What follows belongs to an exercise in optimizing a design on an open flow for small area; a production flow would make more cautious choices. Function was checked by simulation only, so behaviour that the tests miss may differ from the original. The series may have gaps, and a smaller design here may also do less where the tests do not look.

$ cat config.mk
export PLATFORM = sky130hd
export DESIGN_NAME = piano
export DESIGN_NICKNAME = piano
export VERILOG_FILES = /design/flow/design.v
export SDC_FILE = /design/flow/constraint.sdc
export NUM_CORES = 4
export LEC_CHECK = 0
export CAP_MARGIN = 20
export CORE_MARGIN = 2
export CORE_UTILIZATION = 30
export CTS_BUF_LIST = sky130_fd_sc_hd__clkbuf_8 sky130_fd_sc_hd__clkbuf_16
export CTS_CLUSTER_DIAMETER = 100
export CTS_CLUSTER_SIZE = 20
export GPL_TIMING_DRIVEN = 0
export PLACE_DENSITY = 0.4
export SLEW_MARGIN = 20
export SYNTH_MEMORY_MAX_BITS = 65536
$ cat constraint.sdc
create_clock -name core_clock -period 10.0 [get_ports {clk}]
set_input_delay 2.0000 -clock core_clock [delete_from_list [all_inputs] [get_ports {clk}]]
set_output_delay 2.0000 -clock core_clock [all_outputs]
set_load 0.01 [all_outputs]
$ cat design.v
module timebase (input wire clk,
                 input wire rst,
                 output wire tick_en,
                 output wire scan13_en,
                 output wire scan_en);
    reg [4:0] c22;
    reg [5:0] c42;
    reg [12:0] c6001;
    wire [5:0] c42_n = {c42[4:0], c42[5] ^ c42[4]};
    wire [12:0] c6001_n = {c6001[11:0], c6001[12] ^ c6001[3] ^ c6001[2] ^ c6001[0]};
    assign tick_en   = (c22 == 5'd10);
    assign scan13_en = (c22 == 5'd21) && (c42 == 6'd61);
    assign scan_en   = (c6001 == 13'd3320) && !c22[0];
    always @(posedge clk or posedge rst) begin
        if (rst) begin
            c22   <= 5'd0;
            c42   <= 6'd1;
            c6001 <= 13'd1;
        end
        else begin
            if (c22 == 5'd21) begin
                c22 <= 5'd0;
                c42 <= (c42 == 6'd29) ? 6'd1 : c42_n;
            end
            else
                c22 <= c22 + 1'b1;
            c6001 <= (c6001 == 13'd3320) ? 13'd1 : c6001_n;
        end
    end
endmodule
module div3 (input wire clk,
             input wire rst,
             input wire [9:0] m,
             output reg [7:0] ans);
    reg [9:0] lastm;
    reg busy;
    reg [7:0] ac;
    wire [9:0] ac3 = {1'b0, ac, 1'b1} + {2'b00, ac} + 10'd2;    
    always @(posedge clk or posedge rst) begin
        if (rst) begin
            lastm <= 10'd0;
            busy  <= 1'b0;
            ans   <= 8'd0;
        end
        else if (busy) begin
            if (ac3 >= lastm) begin
                busy <= 1'b0;
                ans  <= ac;
            end
        end
        else if (m != lastm) begin
            busy  <= (m != 10'd0);
            lastm <= m;
        end
    end
    always @(posedge clk) begin
        if (busy)
            ac <= ac + 1'b1;
        else
            ac <= 8'd0;
    end
endmodule
module dac (input wire clk,
            input wire rst,
            input wire [7:0] am,
            output reg pwm);
    reg [8:0] u;
    reg [7:0] amq;
    wire wrap = u[8];                  
    wire skip = (u % 9'd15) == 9'd0;
    always @(posedge clk or posedge rst) begin
        if (rst) begin
            u   <= 9'd0;
            amq <= 8'd0;
            pwm <= 1'b0;
        end
        else begin
            if (wrap) begin
                u   <= 9'd0;
                amq <= am;
            end
            else
                u <= u + (skip ? 9'd2 : 9'd1);
            pwm <= {1'b0, amq} < u;
        end
    end
endmodule
module wrom (input wire [6:0] a, output reg [7:0] d);
    always @(*) begin
        case (a)
            7'd0: d = 8'd0;
            7'd1: d = 8'd14;
            7'd2: d = 8'd28;
            7'd3: d = 8'd40;
            7'd4: d = 8'd52;
            7'd5: d = 8'd63;
            7'd6: d = 8'd72;
            7'd7: d = 8'd79;
            7'd8: d = 8'd85;
            7'd9: d = 8'd89;
            7'd10: d = 8'd92;
            7'd11: d = 8'd94;
            7'd12: d = 8'd96;
            7'd13: d = 8'd96;
            7'd14: d = 8'd97;
            7'd15: d = 8'd97;
            7'd16: d = 8'd97;
            7'd17: d = 8'd98;
            7'd18: d = 8'd99;
            7'd19: d = 8'd100;
            7'd20: d = 8'd101;
            7'd21: d = 8'd102;
            7'd22: d = 8'd103;
            7'd23: d = 8'd105;
            7'd24: d = 8'd106;
            7'd25: d = 8'd107;
            7'd26: d = 8'd108;
            7'd27: d = 8'd109;
            7'd28: d = 8'd110;
            7'd29: d = 8'd111;
            7'd30: d = 8'd112;
            7'd31: d = 8'd114;
            7'd32: d = 8'd115;
            7'd33: d = 8'd116;
            7'd34: d = 8'd118;
            7'd35: d = 8'd119;
            7'd36: d = 8'd121;
            7'd37: d = 8'd123;
            7'd38: d = 8'd124;
            7'd39: d = 8'd125;
            7'd40: d = 8'd126;
            7'd41: d = 8'd127;
            7'd42: d = 8'd127;
            7'd43: d = 8'd127;
            7'd44: d = 8'd126;
            7'd45: d = 8'd125;
            7'd46: d = 8'd124;
            7'd47: d = 8'd123;
            7'd48: d = 8'd121;
            7'd49: d = 8'd120;
            7'd50: d = 8'd119;
            7'd51: d = 8'd117;
            7'd52: d = 8'd116;
            7'd53: d = 8'd115;
            7'd54: d = 8'd115;
            7'd55: d = 8'd114;
            7'd56: d = 8'd114;
            7'd57: d = 8'd113;
            7'd58: d = 8'd113;
            7'd59: d = 8'd112;
            7'd60: d = 8'd112;
            7'd61: d = 8'd111;
            7'd62: d = 8'd110;
            7'd63: d = 8'd109;
            7'd64: d = 8'd108;
            7'd65: d = 8'd107;
            7'd66: d = 8'd106;
            7'd67: d = 8'd105;
            7'd68: d = 8'd104;
            7'd69: d = 8'd102;
            7'd70: d = 8'd101;
            7'd71: d = 8'd100;
            7'd72: d = 8'd98;
            7'd73: d = 8'd96;
            7'd74: d = 8'd95;
            7'd75: d = 8'd92;
            7'd76: d = 8'd90;
            7'd77: d = 8'd88;
            7'd78: d = 8'd85;
            7'd79: d = 8'd82;
            7'd80: d = 8'd79;
            7'd81: d = 8'd76;
            7'd82: d = 8'd73;
            7'd83: d = 8'd70;
            7'd84: d = 8'd67;
            7'd85: d = 8'd64;
            7'd86: d = 8'd61;
            7'd87: d = 8'd59;
            7'd88: d = 8'd57;
            7'd89: d = 8'd55;
            7'd90: d = 8'd53;
            7'd91: d = 8'd52;
            7'd92: d = 8'd51;
            7'd93: d = 8'd50;
            7'd94: d = 8'd49;
            7'd95: d = 8'd49;
            7'd96: d = 8'd48;
            7'd97: d = 8'd48;
            7'd98: d = 8'd47;
            7'd99: d = 8'd47;
            7'd100: d = 8'd47;
            7'd101: d = 8'd46;
            7'd102: d = 8'd45;
            7'd103: d = 8'd44;
            7'd104: d = 8'd43;
            7'd105: d = 8'd42;
            7'd106: d = 8'd40;
            7'd107: d = 8'd38;
            7'd108: d = 8'd35;
            7'd109: d = 8'd33;
            7'd110: d = 8'd30;
            7'd111: d = 8'd26;
            7'd112: d = 8'd23;
            7'd113: d = 8'd19;
            7'd114: d = 8'd16;
            7'd115: d = 8'd12;
            7'd116: d = 8'd9;
            7'd117: d = 8'd5;
            7'd118: d = 8'd3;
            7'd119: d = 8'd0;
            7'd120: d = 8'd254;
            7'd121: d = 8'd253;
            7'd122: d = 8'd252;
            7'd123: d = 8'd252;
            7'd124: d = 8'd252;
            7'd125: d = 8'd253;
            7'd126: d = 8'd254;
            7'd127: d = 8'd255;
            default: d = 8'd0;
        endcase
    end
endmodule
module qrom (input wire [5:0] a, output reg [11:0] d);
    always @(*) begin
        case (a)
            6'd1: d = 12'd3578;
            6'd2: d = 12'd3372;
            6'd3: d = 12'd3188;
            6'd4: d = 12'd3004;
            6'd5: d = 12'd2840;
            6'd6: d = 12'd2678;
            6'd7: d = 12'd2533;
            6'd8: d = 12'd2391;
            6'd9: d = 12'd2253;
            6'd10: d = 12'd2121;
            6'd11: d = 12'd2003;
            6'd12: d = 12'd1890;
            6'd13: d = 12'd1789;
            6'd14: d = 12'd1686;
            6'd15: d = 12'd1588;
            6'd16: d = 12'd1502;
            6'd17: d = 12'd1416;
            6'd18: d = 12'd1335;
            6'd19: d = 12'd1260;
            6'd20: d = 12'd1189;
            6'd21: d = 12'd1124;
            6'd22: d = 12'd1060;
            6'd23: d = 12'd999;
            6'd24: d = 12'd945;
            6'd25: d = 12'd891;
            6'd26: d = 12'd841;
            6'd27: d = 12'd793;
            6'd28: d = 12'd748;
            6'd29: d = 12'd707;
            6'd30: d = 12'd666;
            6'd31: d = 12'd629;
            6'd32: d = 12'd594;
            6'd33: d = 12'd560;
            6'd34: d = 12'd529;
            6'd35: d = 12'd499;
            6'd36: d = 12'd471;
            6'd37: d = 12'd444;
            6'd38: d = 12'd419;
            6'd39: d = 12'd396;
            6'd40: d = 12'd373;
            6'd41: d = 12'd352;
            6'd42: d = 12'd332;
            6'd43: d = 12'd314;
            6'd44: d = 12'd296;
            6'd45: d = 12'd279;
            6'd46: d = 12'd264;
            6'd47: d = 12'd249;
            6'd48: d = 12'd235;
            6'd49: d = 12'd222;
            default: d = 12'd0;
        endcase
    end
endmodule
module note (input wire clk,
             input wire rst,
             input wire [5:0] nid,
             input wire my_slot,       
             input wire [7:0] sample,  
             input wire [1:0] qdist,   
             output reg [5:0] lastc,
             output reg [11:0] acnt,
             output reg [7:0] theta,
             output reg signed [7:0] am);
    reg [5:0] lastn;
    reg [5:0] fcode;
    reg [6:0] k;
    always @(posedge clk or posedge rst) begin
        if (rst) begin
            lastn <= 6'd0;
            fcode <= 6'd0;
            k     <= 7'd0;
        end
        else if (k == 7'd0) begin
            if (nid != lastn) begin
                if (nid == 6'd0)
                    fcode <= 6'd0;
                else
                    k <= {1'b1, nid};      
                lastn <= nid;
            end
        end
        else begin
            if (k == 7'd17) begin
                k     <= 7'd0;
                fcode <= lastn;
            end
            else
                k <= k - 1'b1;
        end
    end
    wire [5:0] ncode = (nid == 6'd0) ? 6'd0 : fcode;
    reg busy;
    reg [10:0] hdiv;           
    reg [1:0] ecnt;
    wire done = (lastc == 6'd0) | (my_slot ? (qdist == 2'd0) : (ecnt == 2'd1));
    always @(posedge clk or posedge rst) begin
        if (rst) begin
            lastc <= 6'd0;
            busy  <= 1'b0;
            hdiv  <= 11'd0;
            ecnt  <= 2'd0;
        end
        else if (busy) begin
            if (my_slot) begin
                if (qdist == 2'd1 || qdist == 2'd2)
                    ecnt <= qdist;
            end
            else if (ecnt != 2'd0)
                ecnt <= ecnt - 1'b1;
            if (done) begin
                busy <= 1'b0;
                hdiv <= acnt[11:1];
            end
        end
        else if (ncode != lastc) begin
            busy  <= 1'b1;
            lastc <= ncode;
        end
    end
    always @(posedge clk) begin
        if (busy)
            acnt <= acnt + 1'b1;
        else
            acnt <= 12'd0;
    end
    reg [10:0] cnt;
    reg clk_out;
    wire wrap = (cnt >= hdiv);
    wire theta_en = wrap & ~clk_out;
    always @(posedge clk or posedge rst) begin
        if (rst) begin
            cnt     <= 11'd0;
            clk_out <= 1'b0;
        end
        else if (wrap) begin
            cnt     <= 11'd0;
            clk_out <= ~clk_out;
        end
        else
            cnt <= cnt + 1'b1;
    end
    reg [5:0] lastid;
    reg [7:0] nx;
    always @(posedge clk)
        if (my_slot)
            nx <= sample;
    always @(posedge clk or posedge rst) begin
        if (rst) begin
            theta  <= 8'd0;
            am     <= 8'd0;
            lastid <= 6'd0;
        end
        else if (theta_en) begin
            theta <= theta + 1'b1;
            if (nid != lastid)
                lastid <= nid;
            else if (nid != 6'd0 && fcode != 6'd0 && hdiv != 11'd0)
                am <= nx;
            else
                am <= 8'd0;
        end
    end
endmodule
module autoplay (input wire clk,
                 input wire rst,
                 input wire play_en,
                 output wire strobe,
                 output wire on,
                 output wire [5:0] code);
    reg [1:0] sta;
    reg [7:0] q;
    reg [3:0] r;
    reg [10:0] i;
    wire [10:0] entry;
    wire [7:0] delay;
    srom srom_u (i, entry);
    sdrom sdrom_u ({entry[5], entry[10:6]}, delay);
    snrom snrom_u (entry[4:0], code);
    assign strobe = sta[1];
    assign on     = entry[5];
    always @(posedge clk or posedge rst) begin
        if (rst) begin
            sta <= 2'd0;
            q   <= 8'd0;
            r   <= 4'd0;
            i   <= 11'd0;
        end
        else if (play_en) begin
            if (r == 4'd8) begin
                r <= 4'd0;
                q <= q + 1'b1;
            end
            else
                r <= r + 1'b1;
            case (sta)
                2'd0: if (q == delay) begin
                    q   <= 8'd0;
                    r   <= 4'd0;
                    sta <= 2'd1;
                end
                2'd1: sta <= 2'd3;
                default: begin
                    sta <= 2'd0;
                    i   <= (i == 11'd1393) ? 11'd0 : i + 1'b1;
                end
            endcase
        end
    end
endmodule
module player (input wire clk,
               input wire rst,
               input wire rise,            
               input wire mode,            
               input wire kon,
               input wire [5:0] kcode,
               input wire aon,
               input wire [5:0] acode,
               output wire wave);
    reg [1:0] pos;             
    reg src;
    reg [5:0] nid0, nid1, nid2;
    wire on = src ? aon : kon;
    wire [5:0] code = src ? acode : kcode;
    wire [5:0] cur = (pos == 2'd1) ? nid0 : (pos == 2'd2) ? nid1 : nid2;
    wire hit = on ? (cur == 6'd0) : (cur == code);
    wire [5:0] wval = on ? code : 6'd0;
    always @(posedge clk or posedge rst) begin
        if (rst) begin
            pos  <= 2'd0;
            src  <= 1'b0;
            nid0 <= 6'd0;
            nid1 <= 6'd0;
            nid2 <= 6'd0;
        end
        else if (pos == 2'd0) begin
            if (rise) begin
                pos <= 2'd1;
                src <= mode;
            end
        end
        else begin
            if (hit) begin
                pos <= 2'd0;
                case (pos)
                    2'd1: nid0 <= wval;
                    2'd2: nid1 <= wval;
                    default: nid2 <= wval;
                endcase
            end
            else
                pos <= (pos == 2'd3) ? 2'd0 : pos + 1'b1;
        end
    end
    reg [1:0] slot;
    always @(posedge clk or posedge rst) begin
        if (rst)
            slot <= 2'd0;
        else
            slot <= (slot == 2'd2) ? 2'd0 : slot + 1'b1;
    end
    wire [7:0] th0, th1, th2;
    wire [7:0] theta = (slot == 2'd0) ? th0 : (slot == 2'd1) ? th1 : th2;
    wire [6:0] waddr = theta[7] ? (7'd0 - theta[6:0]) : theta[6:0];
    wire [7:0] wv;
    wrom wrom_u (waddr, wv);
    wire [7:0] sample = theta[7] ? (8'd0 - wv) : wv;
    wire [5:0] lc0, lc1, lc2;
    wire [11:0] ac0, ac1, ac2;
    wire [5:0] lastc = (slot == 2'd0) ? lc0 : (slot == 2'd1) ? lc1 : lc2;
    wire [11:0] acnt = (slot == 2'd0) ? ac0 : (slot == 2'd1) ? ac1 : ac2;
    wire [11:0] qv;
    qrom qrom_u (lastc, qv);
    wire [11:0] qd = qv - acnt;
    wire [1:0] qdist = (qd[11:2] == 10'd0) ? qd[1:0] : 2'd3;
    wire signed [7:0] am0, am1, am2;
    note voice0 (clk, rst, nid0, slot == 2'd0, sample, qdist, lc0, ac0, th0, am0);
    note voice1 (clk, rst, nid1, slot == 2'd1, sample, qdist, lc1, ac1, th1, am1);
    note voice2 (clk, rst, nid2, slot == 2'd2, sample, qdist, lc2, ac2, th2, am2);
    wire [9:0] am_sum = {2'b00, ~am0[7], am0[6:0]} + {2'b00, ~am1[7], am1[6:0]} + {2'b00, ~am2[7], am2[6:0]};
    wire [7:0] am;
    div3 div3_u (clk, rst, am_sum, am);
    dac dac_u (clk, rst, am, wave);
endmodule
module keyboard (input wire clk,
                 input wire rst,
                 input wire scan13_en,
                 input wire scan_en,
                 input wire [12:0] key,
                 input wire [1:0] pitch,
                 output wire strobe,
                 output wire on,
                 output wire [5:0] code);
    reg [1:0] sta;
    reg [3:0] scan_i;
    reg [12:0] key_last;       
    reg [1:0] shift;           
    reg [1:0] shift_c;         
    reg [1:0] pitch_last;
    assign strobe = sta[1];
    assign on     = ~key_last[12];
    assign code   = {shift_c, 2'b00} * 3 + ((scan_i == 4'd0) ? 4'd13 : scan_i);
    wire cur = key[scan_i];
    wire [1:0] shift_dn = ((pitch_last[0] & ~pitch[0]) && shift != 2'd0) ? shift - 1'b1 : shift;
    wire [1:0] shift_n  = ((pitch_last[1] & ~pitch[1]) && shift_dn != 2'd3) ? shift_dn + 1'b1 : shift_dn;
    always @(posedge clk or posedge rst) begin
        if (rst) begin
            sta      <= 2'd0;
            scan_i   <= 4'd0;
            key_last <= 13'h1fff;
        end
        else if (scan13_en) begin
            case (sta)
                2'd0: begin
                    if (key_last[0] != cur)
                        sta <= 2'd1;
                    key_last <= {cur, key_last[12:1]};
                    scan_i   <= (scan_i == 4'd12) ? 4'd0 : scan_i + 1'b1;
                end
                2'd1: sta <= 2'd2;
                default: sta <= 2'd0;
            endcase
        end
    end
    always @(posedge clk) begin
        if (scan13_en && sta == 2'd0 && key_last[0] != cur)
            shift_c <= shift;
    end
    always @(posedge clk or posedge rst) begin
        if (rst) begin
            shift      <= 2'd1;
            pitch_last <= 2'b11;
        end
        else if (scan_en) begin
            shift      <= shift_n;
            pitch_last <= pitch;
        end
    end
endmodule
module srom (input wire [10:0] a, output reg [10:0] d);
    always @(*) begin
        case (a)
            11'd0: d = 11'd39;
            11'd1: d = 11'd44;
            11'd2: d = 11'd268;
            11'd3: d = 11'd135;
            11'd4: d = 11'd239;
            11'd5: d = 11'd207;
            11'd6: d = 11'd743;
            11'd7: d = 11'd44;
            11'd8: d = 11'd204;
            11'd9: d = 11'd135;
            11'd10: d = 11'd175;
            11'd11: d = 11'd207;
            11'd12: d = 11'd743;
            11'd13: d = 11'd44;
            11'd14: d = 11'd204;
            11'd15: d = 11'd135;
            11'd16: d = 11'd175;
            11'd17: d = 11'd207;
            11'd18: d = 11'd162;
            11'd19: d = 11'd39;
            11'd20: d = 11'd44;
            11'd21: d = 11'd460;
            11'd22: d = 11'd135;
            11'd23: d = 11'd130;
            11'd24: d = 11'd428;
            11'd25: d = 11'd76;
            11'd26: d = 11'd109;
            11'd27: d = 11'd77;
            11'd28: d = 11'd111;
            11'd29: d = 11'd79;
            11'd30: d = 11'd108;
            11'd31: d = 11'd76;
            11'd32: d = 11'd106;
            11'd33: d = 11'd714;
            11'd34: d = 11'd559;
            11'd35: d = 11'd79;
            11'd36: d = 11'd109;
            11'd37: d = 11'd205;
            11'd38: d = 11'd170;
            11'd39: d = 11'd202;
            11'd40: d = 11'd173;
            11'd41: d = 11'd205;
            11'd42: d = 11'd172;
            11'd43: d = 11'd12;
            11'd44: d = 11'd37;
            11'd45: d = 11'd5;
            11'd46: d = 11'd47;
            11'd47: d = 11'd527;
            11'd48: d = 11'd172;
            11'd49: d = 11'd12;
            11'd50: d = 11'd36;
            11'd51: d = 11'd580;
            11'd52: d = 11'd164;
            11'd53: d = 11'd196;
            11'd54: d = 11'd165;
            11'd55: d = 11'd197;
            11'd56: d = 11'd164;
            11'd57: d = 11'd196;
            11'd58: d = 11'd172;
            11'd59: d = 11'd76;
            11'd60: d = 11'd109;
            11'd61: d = 11'd77;
            11'd62: d = 11'd103;
            11'd63: d = 11'd263;
            11'd64: d = 11'd236;
            11'd65: d = 11'd268;
            11'd66: d = 11'd237;
            11'd67: d = 11'd77;
            11'd68: d = 11'd111;
            11'd69: d = 11'd79;
            11'd70: d = 11'd110;
            11'd71: d = 11'd270;
            11'd72: d = 11'd238;
            11'd73: d = 11'd78;
            11'd74: d = 11'd111;
            11'd75: d = 11'd79;
            11'd76: d = 11'd109;
            11'd77: d = 11'd77;
            11'd78: d = 11'd108;
            11'd79: d = 11'd76;
            11'd80: d = 11'd109;
            11'd81: d = 11'd461;
            11'd82: d = 11'd428;
            11'd83: d = 11'd76;
            11'd84: d = 11'd109;
            11'd85: d = 11'd13;
            11'd86: d = 11'd47;
            11'd87: d = 11'd15;
            11'd88: d = 11'd44;
            11'd89: d = 11'd12;
            11'd90: d = 11'd42;
            11'd91: d = 11'd522;
            11'd92: d = 11'd175;
            11'd93: d = 11'd15;
            11'd94: d = 11'd36;
            11'd95: d = 11'd45;
            11'd96: d = 11'd205;
            11'd97: d = 11'd132;
            11'd98: d = 11'd170;
            11'd99: d = 11'd266;
            11'd100: d = 11'd237;
            11'd101: d = 11'd269;
            11'd102: d = 11'd236;
            11'd103: d = 11'd76;
            11'd104: d = 11'd101;
            11'd105: d = 11'd69;
            11'd106: d = 11'd101;
            11'd107: d = 11'd261;
            11'd108: d = 11'd228;
            11'd109: d = 11'd68;
            11'd110: d = 11'd108;
            11'd111: d = 11'd76;
            11'd112: d = 11'd103;
            11'd113: d = 11'd455;
            11'd114: d = 11'd1063;
            11'd115: d = 11'd7;
            11'd116: d = 11'd37;
            11'd117: d = 11'd197;
            11'd118: d = 11'd164;
            11'd119: d = 11'd196;
            11'd120: d = 11'd172;
            11'd121: d = 11'd12;
            11'd122: d = 11'd45;
            11'd123: d = 11'd13;
            11'd124: d = 11'd39;
            11'd125: d = 11'd199;
            11'd126: d = 11'd172;
            11'd127: d = 11'd204;
            11'd128: d = 11'd173;
            11'd129: d = 11'd13;
            11'd130: d = 11'd47;
            11'd131: d = 11'd15;
            11'd132: d = 11'd37;
            11'd133: d = 11'd44;
            11'd134: d = 11'd46;
            11'd135: d = 11'd270;
            11'd136: d = 11'd140;
            11'd137: d = 11'd133;
            11'd138: d = 11'd238;
            11'd139: d = 11'd78;
            11'd140: d = 11'd111;
            11'd141: d = 11'd79;
            11'd142: d = 11'd109;
            11'd143: d = 11'd77;
            11'd144: d = 11'd108;
            11'd145: d = 11'd76;
            11'd146: d = 11'd108;
            11'd147: d = 11'd972;
            11'd148: d = 11'd623;
            11'd149: d = 11'd79;
            11'd150: d = 11'd110;
            11'd151: d = 11'd14;
            11'd152: d = 11'd47;
            11'd153: d = 11'd42;
            11'd154: d = 11'd202;
            11'd155: d = 11'd143;
            11'd156: d = 11'd173;
            11'd157: d = 11'd42;
            11'd158: d = 11'd202;
            11'd159: d = 11'd141;
            11'd160: d = 11'd172;
            11'd161: d = 11'd42;
            11'd162: d = 11'd202;
            11'd163: d = 11'd140;
            11'd164: d = 11'd164;
            11'd165: d = 11'd42;
            11'd166: d = 11'd202;
            11'd167: d = 11'd132;
            11'd168: d = 11'd170;
            11'd169: d = 11'd10;
            11'd170: d = 11'd43;
            11'd171: d = 11'd11;
            11'd172: d = 11'd42;
            11'd173: d = 11'd10;
            11'd174: d = 11'd46;
            11'd175: d = 11'd14;
            11'd176: d = 11'd44;
            11'd177: d = 11'd47;
            11'd178: d = 11'd271;
            11'd179: d = 11'd140;
            11'd180: d = 11'd228;
            11'd181: d = 11'd47;
            11'd182: d = 11'd271;
            11'd183: d = 11'd132;
            11'd184: d = 11'd229;
            11'd185: d = 11'd47;
            11'd186: d = 11'd271;
            11'd187: d = 11'd133;
            11'd188: d = 11'd231;
            11'd189: d = 11'd47;
            11'd190: d = 11'd271;
            11'd191: d = 11'd135;
            11'd192: d = 11'd239;
            11'd193: d = 11'd79;
            11'd194: d = 11'd110;
            11'd195: d = 11'd14;
            11'd196: d = 11'd47;
            11'd197: d = 11'd15;
            11'd198: d = 11'd45;
            11'd199: d = 11'd13;
            11'd200: d = 11'd44;
            11'd201: d = 11'd204;
            11'd202: d = 11'd172;
            11'd203: d = 11'd204;
            11'd204: d = 11'd172;
            11'd205: d = 11'd12;
            11'd206: d = 11'd36;
            11'd207: d = 11'd4;
            11'd208: d = 11'd37;
            11'd209: d = 11'd197;
            11'd210: d = 11'd164;
            11'd211: d = 11'd260;
            11'd212: d = 11'd228;
            11'd213: d = 11'd68;
            11'd214: d = 11'd108;
            11'd215: d = 11'd76;
            11'd216: d = 11'd109;
            11'd217: d = 11'd269;
            11'd218: d = 11'd237;
            11'd219: d = 11'd77;
            11'd220: d = 11'd111;
            11'd221: d = 11'd79;
            11'd222: d = 11'd109;
            11'd223: d = 11'd77;
            11'd224: d = 11'd111;
            11'd225: d = 11'd79;
            11'd226: d = 11'd100;
            11'd227: d = 11'd45;
            11'd228: d = 11'd461;
            11'd229: d = 11'd132;
            11'd230: d = 11'd428;
            11'd231: d = 11'd47;
            11'd232: d = 11'd79;
            11'd233: d = 11'd140;
            11'd234: d = 11'd109;
            11'd235: d = 11'd46;
            11'd236: d = 11'd78;
            11'd237: d = 11'd141;
            11'd238: d = 11'd111;
            11'd239: d = 11'd42;
            11'd240: d = 11'd266;
            11'd241: d = 11'd143;
            11'd242: d = 11'd237;
            11'd243: d = 11'd42;
            11'd244: d = 11'd266;
            11'd245: d = 11'd141;
            11'd246: d = 11'd236;
            11'd247: d = 11'd42;
            11'd248: d = 11'd266;
            11'd249: d = 11'd140;
            11'd250: d = 11'd228;
            11'd251: d = 11'd42;
            11'd252: d = 11'd266;
            11'd253: d = 11'd132;
            11'd254: d = 11'd234;
            11'd255: d = 11'd74;
            11'd256: d = 11'd107;
            11'd257: d = 11'd75;
            11'd258: d = 11'd106;
            11'd259: d = 11'd74;
            11'd260: d = 11'd110;
            11'd261: d = 11'd78;
            11'd262: d = 11'd108;
            11'd263: d = 11'd47;
            11'd264: d = 11'd271;
            11'd265: d = 11'd140;
            11'd266: d = 11'd228;
            11'd267: d = 11'd47;
            11'd268: d = 11'd271;
            11'd269: d = 11'd132;
            11'd270: d = 11'd229;
            11'd271: d = 11'd47;
            11'd272: d = 11'd271;
            11'd273: d = 11'd133;
            11'd274: d = 11'd231;
            11'd275: d = 11'd47;
            11'd276: d = 11'd79;
            11'd277: d = 11'd135;
            11'd278: d = 11'd110;
            11'd279: d = 11'd78;
            11'd280: d = 11'd111;
            11'd281: d = 11'd79;
            11'd282: d = 11'd109;
            11'd283: d = 11'd77;
            11'd284: d = 11'd108;
            11'd285: d = 11'd76;
            11'd286: d = 11'd100;
            11'd287: d = 11'd68;
            11'd288: d = 11'd101;
            11'd289: d = 11'd261;
            11'd290: d = 11'd229;
            11'd291: d = 11'd69;
            11'd292: d = 11'd100;
            11'd293: d = 11'd68;
            11'd294: d = 11'd108;
            11'd295: d = 11'd76;
            11'd296: d = 11'd109;
            11'd297: d = 11'd77;
            11'd298: d = 11'd103;
            11'd299: d = 11'd263;
            11'd300: d = 11'd236;
            11'd301: d = 11'd268;
            11'd302: d = 11'd237;
            11'd303: d = 11'd77;
            11'd304: d = 11'd111;
            11'd305: d = 11'd79;
            11'd306: d = 11'd109;
            11'd307: d = 11'd717;
            11'd308: d = 11'd557;
            11'd309: d = 11'd77;
            11'd310: d = 11'd109;
            11'd311: d = 11'd77;
            11'd312: d = 11'd108;
            11'd313: d = 11'd76;
            11'd314: d = 11'd108;
            11'd315: d = 11'd844;
            11'd316: d = 11'd808;
            11'd317: d = 11'd8;
            11'd318: d = 11'd56;
            11'd319: d = 11'd24;
            11'd320: d = 11'd57;
            11'd321: d = 11'd25;
            11'd322: d = 11'd40;
            11'd323: d = 11'd8;
            11'd324: d = 11'd58;
            11'd325: d = 11'd538;
            11'd326: d = 11'd185;
            11'd327: d = 11'd25;
            11'd328: d = 11'd56;
            11'd329: d = 11'd216;
            11'd330: d = 11'd186;
            11'd331: d = 11'd282;
            11'd332: d = 11'd248;
            11'd333: d = 11'd280;
            11'd334: d = 11'd232;
            11'd335: d = 11'd776;
            11'd336: d = 11'd184;
            11'd337: d = 11'd920;
            11'd338: d = 11'd40;
            11'd339: d = 11'd392;
            11'd340: d = 11'd43;
            11'd341: d = 11'd11;
            11'd342: d = 11'd57;
            11'd343: d = 11'd537;
            11'd344: d = 11'd168;
            11'd345: d = 11'd8;
            11'd346: d = 11'd42;
            11'd347: d = 11'd41;
            11'd348: d = 11'd585;
            11'd349: d = 11'd138;
            11'd350: d = 11'd168;
            11'd351: d = 11'd8;
            11'd352: d = 11'd41;
            11'd353: d = 11'd9;
            11'd354: d = 11'd43;
            11'd355: d = 11'd203;
            11'd356: d = 11'd169;
            11'd357: d = 11'd201;
            11'd358: d = 11'd168;
            11'd359: d = 11'd72;
            11'd360: d = 11'd120;
            11'd361: d = 11'd88;
            11'd362: d = 11'd106;
            11'd363: d = 11'd266;
            11'd364: d = 11'd232;
            11'd365: d = 11'd264;
            11'd366: d = 11'd248;
            11'd367: d = 11'd88;
            11'd368: d = 11'd121;
            11'd369: d = 11'd89;
            11'd370: d = 11'd123;
            11'd371: d = 11'd283;
            11'd372: d = 11'd251;
            11'd373: d = 11'd91;
            11'd374: d = 11'd121;
            11'd375: d = 11'd89;
            11'd376: d = 11'd120;
            11'd377: d = 11'd88;
            11'd378: d = 11'd104;
            11'd379: d = 11'd72;
            11'd380: d = 11'd105;
            11'd381: d = 11'd56;
            11'd382: d = 11'd472;
            11'd383: d = 11'd137;
            11'd384: d = 11'd424;
            11'd385: d = 11'd8;
            11'd386: d = 11'd56;
            11'd387: d = 11'd24;
            11'd388: d = 11'd57;
            11'd389: d = 11'd25;
            11'd390: d = 11'd40;
            11'd391: d = 11'd8;
            11'd392: d = 11'd58;
            11'd393: d = 11'd538;
            11'd394: d = 11'd185;
            11'd395: d = 11'd89;
            11'd396: d = 11'd120;
            11'd397: d = 11'd280;
            11'd398: d = 11'd250;
            11'd399: d = 11'd282;
            11'd400: d = 11'd248;
            11'd401: d = 11'd280;
            11'd402: d = 11'd232;
            11'd403: d = 11'd776;
            11'd404: d = 11'd184;
            11'd405: d = 11'd920;
            11'd406: d = 11'd40;
            11'd407: d = 11'd1096;
            11'd408: d = 11'd299;
            11'd409: d = 11'd75;
            11'd410: d = 11'd107;
            11'd411: d = 11'd267;
            11'd412: d = 11'd233;
            11'd413: d = 11'd73;
            11'd414: d = 11'd104;
            11'd415: d = 11'd72;
            11'd416: d = 11'd106;
            11'd417: d = 11'd458;
            11'd418: d = 11'd426;
            11'd419: d = 11'd202;
            11'd420: d = 11'd174;
            11'd421: d = 11'd43;
            11'd422: d = 11'd203;
            11'd423: d = 11'd142;
            11'd424: d = 11'd169;
            11'd425: d = 11'd201;
            11'd426: d = 11'd168;
            11'd427: d = 11'd8;
            11'd428: d = 11'd56;
            11'd429: d = 11'd24;
            11'd430: d = 11'd42;
            11'd431: d = 11'd202;
            11'd432: d = 11'd168;
            11'd433: d = 11'd200;
            11'd434: d = 11'd184;
            11'd435: d = 11'd24;
            11'd436: d = 11'd57;
            11'd437: d = 11'd25;
            11'd438: d = 11'd699;
            11'd439: d = 11'd1147;
            11'd440: d = 11'd795;
            11'd441: d = 11'd1179;
            11'd442: d = 11'd57;
            11'd443: d = 11'd25;
            11'd444: d = 11'd56;
            11'd445: d = 11'd24;
            11'd446: d = 11'd40;
            11'd447: d = 11'd8;
            11'd448: d = 11'd40;
            11'd449: d = 11'd840;
            11'd450: d = 11'd815;
            11'd451: d = 11'd15;
            11'd452: d = 11'd46;
            11'd453: d = 11'd14;
            11'd454: d = 11'd42;
            11'd455: d = 11'd10;
            11'd456: d = 11'd362;
            11'd457: d = 11'd10;
            11'd458: d = 11'd362;
            11'd459: d = 11'd266;
            11'd460: d = 11'd234;
            11'd461: d = 11'd10;
            11'd462: d = 11'd362;
            11'd463: d = 11'd394;
            11'd464: d = 11'd491;
            11'd465: d = 11'd395;
            11'd466: d = 11'd490;
            11'd467: d = 11'd10;
            11'd468: d = 11'd46;
            11'd469: d = 11'd14;
            11'd470: d = 11'd47;
            11'd471: d = 11'd15;
            11'd472: d = 11'd367;
            11'd473: d = 11'd15;
            11'd474: d = 11'd367;
            11'd475: d = 11'd271;
            11'd476: d = 11'd239;
            11'd477: d = 11'd15;
            11'd478: d = 11'd367;
            11'd479: d = 11'd399;
            11'd480: d = 11'd494;
            11'd481: d = 11'd398;
            11'd482: d = 11'd495;
            11'd483: d = 11'd15;
            11'd484: d = 11'd45;
            11'd485: d = 11'd13;
            11'd486: d = 11'd44;
            11'd487: d = 11'd12;
            11'd488: d = 11'd364;
            11'd489: d = 11'd12;
            11'd490: d = 11'd364;
            11'd491: d = 11'd12;
            11'd492: d = 11'd36;
            11'd493: d = 11'd4;
            11'd494: d = 11'd37;
            11'd495: d = 11'd261;
            11'd496: d = 11'd228;
            11'd497: d = 11'd4;
            11'd498: d = 11'd356;
            11'd499: d = 11'd4;
            11'd500: d = 11'd44;
            11'd501: d = 11'd12;
            11'd502: d = 11'd45;
            11'd503: d = 11'd13;
            11'd504: d = 11'd365;
            11'd505: d = 11'd13;
            11'd506: d = 11'd47;
            11'd507: d = 11'd15;
            11'd508: d = 11'd45;
            11'd509: d = 11'd13;
            11'd510: d = 11'd47;
            11'd511: d = 11'd15;
            11'd512: d = 11'd45;
            11'd513: d = 11'd269;
            11'd514: d = 11'd623;
            11'd515: d = 11'd15;
            11'd516: d = 11'd46;
            11'd517: d = 11'd14;
            11'd518: d = 11'd42;
            11'd519: d = 11'd10;
            11'd520: d = 11'd362;
            11'd521: d = 11'd10;
            11'd522: d = 11'd362;
            11'd523: d = 11'd10;
            11'd524: d = 11'd362;
            11'd525: d = 11'd10;
            11'd526: d = 11'd362;
            11'd527: d = 11'd394;
            11'd528: d = 11'd491;
            11'd529: d = 11'd395;
            11'd530: d = 11'd490;
            11'd531: d = 11'd366;
            11'd532: d = 11'd78;
            11'd533: d = 11'd650;
            11'd534: d = 11'd47;
            11'd535: d = 11'd15;
            11'd536: d = 11'd367;
            11'd537: d = 11'd15;
            11'd538: d = 11'd367;
            11'd539: d = 11'd271;
            11'd540: d = 11'd239;
            11'd541: d = 11'd399;
            11'd542: d = 11'd494;
            11'd543: d = 11'd398;
            11'd544: d = 11'd495;
            11'd545: d = 11'd399;
            11'd546: d = 11'd493;
            11'd547: d = 11'd397;
            11'd548: d = 11'd492;
            11'd549: d = 11'd396;
            11'd550: d = 11'd484;
            11'd551: d = 11'd388;
            11'd552: d = 11'd1189;
            11'd553: d = 11'd69;
            11'd554: d = 11'd100;
            11'd555: d = 11'd68;
            11'd556: d = 11'd108;
            11'd557: d = 11'd76;
            11'd558: d = 11'd109;
            11'd559: d = 11'd77;
            11'd560: d = 11'd103;
            11'd561: d = 11'd263;
            11'd562: d = 11'd236;
            11'd563: d = 11'd268;
            11'd564: d = 11'd237;
            11'd565: d = 11'd77;
            11'd566: d = 11'd111;
            11'd567: d = 11'd79;
            11'd568: d = 11'd109;
            11'd569: d = 11'd461;
            11'd570: d = 11'd429;
            11'd571: d = 11'd77;
            11'd572: d = 11'd108;
            11'd573: d = 11'd76;
            11'd574: d = 11'd108;
            11'd575: d = 11'd844;
            11'd576: d = 11'd1260;
            11'd577: d = 11'd12;
            11'd578: d = 11'd45;
            11'd579: d = 11'd13;
            11'd580: d = 11'd47;
            11'd581: d = 11'd15;
            11'd582: d = 11'd42;
            11'd583: d = 11'd10;
            11'd584: d = 11'd40;
            11'd585: d = 11'd72;
            11'd586: d = 11'd120;
            11'd587: d = 11'd88;
            11'd588: d = 11'd121;
            11'd589: d = 11'd25;
            11'd590: d = 11'd40;
            11'd591: d = 11'd8;
            11'd592: d = 11'd58;
            11'd593: d = 11'd538;
            11'd594: d = 11'd185;
            11'd595: d = 11'd25;
            11'd596: d = 11'd56;
            11'd597: d = 11'd216;
            11'd598: d = 11'd186;
            11'd599: d = 11'd282;
            11'd600: d = 11'd248;
            11'd601: d = 11'd280;
            11'd602: d = 11'd239;
            11'd603: d = 11'd40;
            11'd604: d = 11'd72;
            11'd605: d = 11'd143;
            11'd606: d = 11'd107;
            11'd607: d = 11'd75;
            11'd608: d = 11'd121;
            11'd609: d = 11'd729;
            11'd610: d = 11'd552;
            11'd611: d = 11'd72;
            11'd612: d = 11'd105;
            11'd613: d = 11'd457;
            11'd614: d = 11'd425;
            11'd615: d = 11'd201;
            11'd616: d = 11'd171;
            11'd617: d = 11'd203;
            11'd618: d = 11'd169;
            11'd619: d = 11'd201;
            11'd620: d = 11'd168;
            11'd621: d = 11'd8;
            11'd622: d = 11'd56;
            11'd623: d = 11'd24;
            11'd624: d = 11'd42;
            11'd625: d = 11'd202;
            11'd626: d = 11'd168;
            11'd627: d = 11'd200;
            11'd628: d = 11'd184;
            11'd629: d = 11'd24;
            11'd630: d = 11'd57;
            11'd631: d = 11'd25;
            11'd632: d = 11'd43;
            11'd633: d = 11'd296;
            11'd634: d = 11'd315;
            11'd635: d = 11'd1227;
            11'd636: d = 11'd187;
            11'd637: d = 11'd1032;
            11'd638: d = 11'd347;
            11'd639: d = 11'd91;
            11'd640: d = 11'd57;
            11'd641: d = 11'd25;
            11'd642: d = 11'd56;
            11'd643: d = 11'd24;
            11'd644: d = 11'd40;
            11'd645: d = 11'd8;
            11'd646: d = 11'd42;
            11'd647: d = 11'd41;
            11'd648: d = 11'd56;
            11'd649: d = 11'd600;
            11'd650: d = 11'd137;
            11'd651: d = 11'd138;
            11'd652: d = 11'd168;
            11'd653: d = 11'd8;
            11'd654: d = 11'd56;
            11'd655: d = 11'd24;
            11'd656: d = 11'd57;
            11'd657: d = 11'd25;
            11'd658: d = 11'd40;
            11'd659: d = 11'd8;
            11'd660: d = 11'd58;
            11'd661: d = 11'd538;
            11'd662: d = 11'd185;
            11'd663: d = 11'd25;
            11'd664: d = 11'd56;
            11'd665: d = 11'd216;
            11'd666: d = 11'd186;
            11'd667: d = 11'd218;
            11'd668: d = 11'd184;
            11'd669: d = 11'd216;
            11'd670: d = 11'd168;
            11'd671: d = 11'd776;
            11'd672: d = 11'd184;
            11'd673: d = 11'd920;
            11'd674: d = 11'd40;
            11'd675: d = 11'd392;
            11'd676: d = 11'd43;
            11'd677: d = 11'd11;
            11'd678: d = 11'd43;
            11'd679: d = 11'd203;
            11'd680: d = 11'd169;
            11'd681: d = 11'd9;
            11'd682: d = 11'd40;
            11'd683: d = 11'd8;
            11'd684: d = 11'd42;
            11'd685: d = 11'd586;
            11'd686: d = 11'd874;
            11'd687: d = 11'd10;
            11'd688: d = 11'd43;
            11'd689: d = 11'd203;
            11'd690: d = 11'd169;
            11'd691: d = 11'd201;
            11'd692: d = 11'd168;
            11'd693: d = 11'd72;
            11'd694: d = 11'd120;
            11'd695: d = 11'd88;
            11'd696: d = 11'd106;
            11'd697: d = 11'd266;
            11'd698: d = 11'd232;
            11'd699: d = 11'd264;
            11'd700: d = 11'd248;
            11'd701: d = 11'd88;
            11'd702: d = 11'd121;
            11'd703: d = 11'd89;
            11'd704: d = 11'd107;
            11'd705: d = 11'd296;
            11'd706: d = 11'd315;
            11'd707: d = 11'd1291;
            11'd708: d = 11'd328;
            11'd709: d = 11'd347;
            11'd710: d = 11'd123;
            11'd711: d = 11'd91;
            11'd712: d = 11'd121;
            11'd713: d = 11'd89;
            11'd714: d = 11'd120;
            11'd715: d = 11'd88;
            11'd716: d = 11'd104;
            11'd717: d = 11'd72;
            11'd718: d = 11'd104;
            11'd719: d = 11'd968;
            11'd720: d = 11'd633;
            11'd721: d = 11'd25;
            11'd722: d = 11'd59;
            11'd723: d = 11'd27;
            11'd724: d = 11'd57;
            11'd725: d = 11'd58;
            11'd726: d = 11'd218;
            11'd727: d = 11'd153;
            11'd728: d = 11'd184;
            11'd729: d = 11'd58;
            11'd730: d = 11'd218;
            11'd731: d = 11'd152;
            11'd732: d = 11'd168;
            11'd733: d = 11'd58;
            11'd734: d = 11'd282;
            11'd735: d = 11'd136;
            11'd736: d = 11'd233;
            11'd737: d = 11'd58;
            11'd738: d = 11'd282;
            11'd739: d = 11'd137;
            11'd740: d = 11'd233;
            11'd741: d = 11'd58;
            11'd742: d = 11'd90;
            11'd743: d = 11'd137;
            11'd744: d = 11'd104;
            11'd745: d = 11'd62;
            11'd746: d = 11'd94;
            11'd747: d = 11'd136;
            11'd748: d = 11'd105;
            11'd749: d = 11'd58;
            11'd750: d = 11'd90;
            11'd751: d = 11'd137;
            11'd752: d = 11'd107;
            11'd753: d = 11'd59;
            11'd754: d = 11'd91;
            11'd755: d = 11'd139;
            11'd756: d = 11'd104;
            11'd757: d = 11'd57;
            11'd758: d = 11'd281;
            11'd759: d = 11'd136;
            11'd760: d = 11'd233;
            11'd761: d = 11'd57;
            11'd762: d = 11'd281;
            11'd763: d = 11'd137;
            11'd764: d = 11'd235;
            11'd765: d = 11'd57;
            11'd766: d = 11'd281;
            11'd767: d = 11'd139;
            11'd768: d = 11'd234;
            11'd769: d = 11'd41;
            11'd770: d = 11'd57;
            11'd771: d = 11'd281;
            11'd772: d = 11'd137;
            11'd773: d = 11'd138;
            11'd774: d = 11'd234;
            11'd775: d = 11'd41;
            11'd776: d = 11'd57;
            11'd777: d = 11'd25;
            11'd778: d = 11'd137;
            11'd779: d = 11'd138;
            11'd780: d = 11'd43;
            11'd781: d = 11'd59;
            11'd782: d = 11'd27;
            11'd783: d = 11'd139;
            11'd784: d = 11'd42;
            11'd785: d = 11'd57;
            11'd786: d = 11'd25;
            11'd787: d = 11'd138;
            11'd788: d = 11'd46;
            11'd789: d = 11'd56;
            11'd790: d = 11'd24;
            11'd791: d = 11'd142;
            11'd792: d = 11'd40;
            11'd793: d = 11'd200;
            11'd794: d = 11'd168;
            11'd795: d = 11'd264;
            11'd796: d = 11'd232;
            11'd797: d = 11'd72;
            11'd798: d = 11'd105;
            11'd799: d = 11'd73;
            11'd800: d = 11'd107;
            11'd801: d = 11'd267;
            11'd802: d = 11'd233;
            11'd803: d = 11'd265;
            11'd804: d = 11'd233;
            11'd805: d = 11'd73;
            11'd806: d = 11'd104;
            11'd807: d = 11'd72;
            11'd808: d = 11'd952;
            11'd809: d = 11'd280;
            11'd810: d = 11'd120;
            11'd811: d = 11'd88;
            11'd812: d = 11'd121;
            11'd813: d = 11'd89;
            11'd814: d = 11'd120;
            11'd815: d = 11'd88;
            11'd816: d = 11'd121;
            11'd817: d = 11'd89;
            11'd818: d = 11'd106;
            11'd819: d = 11'd41;
            11'd820: d = 11'd56;
            11'd821: d = 11'd472;
            11'd822: d = 11'd137;
            11'd823: d = 11'd138;
            11'd824: d = 11'd441;
            11'd825: d = 11'd89;
            11'd826: d = 11'd123;
            11'd827: d = 11'd91;
            11'd828: d = 11'd121;
            11'd829: d = 11'd58;
            11'd830: d = 11'd218;
            11'd831: d = 11'd153;
            11'd832: d = 11'd184;
            11'd833: d = 11'd58;
            11'd834: d = 11'd218;
            11'd835: d = 11'd152;
            11'd836: d = 11'd168;
            11'd837: d = 11'd58;
            11'd838: d = 11'd218;
            11'd839: d = 11'd136;
            11'd840: d = 11'd169;
            11'd841: d = 11'd58;
            11'd842: d = 11'd218;
            11'd843: d = 11'd137;
            11'd844: d = 11'd186;
            11'd845: d = 11'd26;
            11'd846: d = 11'd62;
            11'd847: d = 11'd94;
            11'd848: d = 11'd122;
            11'd849: d = 11'd90;
            11'd850: d = 11'd123;
            11'd851: d = 11'd91;
            11'd852: d = 11'd104;
            11'd853: d = 11'd57;
            11'd854: d = 11'd281;
            11'd855: d = 11'd136;
            11'd856: d = 11'd233;
            11'd857: d = 11'd57;
            11'd858: d = 11'd281;
            11'd859: d = 11'd137;
            11'd860: d = 11'd235;
            11'd861: d = 11'd57;
            11'd862: d = 11'd281;
            11'd863: d = 11'd139;
            11'd864: d = 11'd249;
            11'd865: d = 11'd89;
            11'd866: d = 11'd123;
            11'd867: d = 11'd91;
            11'd868: d = 11'd121;
            11'd869: d = 11'd89;
            11'd870: d = 11'd120;
            11'd871: d = 11'd88;
            11'd872: d = 11'd104;
            11'd873: d = 11'd72;
            11'd874: d = 11'd105;
            11'd875: d = 11'd73;
            11'd876: d = 11'd107;
            11'd877: d = 11'd203;
            11'd878: d = 11'd171;
            11'd879: d = 11'd11;
            11'd880: d = 11'd41;
            11'd881: d = 11'd9;
            11'd882: d = 11'd40;
            11'd883: d = 11'd8;
            11'd884: d = 11'd56;
            11'd885: d = 11'd24;
            11'd886: d = 11'd42;
            11'd887: d = 11'd202;
            11'd888: d = 11'd168;
            11'd889: d = 11'd200;
            11'd890: d = 11'd184;
            11'd891: d = 11'd88;
            11'd892: d = 11'd121;
            11'd893: d = 11'd89;
            11'd894: d = 11'd107;
            11'd895: d = 11'd296;
            11'd896: d = 11'd315;
            11'd897: d = 11'd1355;
            11'd898: d = 11'd328;
            11'd899: d = 11'd347;
            11'd900: d = 11'd249;
            11'd901: d = 11'd89;
            11'd902: d = 11'd120;
            11'd903: d = 11'd88;
            11'd904: d = 11'd104;
            11'd905: d = 11'd72;
            11'd906: d = 11'd111;
            11'd907: d = 11'd298;
            11'd908: d = 11'd296;
            11'd909: d = 11'd1423;
            11'd910: d = 11'd330;
            11'd911: d = 11'd328;
            11'd912: d = 11'd1004;
            11'd913: d = 11'd12;
            11'd914: d = 11'd45;
            11'd915: d = 11'd13;
            11'd916: d = 11'd47;
            11'd917: d = 11'd15;
            11'd918: d = 11'd42;
            11'd919: d = 11'd10;
            11'd920: d = 11'd40;
            11'd921: d = 11'd8;
            11'd922: d = 11'd56;
            11'd923: d = 11'd24;
            11'd924: d = 11'd57;
            11'd925: d = 11'd537;
            11'd926: d = 11'd186;
            11'd927: d = 11'd26;
            11'd928: d = 11'd63;
            11'd929: d = 11'd31;
            11'd930: d = 11'd61;
            11'd931: d = 11'd29;
            11'd932: d = 11'd60;
            11'd933: d = 11'd476;
            11'd934: d = 11'd428;
            11'd935: d = 11'd12;
            11'd936: d = 11'd45;
            11'd937: d = 11'd13;
            11'd938: d = 11'd47;
            11'd939: d = 11'd15;
            11'd940: d = 11'd44;
            11'd941: d = 11'd12;
            11'd942: d = 11'd42;
            11'd943: d = 11'd522;
            11'd944: d = 11'd175;
            11'd945: d = 11'd79;
            11'd946: d = 11'd109;
            11'd947: d = 11'd269;
            11'd948: d = 11'd234;
            11'd949: d = 11'd266;
            11'd950: d = 11'd237;
            11'd951: d = 11'd269;
            11'd952: d = 11'd556;
            11'd953: d = 11'd1317;
            11'd954: d = 11'd1036;
            11'd955: d = 11'd1477;
            11'd956: d = 11'd111;
            11'd957: d = 11'd719;
            11'd958: d = 11'd556;
            11'd959: d = 11'd76;
            11'd960: d = 11'd103;
            11'd961: d = 11'd36;
            11'd962: d = 11'd452;
            11'd963: d = 11'd135;
            11'd964: d = 11'd428;
            11'd965: d = 11'd76;
            11'd966: d = 11'd100;
            11'd967: d = 11'd68;
            11'd968: d = 11'd101;
            11'd969: d = 11'd197;
            11'd970: d = 11'd164;
            11'd971: d = 11'd196;
            11'd972: d = 11'd172;
            11'd973: d = 11'd76;
            11'd974: d = 11'd109;
            11'd975: d = 11'd77;
            11'd976: d = 11'd103;
            11'd977: d = 11'd263;
            11'd978: d = 11'd236;
            11'd979: d = 11'd268;
            11'd980: d = 11'd237;
            11'd981: d = 11'd77;
            11'd982: d = 11'd111;
            11'd983: d = 11'd79;
            11'd984: d = 11'd942;
            11'd985: d = 11'd270;
            11'd986: d = 11'd302;
            11'd987: d = 11'd78;
            11'd988: d = 11'd111;
            11'd989: d = 11'd79;
            11'd990: d = 11'd109;
            11'd991: d = 11'd77;
            11'd992: d = 11'd108;
            11'd993: d = 11'd76;
            11'd994: d = 11'd103;
            11'd995: d = 11'd292;
            11'd996: d = 11'd301;
            11'd997: d = 11'd1543;
            11'd998: d = 11'd324;
            11'd999: d = 11'd333;
            11'd1000: d = 11'd1004;
            11'd1001: d = 11'd76;
            11'd1002: d = 11'd109;
            11'd1003: d = 11'd13;
            11'd1004: d = 11'd47;
            11'd1005: d = 11'd15;
            11'd1006: d = 11'd44;
            11'd1007: d = 11'd12;
            11'd1008: d = 11'd42;
            11'd1009: d = 11'd522;
            11'd1010: d = 11'd175;
            11'd1011: d = 11'd79;
            11'd1012: d = 11'd109;
            11'd1013: d = 11'd205;
            11'd1014: d = 11'd170;
            11'd1015: d = 11'd202;
            11'd1016: d = 11'd173;
            11'd1017: d = 11'd205;
            11'd1018: d = 11'd172;
            11'd1019: d = 11'd12;
            11'd1020: d = 11'd37;
            11'd1021: d = 11'd5;
            11'd1022: d = 11'd37;
            11'd1023: d = 11'd197;
            11'd1024: d = 11'd164;
            11'd1025: d = 11'd4;
            11'd1026: d = 11'd44;
            11'd1027: d = 11'd12;
            11'd1028: d = 11'd39;
            11'd1029: d = 11'd583;
            11'd1030: d = 11'd167;
            11'd1031: d = 11'd199;
            11'd1032: d = 11'd166;
            11'd1033: d = 11'd37;
            11'd1034: d = 11'd197;
            11'd1035: d = 11'd134;
            11'd1036: d = 11'd164;
            11'd1037: d = 11'd196;
            11'd1038: d = 11'd172;
            11'd1039: d = 11'd12;
            11'd1040: d = 11'd45;
            11'd1041: d = 11'd13;
            11'd1042: d = 11'd39;
            11'd1043: d = 11'd199;
            11'd1044: d = 11'd172;
            11'd1045: d = 11'd204;
            11'd1046: d = 11'd868;
            11'd1047: d = 11'd68;
            11'd1048: d = 11'd102;
            11'd1049: d = 11'd37;
            11'd1050: d = 11'd197;
            11'd1051: d = 11'd134;
            11'd1052: d = 11'd164;
            11'd1053: d = 11'd196;
            11'd1054: d = 11'd172;
            11'd1055: d = 11'd12;
            11'd1056: d = 11'd45;
            11'd1057: d = 11'd13;
            11'd1058: d = 11'd39;
            11'd1059: d = 11'd583;
            11'd1060: d = 11'd172;
            11'd1061: d = 11'd12;
            11'd1062: d = 11'd36;
            11'd1063: d = 11'd4;
            11'd1064: d = 11'd38;
            11'd1065: d = 11'd37;
            11'd1066: d = 11'd197;
            11'd1067: d = 11'd134;
            11'd1068: d = 11'd164;
            11'd1069: d = 11'd196;
            11'd1070: d = 11'd172;
            11'd1071: d = 11'd76;
            11'd1072: d = 11'd109;
            11'd1073: d = 11'd77;
            11'd1074: d = 11'd103;
            11'd1075: d = 11'd263;
            11'd1076: d = 11'd236;
            11'd1077: d = 11'd268;
            11'd1078: d = 11'd237;
            11'd1079: d = 11'd77;
            11'd1080: d = 11'd111;
            11'd1081: d = 11'd79;
            11'd1082: d = 11'd101;
            11'd1083: d = 11'd300;
            11'd1084: d = 11'd302;
            11'd1085: d = 11'd1605;
            11'd1086: d = 11'd332;
            11'd1087: d = 11'd334;
            11'd1088: d = 11'd302;
            11'd1089: d = 11'd78;
            11'd1090: d = 11'd111;
            11'd1091: d = 11'd79;
            11'd1092: d = 11'd109;
            11'd1093: d = 11'd77;
            11'd1094: d = 11'd108;
            11'd1095: d = 11'd76;
            11'd1096: d = 11'd108;
            11'd1097: d = 11'd1676;
            11'd1098: d = 11'd428;
            11'd1099: d = 11'd76;
            11'd1100: d = 11'd109;
            11'd1101: d = 11'd77;
            11'd1102: d = 11'd111;
            11'd1103: d = 11'd79;
            11'd1104: d = 11'd106;
            11'd1105: d = 11'd74;
            11'd1106: d = 11'd104;
            11'd1107: d = 11'd72;
            11'd1108: d = 11'd120;
            11'd1109: d = 11'd88;
            11'd1110: d = 11'd120;
            11'd1111: d = 11'd313;
            11'd1112: d = 11'd314;
            11'd1113: d = 11'd1752;
            11'd1114: d = 11'd345;
            11'd1115: d = 11'd346;
            11'd1116: d = 11'd1388;
            11'd1117: d = 11'd12;
            11'd1118: d = 11'd45;
            11'd1119: d = 11'd13;
            11'd1120: d = 11'd47;
            11'd1121: d = 11'd15;
            11'd1122: d = 11'd42;
            11'd1123: d = 11'd10;
            11'd1124: d = 11'd40;
            11'd1125: d = 11'd57;
            11'd1126: d = 11'd25;
            11'd1127: d = 11'd136;
            11'd1128: d = 11'd56;
            11'd1129: d = 11'd59;
            11'd1130: d = 11'd27;
            11'd1131: d = 11'd152;
            11'd1132: d = 11'd57;
            11'd1133: d = 11'd58;
            11'd1134: d = 11'd218;
            11'd1135: d = 11'd153;
            11'd1136: d = 11'd184;
            11'd1137: d = 11'd58;
            11'd1138: d = 11'd218;
            11'd1139: d = 11'd152;
            11'd1140: d = 11'd168;
            11'd1141: d = 11'd58;
            11'd1142: d = 11'd218;
            11'd1143: d = 11'd136;
            11'd1144: d = 11'd169;
            11'd1145: d = 11'd56;
            11'd1146: d = 11'd58;
            11'd1147: d = 11'd218;
            11'd1148: d = 11'd152;
            11'd1149: d = 11'd137;
            11'd1150: d = 11'd169;
            11'd1151: d = 11'd58;
            11'd1152: d = 11'd26;
            11'd1153: d = 11'd137;
            11'd1154: d = 11'd40;
            11'd1155: d = 11'd62;
            11'd1156: d = 11'd30;
            11'd1157: d = 11'd136;
            11'd1158: d = 11'd58;
            11'd1159: d = 11'd26;
            11'd1160: d = 11'd59;
            11'd1161: d = 11'd27;
            11'd1162: d = 11'd40;
            11'd1163: d = 11'd57;
            11'd1164: d = 11'd217;
            11'd1165: d = 11'd136;
            11'd1166: d = 11'd169;
            11'd1167: d = 11'd57;
            11'd1168: d = 11'd217;
            11'd1169: d = 11'd137;
            11'd1170: d = 11'd171;
            11'd1171: d = 11'd57;
            11'd1172: d = 11'd217;
            11'd1173: d = 11'd139;
            11'd1174: d = 11'd170;
            11'd1175: d = 11'd57;
            11'd1176: d = 11'd217;
            11'd1177: d = 11'd138;
            11'd1178: d = 11'd170;
            11'd1179: d = 11'd57;
            11'd1180: d = 11'd25;
            11'd1181: d = 11'd138;
            11'd1182: d = 11'd43;
            11'd1183: d = 11'd59;
            11'd1184: d = 11'd27;
            11'd1185: d = 11'd139;
            11'd1186: d = 11'd42;
            11'd1187: d = 11'd57;
            11'd1188: d = 11'd25;
            11'd1189: d = 11'd138;
            11'd1190: d = 11'd46;
            11'd1191: d = 11'd56;
            11'd1192: d = 11'd24;
            11'd1193: d = 11'd142;
            11'd1194: d = 11'd43;
            11'd1195: d = 11'd40;
            11'd1196: d = 11'd200;
            11'd1197: d = 11'd139;
            11'd1198: d = 11'd171;
            11'd1199: d = 11'd40;
            11'd1200: d = 11'd200;
            11'd1201: d = 11'd139;
            11'd1202: d = 11'd171;
            11'd1203: d = 11'd40;
            11'd1204: d = 11'd8;
            11'd1205: d = 11'd139;
            11'd1206: d = 11'd42;
            11'd1207: d = 11'd41;
            11'd1208: d = 11'd9;
            11'd1209: d = 11'd138;
            11'd1210: d = 11'd46;
            11'd1211: d = 11'd43;
            11'd1212: d = 11'd203;
            11'd1213: d = 11'd142;
            11'd1214: d = 11'd170;
            11'd1215: d = 11'd41;
            11'd1216: d = 11'd201;
            11'd1217: d = 11'd138;
            11'd1218: d = 11'd170;
            11'd1219: d = 11'd41;
            11'd1220: d = 11'd9;
            11'd1221: d = 11'd138;
            11'd1222: d = 11'd43;
            11'd1223: d = 11'd40;
            11'd1224: d = 11'd8;
            11'd1225: d = 11'd139;
            11'd1226: d = 11'd46;
            11'd1227: d = 11'd43;
            11'd1228: d = 11'd56;
            11'd1229: d = 11'd280;
            11'd1230: d = 11'd139;
            11'd1231: d = 11'd142;
            11'd1232: d = 11'd248;
            11'd1233: d = 11'd88;
            11'd1234: d = 11'd121;
            11'd1235: d = 11'd89;
            11'd1236: d = 11'd120;
            11'd1237: d = 11'd88;
            11'd1238: d = 11'd121;
            11'd1239: d = 11'd89;
            11'd1240: d = 11'd106;
            11'd1241: d = 11'd41;
            11'd1242: d = 11'd56;
            11'd1243: d = 11'd472;
            11'd1244: d = 11'd137;
            11'd1245: d = 11'd138;
            11'd1246: d = 11'd424;
            11'd1247: d = 11'd57;
            11'd1248: d = 11'd25;
            11'd1249: d = 11'd136;
            11'd1250: d = 11'd56;
            11'd1251: d = 11'd59;
            11'd1252: d = 11'd27;
            11'd1253: d = 11'd152;
            11'd1254: d = 11'd57;
            11'd1255: d = 11'd58;
            11'd1256: d = 11'd218;
            11'd1257: d = 11'd153;
            11'd1258: d = 11'd184;
            11'd1259: d = 11'd58;
            11'd1260: d = 11'd282;
            11'd1261: d = 11'd152;
            11'd1262: d = 11'd232;
            11'd1263: d = 11'd58;
            11'd1264: d = 11'd282;
            11'd1265: d = 11'd136;
            11'd1266: d = 11'd233;
            11'd1267: d = 11'd56;
            11'd1268: d = 11'd58;
            11'd1269: d = 11'd282;
            11'd1270: d = 11'd152;
            11'd1271: d = 11'd137;
            11'd1272: d = 11'd233;
            11'd1273: d = 11'd56;
            11'd1274: d = 11'd58;
            11'd1275: d = 11'd90;
            11'd1276: d = 11'd152;
            11'd1277: d = 11'd137;
            11'd1278: d = 11'd104;
            11'd1279: d = 11'd62;
            11'd1280: d = 11'd94;
            11'd1281: d = 11'd136;
            11'd1282: d = 11'd105;
            11'd1283: d = 11'd58;
            11'd1284: d = 11'd90;
            11'd1285: d = 11'd137;
            11'd1286: d = 11'd107;
            11'd1287: d = 11'd59;
            11'd1288: d = 11'd91;
            11'd1289: d = 11'd139;
            11'd1290: d = 11'd104;
            11'd1291: d = 11'd57;
            11'd1292: d = 11'd281;
            11'd1293: d = 11'd136;
            11'd1294: d = 11'd233;
            11'd1295: d = 11'd57;
            11'd1296: d = 11'd281;
            11'd1297: d = 11'd137;
            11'd1298: d = 11'd249;
            11'd1299: d = 11'd281;
            11'd1300: d = 11'd234;
            11'd1301: d = 11'd57;
            11'd1302: d = 11'd25;
            11'd1303: d = 11'd138;
            11'd1304: d = 11'd43;
            11'd1305: d = 11'd59;
            11'd1306: d = 11'd27;
            11'd1307: d = 11'd139;
            11'd1308: d = 11'd42;
            11'd1309: d = 11'd57;
            11'd1310: d = 11'd25;
            11'd1311: d = 11'd138;
            11'd1312: d = 11'd46;
            11'd1313: d = 11'd56;
            11'd1314: d = 11'd24;
            11'd1315: d = 11'd142;
            11'd1316: d = 11'd47;
            11'd1317: d = 11'd40;
            11'd1318: d = 11'd8;
            11'd1319: d = 11'd143;
            11'd1320: d = 11'd45;
            11'd1321: d = 11'd41;
            11'd1322: d = 11'd9;
            11'd1323: d = 11'd141;
            11'd1324: d = 11'd44;
            11'd1325: d = 11'd43;
            11'd1326: d = 11'd203;
            11'd1327: d = 11'd140;
            11'd1328: d = 11'd171;
            11'd1329: d = 11'd11;
            11'd1330: d = 11'd41;
            11'd1331: d = 11'd9;
            11'd1332: d = 11'd40;
            11'd1333: d = 11'd72;
            11'd1334: d = 11'd120;
            11'd1335: d = 11'd88;
            11'd1336: d = 11'd106;
            11'd1337: d = 11'd266;
            11'd1338: d = 11'd232;
            11'd1339: d = 11'd264;
            11'd1340: d = 11'd248;
            11'd1341: d = 11'd88;
            11'd1342: d = 11'd121;
            11'd1343: d = 11'd89;
            11'd1344: d = 11'd110;
            11'd1345: d = 11'd107;
            11'd1346: d = 11'd312;
            11'd1347: d = 11'd1806;
            11'd1348: d = 11'd651;
            11'd1349: d = 11'd344;
            11'd1350: d = 11'd686;
            11'd1351: d = 11'd120;
            11'd1352: d = 11'd1870;
            11'd1353: d = 11'd664;
            11'd1354: d = 11'd40;
            11'd1355: d = 11'd72;
            11'd1356: d = 11'd111;
            11'd1357: d = 11'd106;
            11'd1358: d = 11'd296;
            11'd1359: d = 11'd1935;
            11'd1360: d = 11'd650;
            11'd1361: d = 11'd328;
            11'd1362: d = 11'd684;
            11'd1363: d = 11'd76;
            11'd1364: d = 11'd109;
            11'd1365: d = 11'd13;
            11'd1366: d = 11'd47;
            11'd1367: d = 11'd15;
            11'd1368: d = 11'd42;
            11'd1369: d = 11'd10;
            11'd1370: d = 11'd40;
            11'd1371: d = 11'd8;
            11'd1372: d = 11'd56;
            11'd1373: d = 11'd24;
            11'd1374: d = 11'd1452;
            11'd1375: d = 11'd76;
            11'd1376: d = 11'd109;
            11'd1377: d = 11'd13;
            11'd1378: d = 11'd47;
            11'd1379: d = 11'd15;
            11'd1380: d = 11'd42;
            11'd1381: d = 11'd10;
            11'd1382: d = 11'd40;
            11'd1383: d = 11'd8;
            11'd1384: d = 11'd58;
            11'd1385: d = 11'd26;
            11'd1386: d = 11'd56;
            11'd1387: d = 11'd121;
            11'd1388: d = 11'd314;
            11'd1389: d = 11'd319;
            11'd1390: d = 11'd2008;
            11'd1391: d = 11'd665;
            11'd1392: d = 11'd346;
            11'd1393: d = 11'd351;
            default: d = 11'd0;
        endcase
    end
endmodule
module sdrom (input wire [5:0] a, output reg [7:0] d);
    always @(*) begin
        case (a)
            6'd0: d = 8'd32;
            6'd1: d = 8'd29;
            6'd2: d = 8'd0;
            6'd3: d = 8'd63;
            6'd4: d = 8'd58;
            6'd5: d = 8'd2;
            6'd6: d = 8'd16;
            6'd7: d = 8'd115;
            6'd8: d = 8'd95;
            6'd9: d = 8'd127;
            6'd10: d = 8'd3;
            6'd11: d = 8'd86;
            6'd12: d = 8'd7;
            6'd13: d = 8'd255;
            6'd14: d = 8'd8;
            6'd15: d = 8'd250;
            6'd16: d = 8'd1;
            6'd17: d = 8'd14;
            6'd18: d = 8'd25;
            6'd19: d = 8'd60;
            6'd20: d = 8'd54;
            6'd21: d = 8'd83;
            6'd22: d = 8'd176;
            6'd23: d = 8'd28;
            6'd24: d = 8'd112;
            6'd25: d = 8'd53;
            6'd26: d = 8'd179;
            6'd27: d = 8'd111;
            6'd28: d = 8'd110;
            6'd29: d = 8'd26;
            6'd30: d = 8'd174;
            6'd31: d = 8'd172;
            6'd32: d = 8'd0;
            6'd33: d = 8'd3;
            6'd34: d = 8'd1;
            6'd35: d = 8'd6;
            6'd36: d = 8'd2;
            6'd37: d = 8'd32;
            6'd38: d = 8'd13;
            6'd39: d = 8'd16;
            6'd40: d = 8'd10;
            6'd41: d = 8'd70;
            6'd42: d = 8'd8;
            6'd43: d = 8'd65;
            6'd44: d = 8'd141;
            6'd45: d = 8'd33;
            6'd46: d = 8'd7;
            6'd47: d = 8'd9;
            6'd48: d = 8'd45;
            6'd49: d = 8'd57;
            6'd50: d = 8'd80;
            6'd51: d = 8'd205;
            6'd52: d = 8'd28;
            6'd53: d = 8'd73;
            6'd54: d = 8'd192;
            default: d = 8'd0;
        endcase
    end
endmodule
module snrom (input wire [4:0] a, output reg [5:0] d);
    always @(*) begin
        case (a)
            5'd2: d = 6'd10;
            5'd4: d = 6'd17;
            5'd5: d = 6'd15;
            5'd6: d = 6'd11;
            5'd7: d = 6'd13;
            5'd8: d = 6'd30;
            5'd9: d = 6'd29;
            5'd10: d = 6'd25;
            5'd11: d = 6'd27;
            5'd12: d = 6'd18;
            5'd13: d = 6'd20;
            5'd14: d = 6'd23;
            5'd15: d = 6'd22;
            5'd24: d = 6'd32;
            5'd25: d = 6'd34;
            5'd26: d = 6'd37;
            5'd27: d = 6'd35;
            5'd28: d = 6'd49;
            5'd29: d = 6'd44;
            5'd30: d = 6'd39;
            5'd31: d = 6'd42;
            default: d = 6'd0;
        endcase
    end
endmodule
module segrom (input wire [5:0] a, output reg [17:0] d);
    always @(*) begin
        case (a)
            6'd1: d = 18'd52351;
            6'd2: d = 18'd52335;
            6'd3: d = 18'd55871;
            6'd4: d = 18'd55814;
            6'd5: d = 18'd55899;
            6'd6: d = 18'd55887;
            6'd7: d = 18'd55910;
            6'd8: d = 18'd55917;
            6'd9: d = 18'd55933;
            6'd10: d = 18'd55815;
            6'd11: d = 18'd55935;
            6'd12: d = 18'd55919;
            6'd13: d = 18'd64063;
            6'd14: d = 18'd64006;
            6'd15: d = 18'd64091;
            6'd16: d = 18'd64079;
            6'd17: d = 18'd64102;
            6'd18: d = 18'd64109;
            6'd19: d = 18'd64125;
            6'd20: d = 18'd64007;
            6'd21: d = 18'd64127;
            6'd22: d = 18'd64111;
            6'd23: d = 18'd3647;
            6'd24: d = 18'd3590;
            6'd25: d = 18'd3675;
            6'd26: d = 18'd3663;
            6'd27: d = 18'd3686;
            6'd28: d = 18'd3693;
            6'd29: d = 18'd3709;
            6'd30: d = 18'd3591;
            6'd31: d = 18'd3711;
            6'd32: d = 18'd3695;
            6'd33: d = 18'd65087;
            6'd34: d = 18'd65030;
            6'd35: d = 18'd65115;
            6'd36: d = 18'd65103;
            6'd37: d = 18'd65126;
            6'd38: d = 18'd65133;
            6'd39: d = 18'd65149;
            6'd40: d = 18'd65031;
            6'd41: d = 18'd65151;
            6'd42: d = 18'd65135;
            6'd43: d = 18'd56895;
            6'd44: d = 18'd56838;
            6'd45: d = 18'd56923;
            6'd46: d = 18'd56911;
            6'd47: d = 18'd56934;
            6'd48: d = 18'd56941;
            6'd49: d = 18'd56957;
            default: d = 18'd0;
        endcase
    end
endmodule
module piano (input wire clk,
              input wire rst_n,
              input wire [12:0] key,
              input wire [1:0] pitch,
              input wire switch_sel,
              input wire autoplay_n,
              output wire buzzer,
              output wire speaker,
              output wire [8:0] seg1,
              output wire [8:0] seg2);
    wire rst = ~rst_n;
    wire tick_en, scan13_en, scan_en;
    timebase timebase_u (clk, rst, tick_en, scan13_en, scan_en);
    reg mode;
    always @(posedge clk or posedge rst) begin
        if (rst)
            mode <= 1'b0;
        else if (~autoplay_n)
            mode <= 1'b1;
    end
    wire kstrobe, kon;
    wire [5:0] kcode;
    keyboard keyboard_u (clk, rst, scan13_en, scan_en, key, pitch, kstrobe, kon, kcode);
    wire astrobe, aon;
    wire [5:0] acode;
    autoplay autoplay_u (clk, rst, mode & tick_en, astrobe, aon, acode);
    wire strobe = mode ? astrobe : kstrobe;
    wire mon = mode ? aon : kon;
    wire [5:0] mcode = mode ? acode : kcode;
    reg strobe_q;
    wire rise = strobe & ~strobe_q;
    reg [5:0] disp;
    always @(posedge clk or posedge rst) begin
        if (rst) begin
            disp     <= 6'd0;
            strobe_q <= 1'b0;
        end
        else begin
            strobe_q <= strobe;
            if (rise & mon)
                disp <= mcode;
        end
    end
    segrom segrom_u (disp, {seg1, seg2});
    wire wave;
    player player_u (clk, rst, rise, mode, kon, kcode, aon, acode, wave);
    assign buzzer  = ~switch_sel & wave;
    assign speaker = switch_sel & wave;
endmodule
$ cat flow/run.sh
#!/bin/bash
# Own layout flow: the standard synthesis, then the combinational logic
# between the (unchanged) registers is re-mapped by ABC for area, then the standard flow's
# standard layout from floorplan to finish on that netlist.
set -euo pipefail
R=orfs/results/${FLOW_PLATFORM}/piano/base
LIB=${FLOW_HOME}/platforms/${FLOW_PLATFORM}/lib/sky130_fd_sc_hd__tt_025C_1v80.lib
YOSYS=$(command -v yosys || echo ${FLOW_HOME}/../tools/install/yosys/bin/yosys)

# 1. standard synthesis (register names and cell types come from here)
bash standard.sh synth > 1_standard_synth.log 2>&1
cp ${R}/1_2_yosys.v 1_2_yosys_standard.v

# 2. re-map the combinational logic; sequential and tie cells stay as they are
SEQ=$(grep -oE 'sky130_fd_sc_hd__(df|edf|dl|sdf|conb)[a-z0-9_]*' 1_2_yosys_standard.v | sort -u | tr '\n' ' ')
cat > resyn.abc <<EOA
strash
dch -f
map -a
strash
dch -f
amap
strash
dch -f
amap
topo
EOA
cat > resyn.ys <<EOY
read_liberty -ignore_miss_func ${LIB}
blackbox ${SEQ}
read_verilog 1_2_yosys_standard.v
hierarchy -top ${FLOW_TOP}
flatten
opt_clean
abc -liberty ${LIB} -dont_use sky130_fd_sc_hd__probe* -dont_use sky130_fd_sc_hd__lpflow_* -script resyn.abc
opt_clean -purge
hilomap -singleton -hicell sky130_fd_sc_hd__conb_1 HI -locell sky130_fd_sc_hd__conb_1 LO
splitnets
opt_clean -purge
tee -o resyn_stat.txt stat -liberty ${LIB}
write_verilog -noattr -nohex -nodec 1_2_yosys_resyn.v
EOY
${YOSYS} -s resyn.ys > 2_resyn.log 2>&1
cp 1_2_yosys_resyn.v ${R}/1_2_yosys.v
rm -f ${R}/1_synth.odb ${R}/1_synth.sdc

# 3. standard layout on the re-mapped netlist
bash standard.sh finish > 3_standard_finish.log 2>&1
$ cat standard.sh
#!/bin/bash
# synth_recipe.tcl (not shown) runs the flow's synth.tcl, then flattens the netlist and writes it again
# the make line also repeats each setting of config.mk as NAME=value (left out here)
make -C /OpenROAD-flow-scripts/flow DESIGN_CONFIG=/design/flow/config.mk WORK_HOME=/design/flow/orfs CLKGATE_MAP_FILE= SYNTH_SCRIPT=/design/flow/synth_recipe.tcl "${@:-finish}"
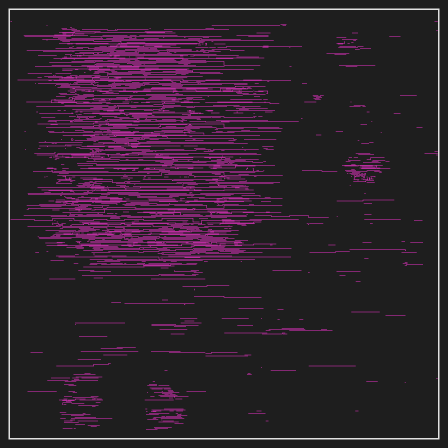
(run_1/m3.png)
longest straight run: 145 um
nets with wire on the layer: 628
main direction: horizontal
share of all routed wire: 12%

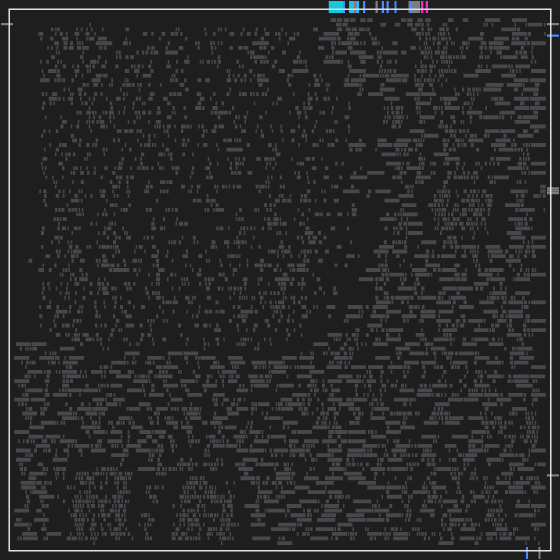
(run_1/pinout.png)
Pins as bars across the die edge, other pins in grey.
| colour | port | pins | direction | edge |
|---|---|---|---|---|
| blue | seg2 | 9 | output | 7 north, 1 south, 1 east |
| magenta | pitch | 2 | input | north |
| cyan | key | 13 | input | north |
| red | autoplay_n | 1 | input | north |
all pins by edge: 30 north, 6 east, 2 south, 1 west
Die Wd: 317 um
PortBufs: 34
Die H: 317 um

==> run notes, run 1 <==
* Synth Area per Inst at 7.09 um2
* Vias in the first global route at 33048
* GRT overflow at 0
* Worst Path Buf+Inv at 7
* Outcome: failed layout checks
* Vias at roughly 36000
* Post-layout instance area at 0.0337 mm2
* Final setup margin at -0.112 ns
* Fin crit period at around 10 ns
* Hold Violations, Final at 0
* Core Region at between 0.09 and 0.1 mm2
* Top Layer Used: met5
* Post-route DRC at 0
* Crit end category: register
* RSZ-0062 raised after global routing: no
* Layout Check Fail Reasons: setup timing
* Startpoint Class: register
* Drt pass-1 iters at 6
* Final Setup Violations at 15
* Post-DP Area at between 0.03 and 0.04 mm2
* Fin crit share at 1.01
* DR WL/cell at approximately 33 um
* Arr. time, crit path at 10.66 ns
* WL met2 at about 70000 um
* Number of fill cells in the layout at roughly 11000
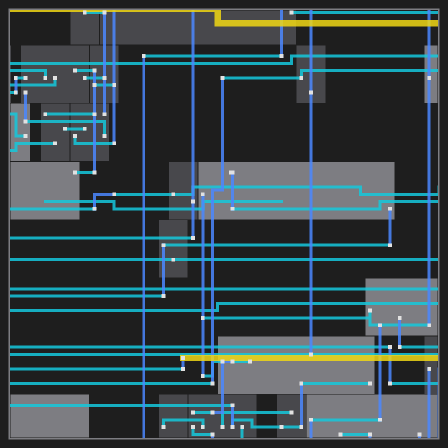
(run_1/closeup.png)
Window x 149 to 169, y 85 to 105 um. Cells in grey, sequential cells in the stronger grey; small squares are vias.
| colour | layer |
|---|---|
| yellow | M3 |
| blue | M2 |
| cyan | M1 |
sequential cells in the window: 4
netlist names of flops here include: player_u.voice1.acnt (2)
most frequent: clkinv_1 (8), dfrtp_1 (2), dfxtp_1 (2)
cells with their middle in the window: 16

==> run 1: sequential cells by signal (all words and copies together) (netlist names), 9 cells and up <==
| signal | count |
|---|---|
| player_u.voice1.cnt | 11 |
| player_u.voice1.hdiv | 11 |
| player_u.voice2.cnt | 11 |
| autoplay_u.i | 11 |
| player_u.voice2.acnt | 12 |
| player_u.div3_u.lastm | 10 |
| player_u.voice0.acnt | 12 |
| player_u.voice2.hdiv | 11 |
| player_u.voice0.cnt | 11 |
| player_u.voice0.hdiv | 11 |
| player_u.voice1.acnt | 12 |
| keyboard_u.key_last | 13 |
| timebase_u.c6001 | 13 |
| player_u.dac_u.u | 9 |
==> run 1: path summary, 6_finish.rpt <==
kind	from	endpoint	slack (ns)	depth (start not counted)
hold reg to reg	timebase_u.c6001[9]	timebase_u.c6001[10]	0.38	0
min in group asynchronous	rst_n	player_u.dac_u.u[5]	1.29	1
setup / recovery	autoplay_u.i[0]	player_u.nid2[0]	-0.11	28
hold / removal	timebase_u.c6001[9]	timebase_u.c6001[10]	0.38	0
max in group asynchronous	rst_n	player_u.slot[1]	7.54	3
setup reg to reg	autoplay_u.i[0]	player_u.nid2[0]	-0.11	28
==> run 1: repair_timing <==
action,4_1_cts,5_1_grt
setup buffers,1,2
hold buffers,0,0
resized for setup,18,21
pin swaps,1,1
setup endpoints to repair,81,73
==> run 1: layer usage <==
layer  track usage  up-vias
met5       0.00616        -
met4         0.196       20
met3         0.145      647
met2         0.482     2342
met1         0.468    17159
li1              -    15586
==> run 1: stage by stage <==
stage,setup slack (ns),setup TNS (ns),utilization
finish,-0.112,-0.705,0.348
global route,0.0338,0,0.347
CTS,0.0144,0,0.346
detailed placement,-1.85,-94.33,0.336
global placement,-10.27,-4154.29,0.324
floorplan,1.04,0,-
==> run 1: cell type report <==
class | instances | share of cell area
Antenna cell | 16 | 0.00119
Clock buffer | 31 | 0.0227
Clock inverter | 21 | 0.00482
Inverter | 580 | 0.0661
Multi-Input combinational cell | 3149 | 0.506
Sequential cell | 429 | 0.317
Tap cell | 1276 | 0.0473
Timing Repair Buffer | 93 | 0.0347
==> run 1: layout by cell type, fill, tap and decap left out, types with 37 or more instances in the layout <==
master,instances
a21oi_1,272
dfxtp_1,44
a221oi_1,40
nand2_1,332
a222oi_1,38
nor2_2,47
dfrtp_1,331
nand3_1,42
a22oi_1,37
o22ai_1,234
nor2_1,918
a31oi_1,69
clkinv_1,563
o21ai_0,311
nor4_1,74
a211oi_1,93
nor3_1,181
==> run 2, diff against run 1 <==
--- a/design.v
+++ b/design.v
@@ -398,5 +398,8 @@
     reg [10:0] i;
-    wire [10:0] entry;
+    wire [10:0] rom_out;
+    reg [10:0] entry;
     wire [7:0] delay;
-    srom srom_u (i, entry);
+    srom srom_u (i, rom_out);
+    always @(posedge clk)
+        entry <= rom_out;
     sdrom sdrom_u ({entry[5], entry[10:6]}, delay);
--- a/config.mk
+++ b/config.mk
@@ -15,2 +15,3 @@
 export PLACE_DENSITY = 0.4
+export SETUP_SLACK_MARGIN = 0.3
 export SLEW_MARGIN = 20
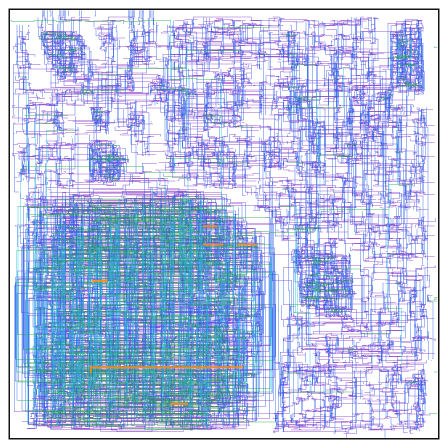
(run_2/layers.png)
| colour | layer | wire length |
|---|---|---|
| purple | M1 | 70.3 mm |
| blue | M2 | 68.5 mm |
| green | M3 | 20.6 mm |
| cyan | M4 | 12200 um |
| orange | M5 | 175 um |

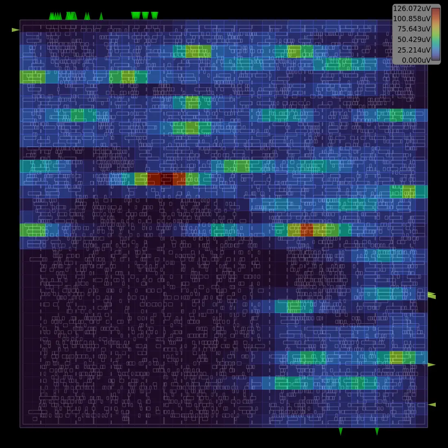
(run_2/ir_map.png)

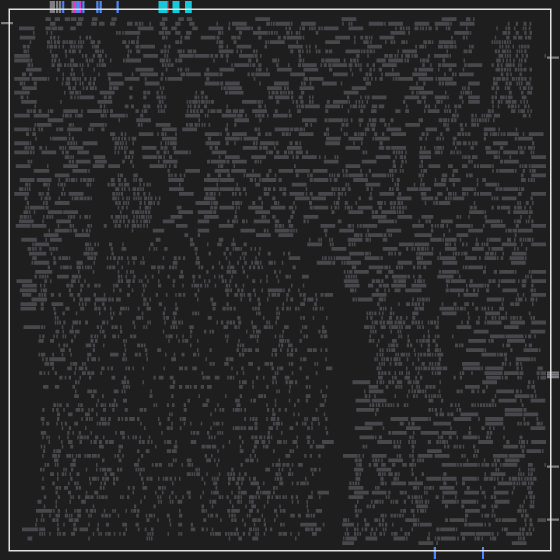
(run_2/pinout.png)
Pins as bars across the die edge, other pins in grey.
| colour | port | pins | direction | edge |
|---|---|---|---|---|
| blue | seg2 | 9 | output | 7 north, 2 south |
| cyan | key | 13 | input | north |
| magenta | pitch | 2 | input | north |
| red | autoplay_n | 1 | input | north |
Die Wd: 320 um
Die H: 320 um

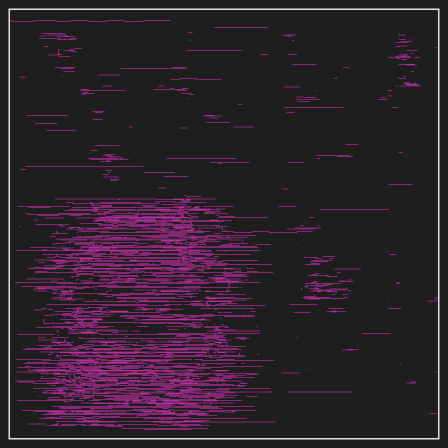
(run_2/m3.png)
share of all routed wire: 12%
main direction: horizontal
nets with wire on the layer: 592
longest straight run: 126 um
wire length on this layer: 20.6 mm

==> run notes, run 2 <==
* Syn Inst Count at about 4200
* Final setup margin at just over 1 ns
* Synth Area per Inst at 7.08 um2
* Commonest non-fill, non-tap cells in the layout: 934 x nor2_1, 599 x clkinv_1, 332 x dfrtp_1, 329 x nand2_1, 301 x o21ai_0
* WL met2 at 68500 um
* Post-Route WL at between 150000 and 200000 um
* PortBufs at 34
* Layout cells sized above 1 at 0.0397
* Fin crit period at 8.97 ns
* DR vias/cell at between 6 and 7
* CTS Root Cell: clkbuf_16
* Commonest non-fill, non-tap cell in the layout: nor2_1
* DR WL/cell at slightly above 30 um
* Post-layout util at 0.343
* FF-to-FF End: player_u.voice2.hdiv[2]
* Registers with the most flip-flops: keyboard_u.key_last: 13 flops, timebase_u.c6001: 13 flops
* Outcome: complete, no violations
* Startpoint Class: register
* Post-route DRC at 0
* DIE AREA at 0.102 mm2
* Worst hold stages at 0
* Cts hold-fix bufs at 0
* Arr. time, crit path at approximately 9.5 ns
* Reg2Reg Setup Slack at about 1.0 ns
* Fin crit share at 0.897
* Pre-CTS setup slack at around 0.55 ns
* Final Setup Violations at 0
* Number of max-cap violations at 0
* R2R cell count at 29
* RSZ-0062 raised after global routing: no
* GRT overflow at 0
* First DRT Iteration DRCs at 5323
* Vias at between 30000 and 40000
* Worst Path Required at 10.54 ns
* Hold endpoint: timebase_u.c6001[3]
* RR Startpoint: player_u.slot[1]
* Worst hold start: timebase_u.c6001[2]
* Top Layer Used: met5
* Core Region at around 0.099 mm2
* Hold Violations, Final at 0
* Drt pass-1 iters at 10
* Vias in the first global route at 32943
* Crit end category: register
* Htree depth at 1
* Largest net degree at the start of global routing at between 80 and 90
* Number of fill cells in the layout at 10785
* Rel. slew slack at 0.0710
[run 2: final cells by class]
class | count | share of cell area
multi-input combinational | 3173 | 0.501
sequential | 440 | 0.323
inverter | 608 | 0.0683
tap | 1287 | 0.0477
timing repair buffer | 88 | 0.0328
clock buffer | 29 | 0.0215
clock inverter | 25 | 0.00511
antenna | 9 | 0.000667
[run 2: worst max-delay path by stage]
| stage | start | cells after the start | slack (ns) | to |
|---|---|---|---|---|
| 6_report | player_u.slot[1] | 29 | 1.03 | player_u.voice2.hdiv[2] |
| 5_1_grt | player_u.slot[1] | 32 | 0.41 | player_u.voice0.hdiv[1] |
| 4_1_cts | player_u.slot[1] | 29 | 0.49 | player_u.voice2.hdiv[2] |
| 3_5_place_dp | player_u.slot[1] | 29 | 0.55 | player_u.voice2.hdiv[2] |
| 3_3_place_gp | rst_n | 1 | -10.37 | autoplay_u.i[1] |
| 2_1_floorplan | player_u.slot[1] | 24 | 1.71 | player_u.voice2.hdiv[2] |
[run 2: layer usage]
layer | up-vias | track usage
met5 | - | 0.00804
met3 | 683 | 0.122
met2 | 2283 | 0.461
li1 | 15791 | -
met4 | 12 | 0.186
met1 | 16881 | 0.420
[run 2: through the flow]
stage | area [um2] | TNS (ns)
after CTS | 33700 | 0
after global routing | 33800 | 0
after floorplan | 29900 | 0
final | 33800 | 0
after detailed placement | 32800 | 0
after global placement | 31800 | -3780.88
[run 2: timing repair]
item,in CTS,in global routing
buffers inserted,0,0
gates resized for setup,0,4
setup endpoints to repair,0,26
[run 2: critical path, delay by kind of cell (launching register included)]
family                 cells  cell delay [ns]
AO/OA/AOI/OAI             12             3.69
buffers and inverters      7             2.06
flip-flops                 1             0.69
AND/OR/NAND/NOR           10             2.39
==> run 3, diff against run 2 <==
--- a/config.mk
+++ b/config.mk
@@ -13,3 +13,3 @@
 export CTS_CLUSTER_SIZE = 20
-export GPL_TIMING_DRIVEN = 0
+export GPL_TIMING_DRIVEN = 1
 export PLACE_DENSITY = 0.4
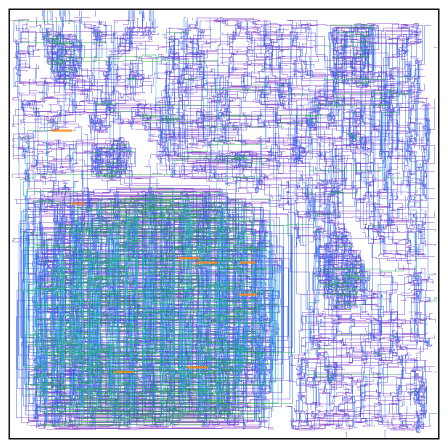
(run_3/layers.png)
| colour | layer | wire length |
|---|---|---|
| purple | M1 | 73.2 mm |
| blue | M2 | 70.5 mm |
| cyan | M4 | 12400 um |
| green | M3 | 21.1 mm |
| orange | M5 | 99.1 um |

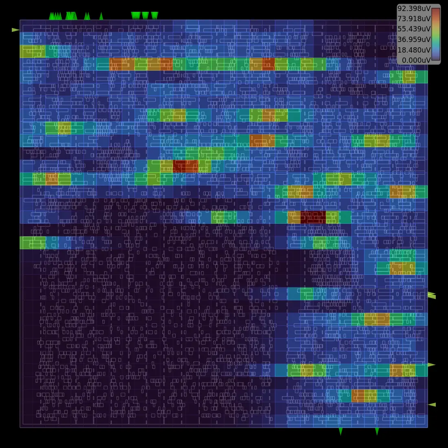
(run_3/ir_map.png)

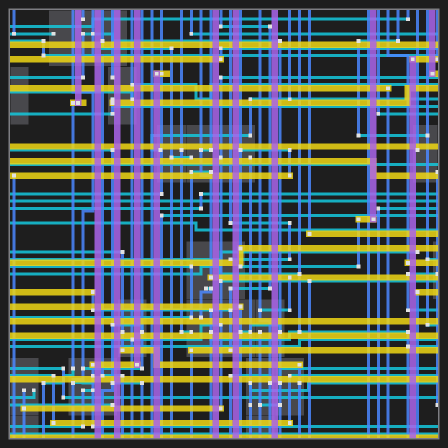
(run_3/closeup.png)
Window x 150 to 170, y 86 to 106 um. Cells in grey, sequential cells in the stronger grey; small squares are vias.

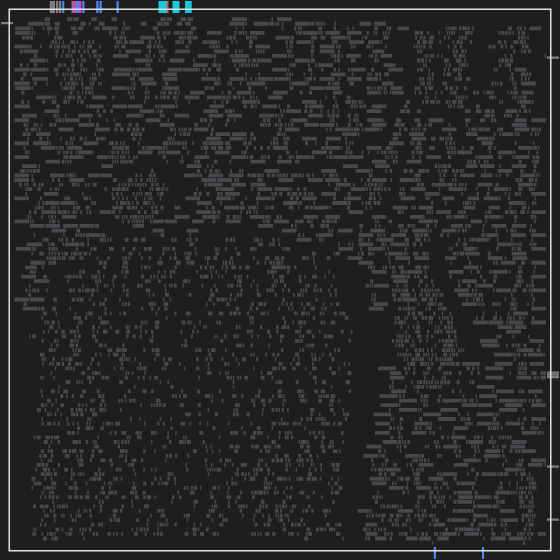
(run_3/pinout.png)
Pins as bars across the die edge, other pins in grey.
| colour | port | pins | direction | edge |
|---|---|---|---|---|
| red | autoplay_n | 1 | input | north |
| blue | seg2 | 9 | output | 7 north, 2 south |
| cyan | key | 13 | input | north |
| magenta | pitch | 2 | input | north |
all pins by edge: 30 north, 6 east, 2 south, 1 west

==> run notes, run 3 <==
* Setup Buffers After CTS at 0
* Vias in the first global route at 33536
* Number of fill cells in the layout at about 11000
* Met1 usage at 0.448
* Post-route DRC at 0
* DR WL/cell at approximately 31 um
* Cts hold-fix bufs at 0
* Met3 Usage GRT at 0.116
* Hold Violations, Final at 0
* Final setup margin at roughly 1.1 ns
* DIE AREA at between 0.1 and 0.15 mm2
* Commonest non-fill, non-tap cells in the layout: 948 x nor2_1, 605 x clkinv_1, 338 x dfrtp_1, 330 x nand2_1, 304 x o21ai_0
* Post-layout util at 0.345
* RR Startpoint: player_u.slot[1]
* Reg2Reg Setup Slack at 1.14 ns
* Commonest non-fill, non-tap cell in the layout: nor2_1
* Rel. slew slack at 0.0718
* DR vias/cell at ~6.3
* Pre-CTS setup slack at around 1.2 ns
* R2R cell count at 28
* Worst path top cell family by delay: compound AO/OA/AOI/OAI gates
* Grt met2 use at 0.472
* First DRT Iteration DRCs at 5191
* FF-to-FF End: player_u.voice1.hdiv[0]
* Die Wd at approximately 320 um
* Arr. time, crit path at between 9 and 10 ns
* Core Region at slightly below 0.1 mm2
* Fin crit share at 0.886
* Crit end category: register
* Resize count post-CTS at 0
* Post-Route WL at ~180000 um
* GRT overflow at 0
* Worst Path Required at around 11 ns
* Outcome: complete, no violations
* RSZ-0062 raised after global routing: no
* Startpoint Class: register
* Vias at 36300
* Hold endpoint: timebase_u.c6001[3]
run 3: worst register-to-register path: cells and delay by family (launching register included):
kind | cells | cell delay, ns
DFF | 1 | 0.63
and+or+nand+nor | 10 | 2.45
AOI/OAI and AO/OA | 12 | 3.62
buffers and inverters | 6 | 2.06
run 3: layout make-up:
type | instances | area, um2 | area share
multi-input cells | 3173 | 16800 | 0.494
flip-flops and latches | 440 | 10900 | 0.321
inverters | 608 | 2280 | 0.0672
well taps | 1287 | 1610 | 0.0474
repair buffers | 182 | 1470 | 0.0432
clock buffers | 29 | 726 | 0.0214
clock inverters | 24 | 158 | 0.00464
diodes | 15 | 37.5 | 0.00110
run 3: stage by stage:
| step | std cells | instance area [um2] |
|---|---|---|
| floorplan | 4221 | 29900 |
| finish | 5758 | 34000 |
| detailed placement | 5690 | 33000 |
| global route | 5743 | 33900 |
| CTS | 5743 | 33900 |
| global placement | 5690 | 33000 |
run 3: worst max-delay path by stage:
stage,startpoint,to
2_1_floorplan,player_u.slot[1],player_u.voice2.hdiv[2]
6_report,player_u.slot[1],player_u.voice1.hdiv[0]
3_3_place_gp,player_u.slot[1],player_u.voice1.hdiv[1]
4_1_cts,player_u.slot[1],player_u.voice1.hdiv[0]
5_1_grt,player_u.slot[1],player_u.voice1.hdiv[1]
3_5_place_dp,player_u.slot[1],player_u.voice1.hdiv[4]
run 3: per-layer routing:
layer / share of wire / vias to the layer above
li1: - / 15962
met1: 0.41 / 17264
met2: 0.40 / 2365
met3: 0.12 / 693
met4: 0.070 / 16
met5: 0.00056 / -
==> run 4, diff against run 3 <==
--- a/design.v
+++ b/design.v
@@ -69,3 +69,9 @@
     wire wrap = u[8];                  
-    wire skip = (u % 9'd15) == 9'd0;
+    reg skip;                          
+    always @(*)
+        case (u)
+            9'd0, 9'd15, 9'd30, 9'd45, 9'd60, 9'd75, 9'd90, 9'd105, 9'd120,
+            9'd135, 9'd150, 9'd165, 9'd180, 9'd195, 9'd210, 9'd225, 9'd240: skip = 1'b1;
+            default: skip = 1'b0;
+        endcase
     always @(posedge clk or posedge rst) begin
@@ -522,3 +528,3 @@
     reg [3:0] scan_i;
-    reg [12:0] key_last;       
+    reg [12:0] key_up;         
     reg [1:0] shift;           
@@ -527,3 +533,3 @@
     assign strobe = sta[1];
-    assign on     = ~key_last[12];
+    assign on     = key_up[12];
     assign code   = {shift_c, 2'b00} * 3 + ((scan_i == 4'd0) ? 4'd13 : scan_i);
@@ -536,3 +542,3 @@
             scan_i   <= 4'd0;
-            key_last <= 13'h1fff;
+            key_up   <= 13'h0000;
         end
@@ -541,5 +547,5 @@
                 2'd0: begin
-                    if (key_last[0] != cur)
+                    if (key_up[0] == cur)
                         sta <= 2'd1;
-                    key_last <= {cur, key_last[12:1]};
+                    key_up   <= {~cur, key_up[12:1]};
                     scan_i   <= (scan_i == 4'd12) ? 4'd0 : scan_i + 1'b1;
@@ -552,3 +558,3 @@
     always @(posedge clk) begin
-        if (scan13_en && sta == 2'd0 && key_last[0] != cur)
+        if (scan13_en && sta == 2'd0 && key_up[0] == cur)
             shift_c <= shift;
--- a/config.mk
+++ b/config.mk
@@ -13,3 +13,3 @@
 export CTS_CLUSTER_SIZE = 20
-export GPL_TIMING_DRIVEN = 1
+export GPL_TIMING_DRIVEN = 0
 export PLACE_DENSITY = 0.4
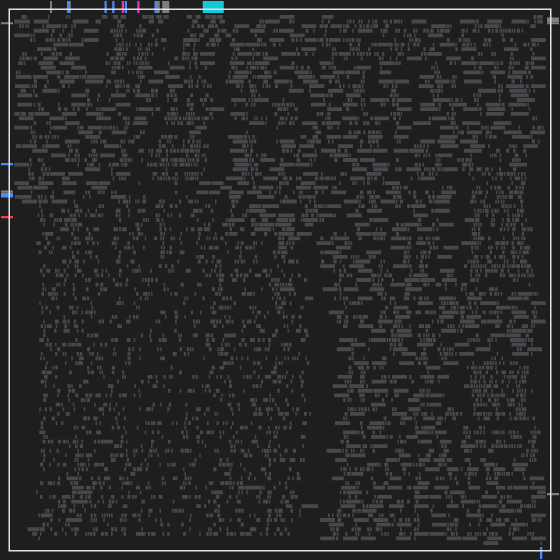
(run_4/pinout.png)
Pins as bars across the die edge, other pins in grey.
| colour | port | pins | direction | edge |
|---|---|---|---|---|
| blue | seg2 | 9 | output | 5 north, 3 west, 1 south |
| magenta | pitch | 2 | input | north |
| red | autoplay_n | 1 | input | west |
| cyan | key | 13 | input | north |
all pins by edge: 28 north, 6 west, 4 east, 1 south

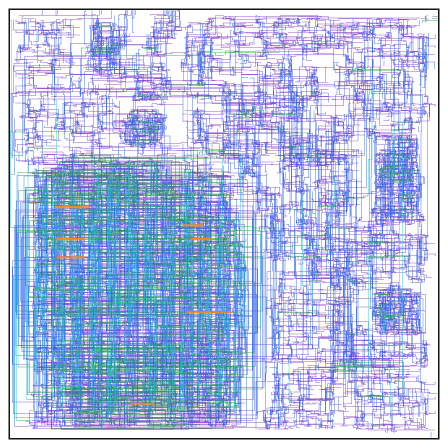
(run_4/layers.png)
| colour | layer | wire length |
|---|---|---|
| green | M3 | 18700 um |
| purple | M1 | 72.2 mm |
| orange | M5 | 139 um |
| cyan | M4 | 14000 um |
| blue | M2 | 72.6 mm |

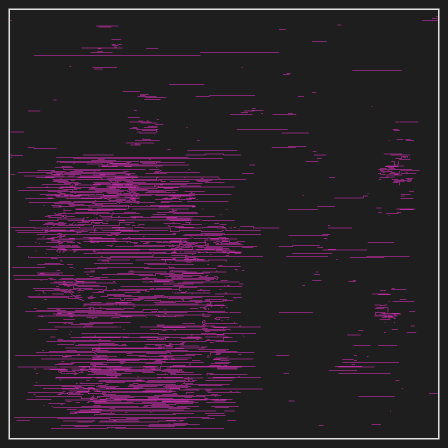
(run_4/m3.png)
met3 Usage GRT: 0.115
vias: 35361
Post-Route WL: 178000 um

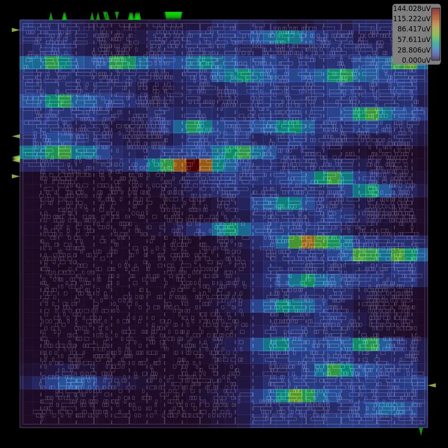
(run_4/ir_map.png)

==> run notes, run 4 <==
* Setup Buffers After CTS at 0
* Number of max-cap violations at 0
* Fin crit period at approximately 9 ns
* Setup CP Type: register to register
* Post-DP Area at roughly 0.033 mm2
* PortBufs at 34
* Clk_skew at between 0.04 and 0.05 ns
* DIE AREA at 0.101 mm2
* Outcome: complete, no violations
* Synth Area per Inst at between 7 and 8 um2
* Hold Violations, Final at 0
* Registers with the most flip-flops: keyboard_u.key_up: 13 flops, timebase_u.c6001: 13 flops
* Die Wd at between 300 and 400 um
* Commonest non-fill, non-tap cell in the layout: nor2_1
* R2R cell count at 31
* Vias in the first global route at around 33000
* Crit end category: register
* Final Setup Violations at 0
* Commonest non-fill, non-tap cells in the layout: 906 x nor2_1, 564 x clkinv_1, 344 x dfrtp_1, 319 x nand2_1, 311 x o21ai_0
* Startpoint Class: register
* DR vias/cell at between 6 and 7
* Worst hold stages at 0
* Worst hold start: timebase_u.c6001[8]
* Largest net degree at the start of global routing at 92
* CTS Root Cell: clkbuf_16
* Syn Inst Count at ~4200
* Resize count post-CTS at 0
* FF-to-FF End: player_u.voice2.hdiv[4]
* Layout cells sized above 1 at 0.0447
* DR WL/cell at roughly 32 um
* Post-layout instance area at roughly 0.034 mm2
* Drt pass-1 iters at 10
* First DRT Iteration DRCs at between 5000 and 6000
* RSZ-0062 raised after global routing: no
* First-pass GRT wire length at between 200000 and 300000 um
* Post-route DRC at 0
* Fin crit share at 0.874
* Htree depth at 1
* Die H at 318 um
* RR Startpoint: player_u.slot[1]
* Hold endpoint: timebase_u.c6001[9]
* GRT overflow at 0
* Arr. time, crit path at between 9 and 10 ns
* Least-Margin Pin Slew at between 1 and 1.5 ns
* Rel. slew slack at 0.0915
* Fin nets at between 4000 and 5000
* Reg2Reg Setup Slack at approximately 1.3 ns
run 4: final cells by class:
cell class	instances	area [um2]
fillers	10753	64300
multi-input cells	3147	16900
flip-flops and latches	440	10900
inverters	577	2190
well taps	1287	1610
repair buffers	99	1280
clock buffers	30	739
clock inverters	24	166
diodes	13	32.5
run 4: worst max-delay path, delay by kind of cell (launching register included):
family	cells	cell delay (ns)
AOI/OAI and AO/OA	17	3.97
and+or+nand+nor	7	2.04
buffers and inverters	7	1.84
DFF	1	0.78
run 4: worst max path at each step:
| stage | endpoint | slack (ns) | from |
|---|---|---|---|
| 6_report | player_u.voice2.hdiv[4] | 1.26 | player_u.slot[1] |
| 5_1_grt | player_u.voice2.hdiv[4] | 0.41 | player_u.slot[1] |
| 4_1_cts | player_u.voice2.hdiv[4] | 0.50 | player_u.slot[1] |
| 3_5_place_dp | player_u.voice2.hdiv[4] | 0.53 | player_u.slot[1] |
| 3_3_place_gp | timebase_u.c6001[1] | -10.62 | rst_n |
| 2_1_floorplan | player_u.voice0.hdiv[8] | 1.84 | player_u.slot[1] |
run 4: per-layer routing:
metal	GRT usage	wire length [um]	vias to the layer above
li1	-	-	15649
met1	0.433	72200	16856
met2	0.493	72600	2136
met3	0.115	18700	706
met4	0.217	14000	14
met5	0	138	-
run 4: through the flow:
stage	instances	setup TNS [ns]	setup slack [ns]	util
final	5617	0	1.26	0.344
after global routing	5604	0	0.407	0.344
after CTS	5602	0	0.499	0.344
after detailed placement	5548	0	0.535	0.335
after global placement	5485	-3935.63	-10.62	0.322
after floorplan	4164	0	1.84	-

-- afterwards: timing with drivers on the ports --
The flow's constraints put no driver on any port. The routed layouts listed below were extracted and timed again, unchanged, in two steps. Step 1: set_driving_cell puts a clkbuf_16 on clk and a buf_2 on each other input, an assumption about the parent block. Step 2, shift: input delay + t, output delay - t, t = (earliest + latest rising clock arrival at the registers) / 2. This alone moves slack from input paths to output paths. Slacks: no drivers / after step 1 / after step 2; pairs: no drivers / after step 1.
run | t (ns) | slack for setup (ns) | clock arrival spread, ns
run 1 | 0.681 | -0.112 / -0.112 / -0.112 | 0.052 / 0.051
run 2 | 0.695 | 1.035 / 1.035 / 1.035 | 0.062 / 0.062
run 3 | 0.679 | 1.141 / 1.141 / 1.141 | 0.025 / 0.025
run 4 | 0.721 | 1.255 / 1.255 / 1.255 | 0.042 / 0.042
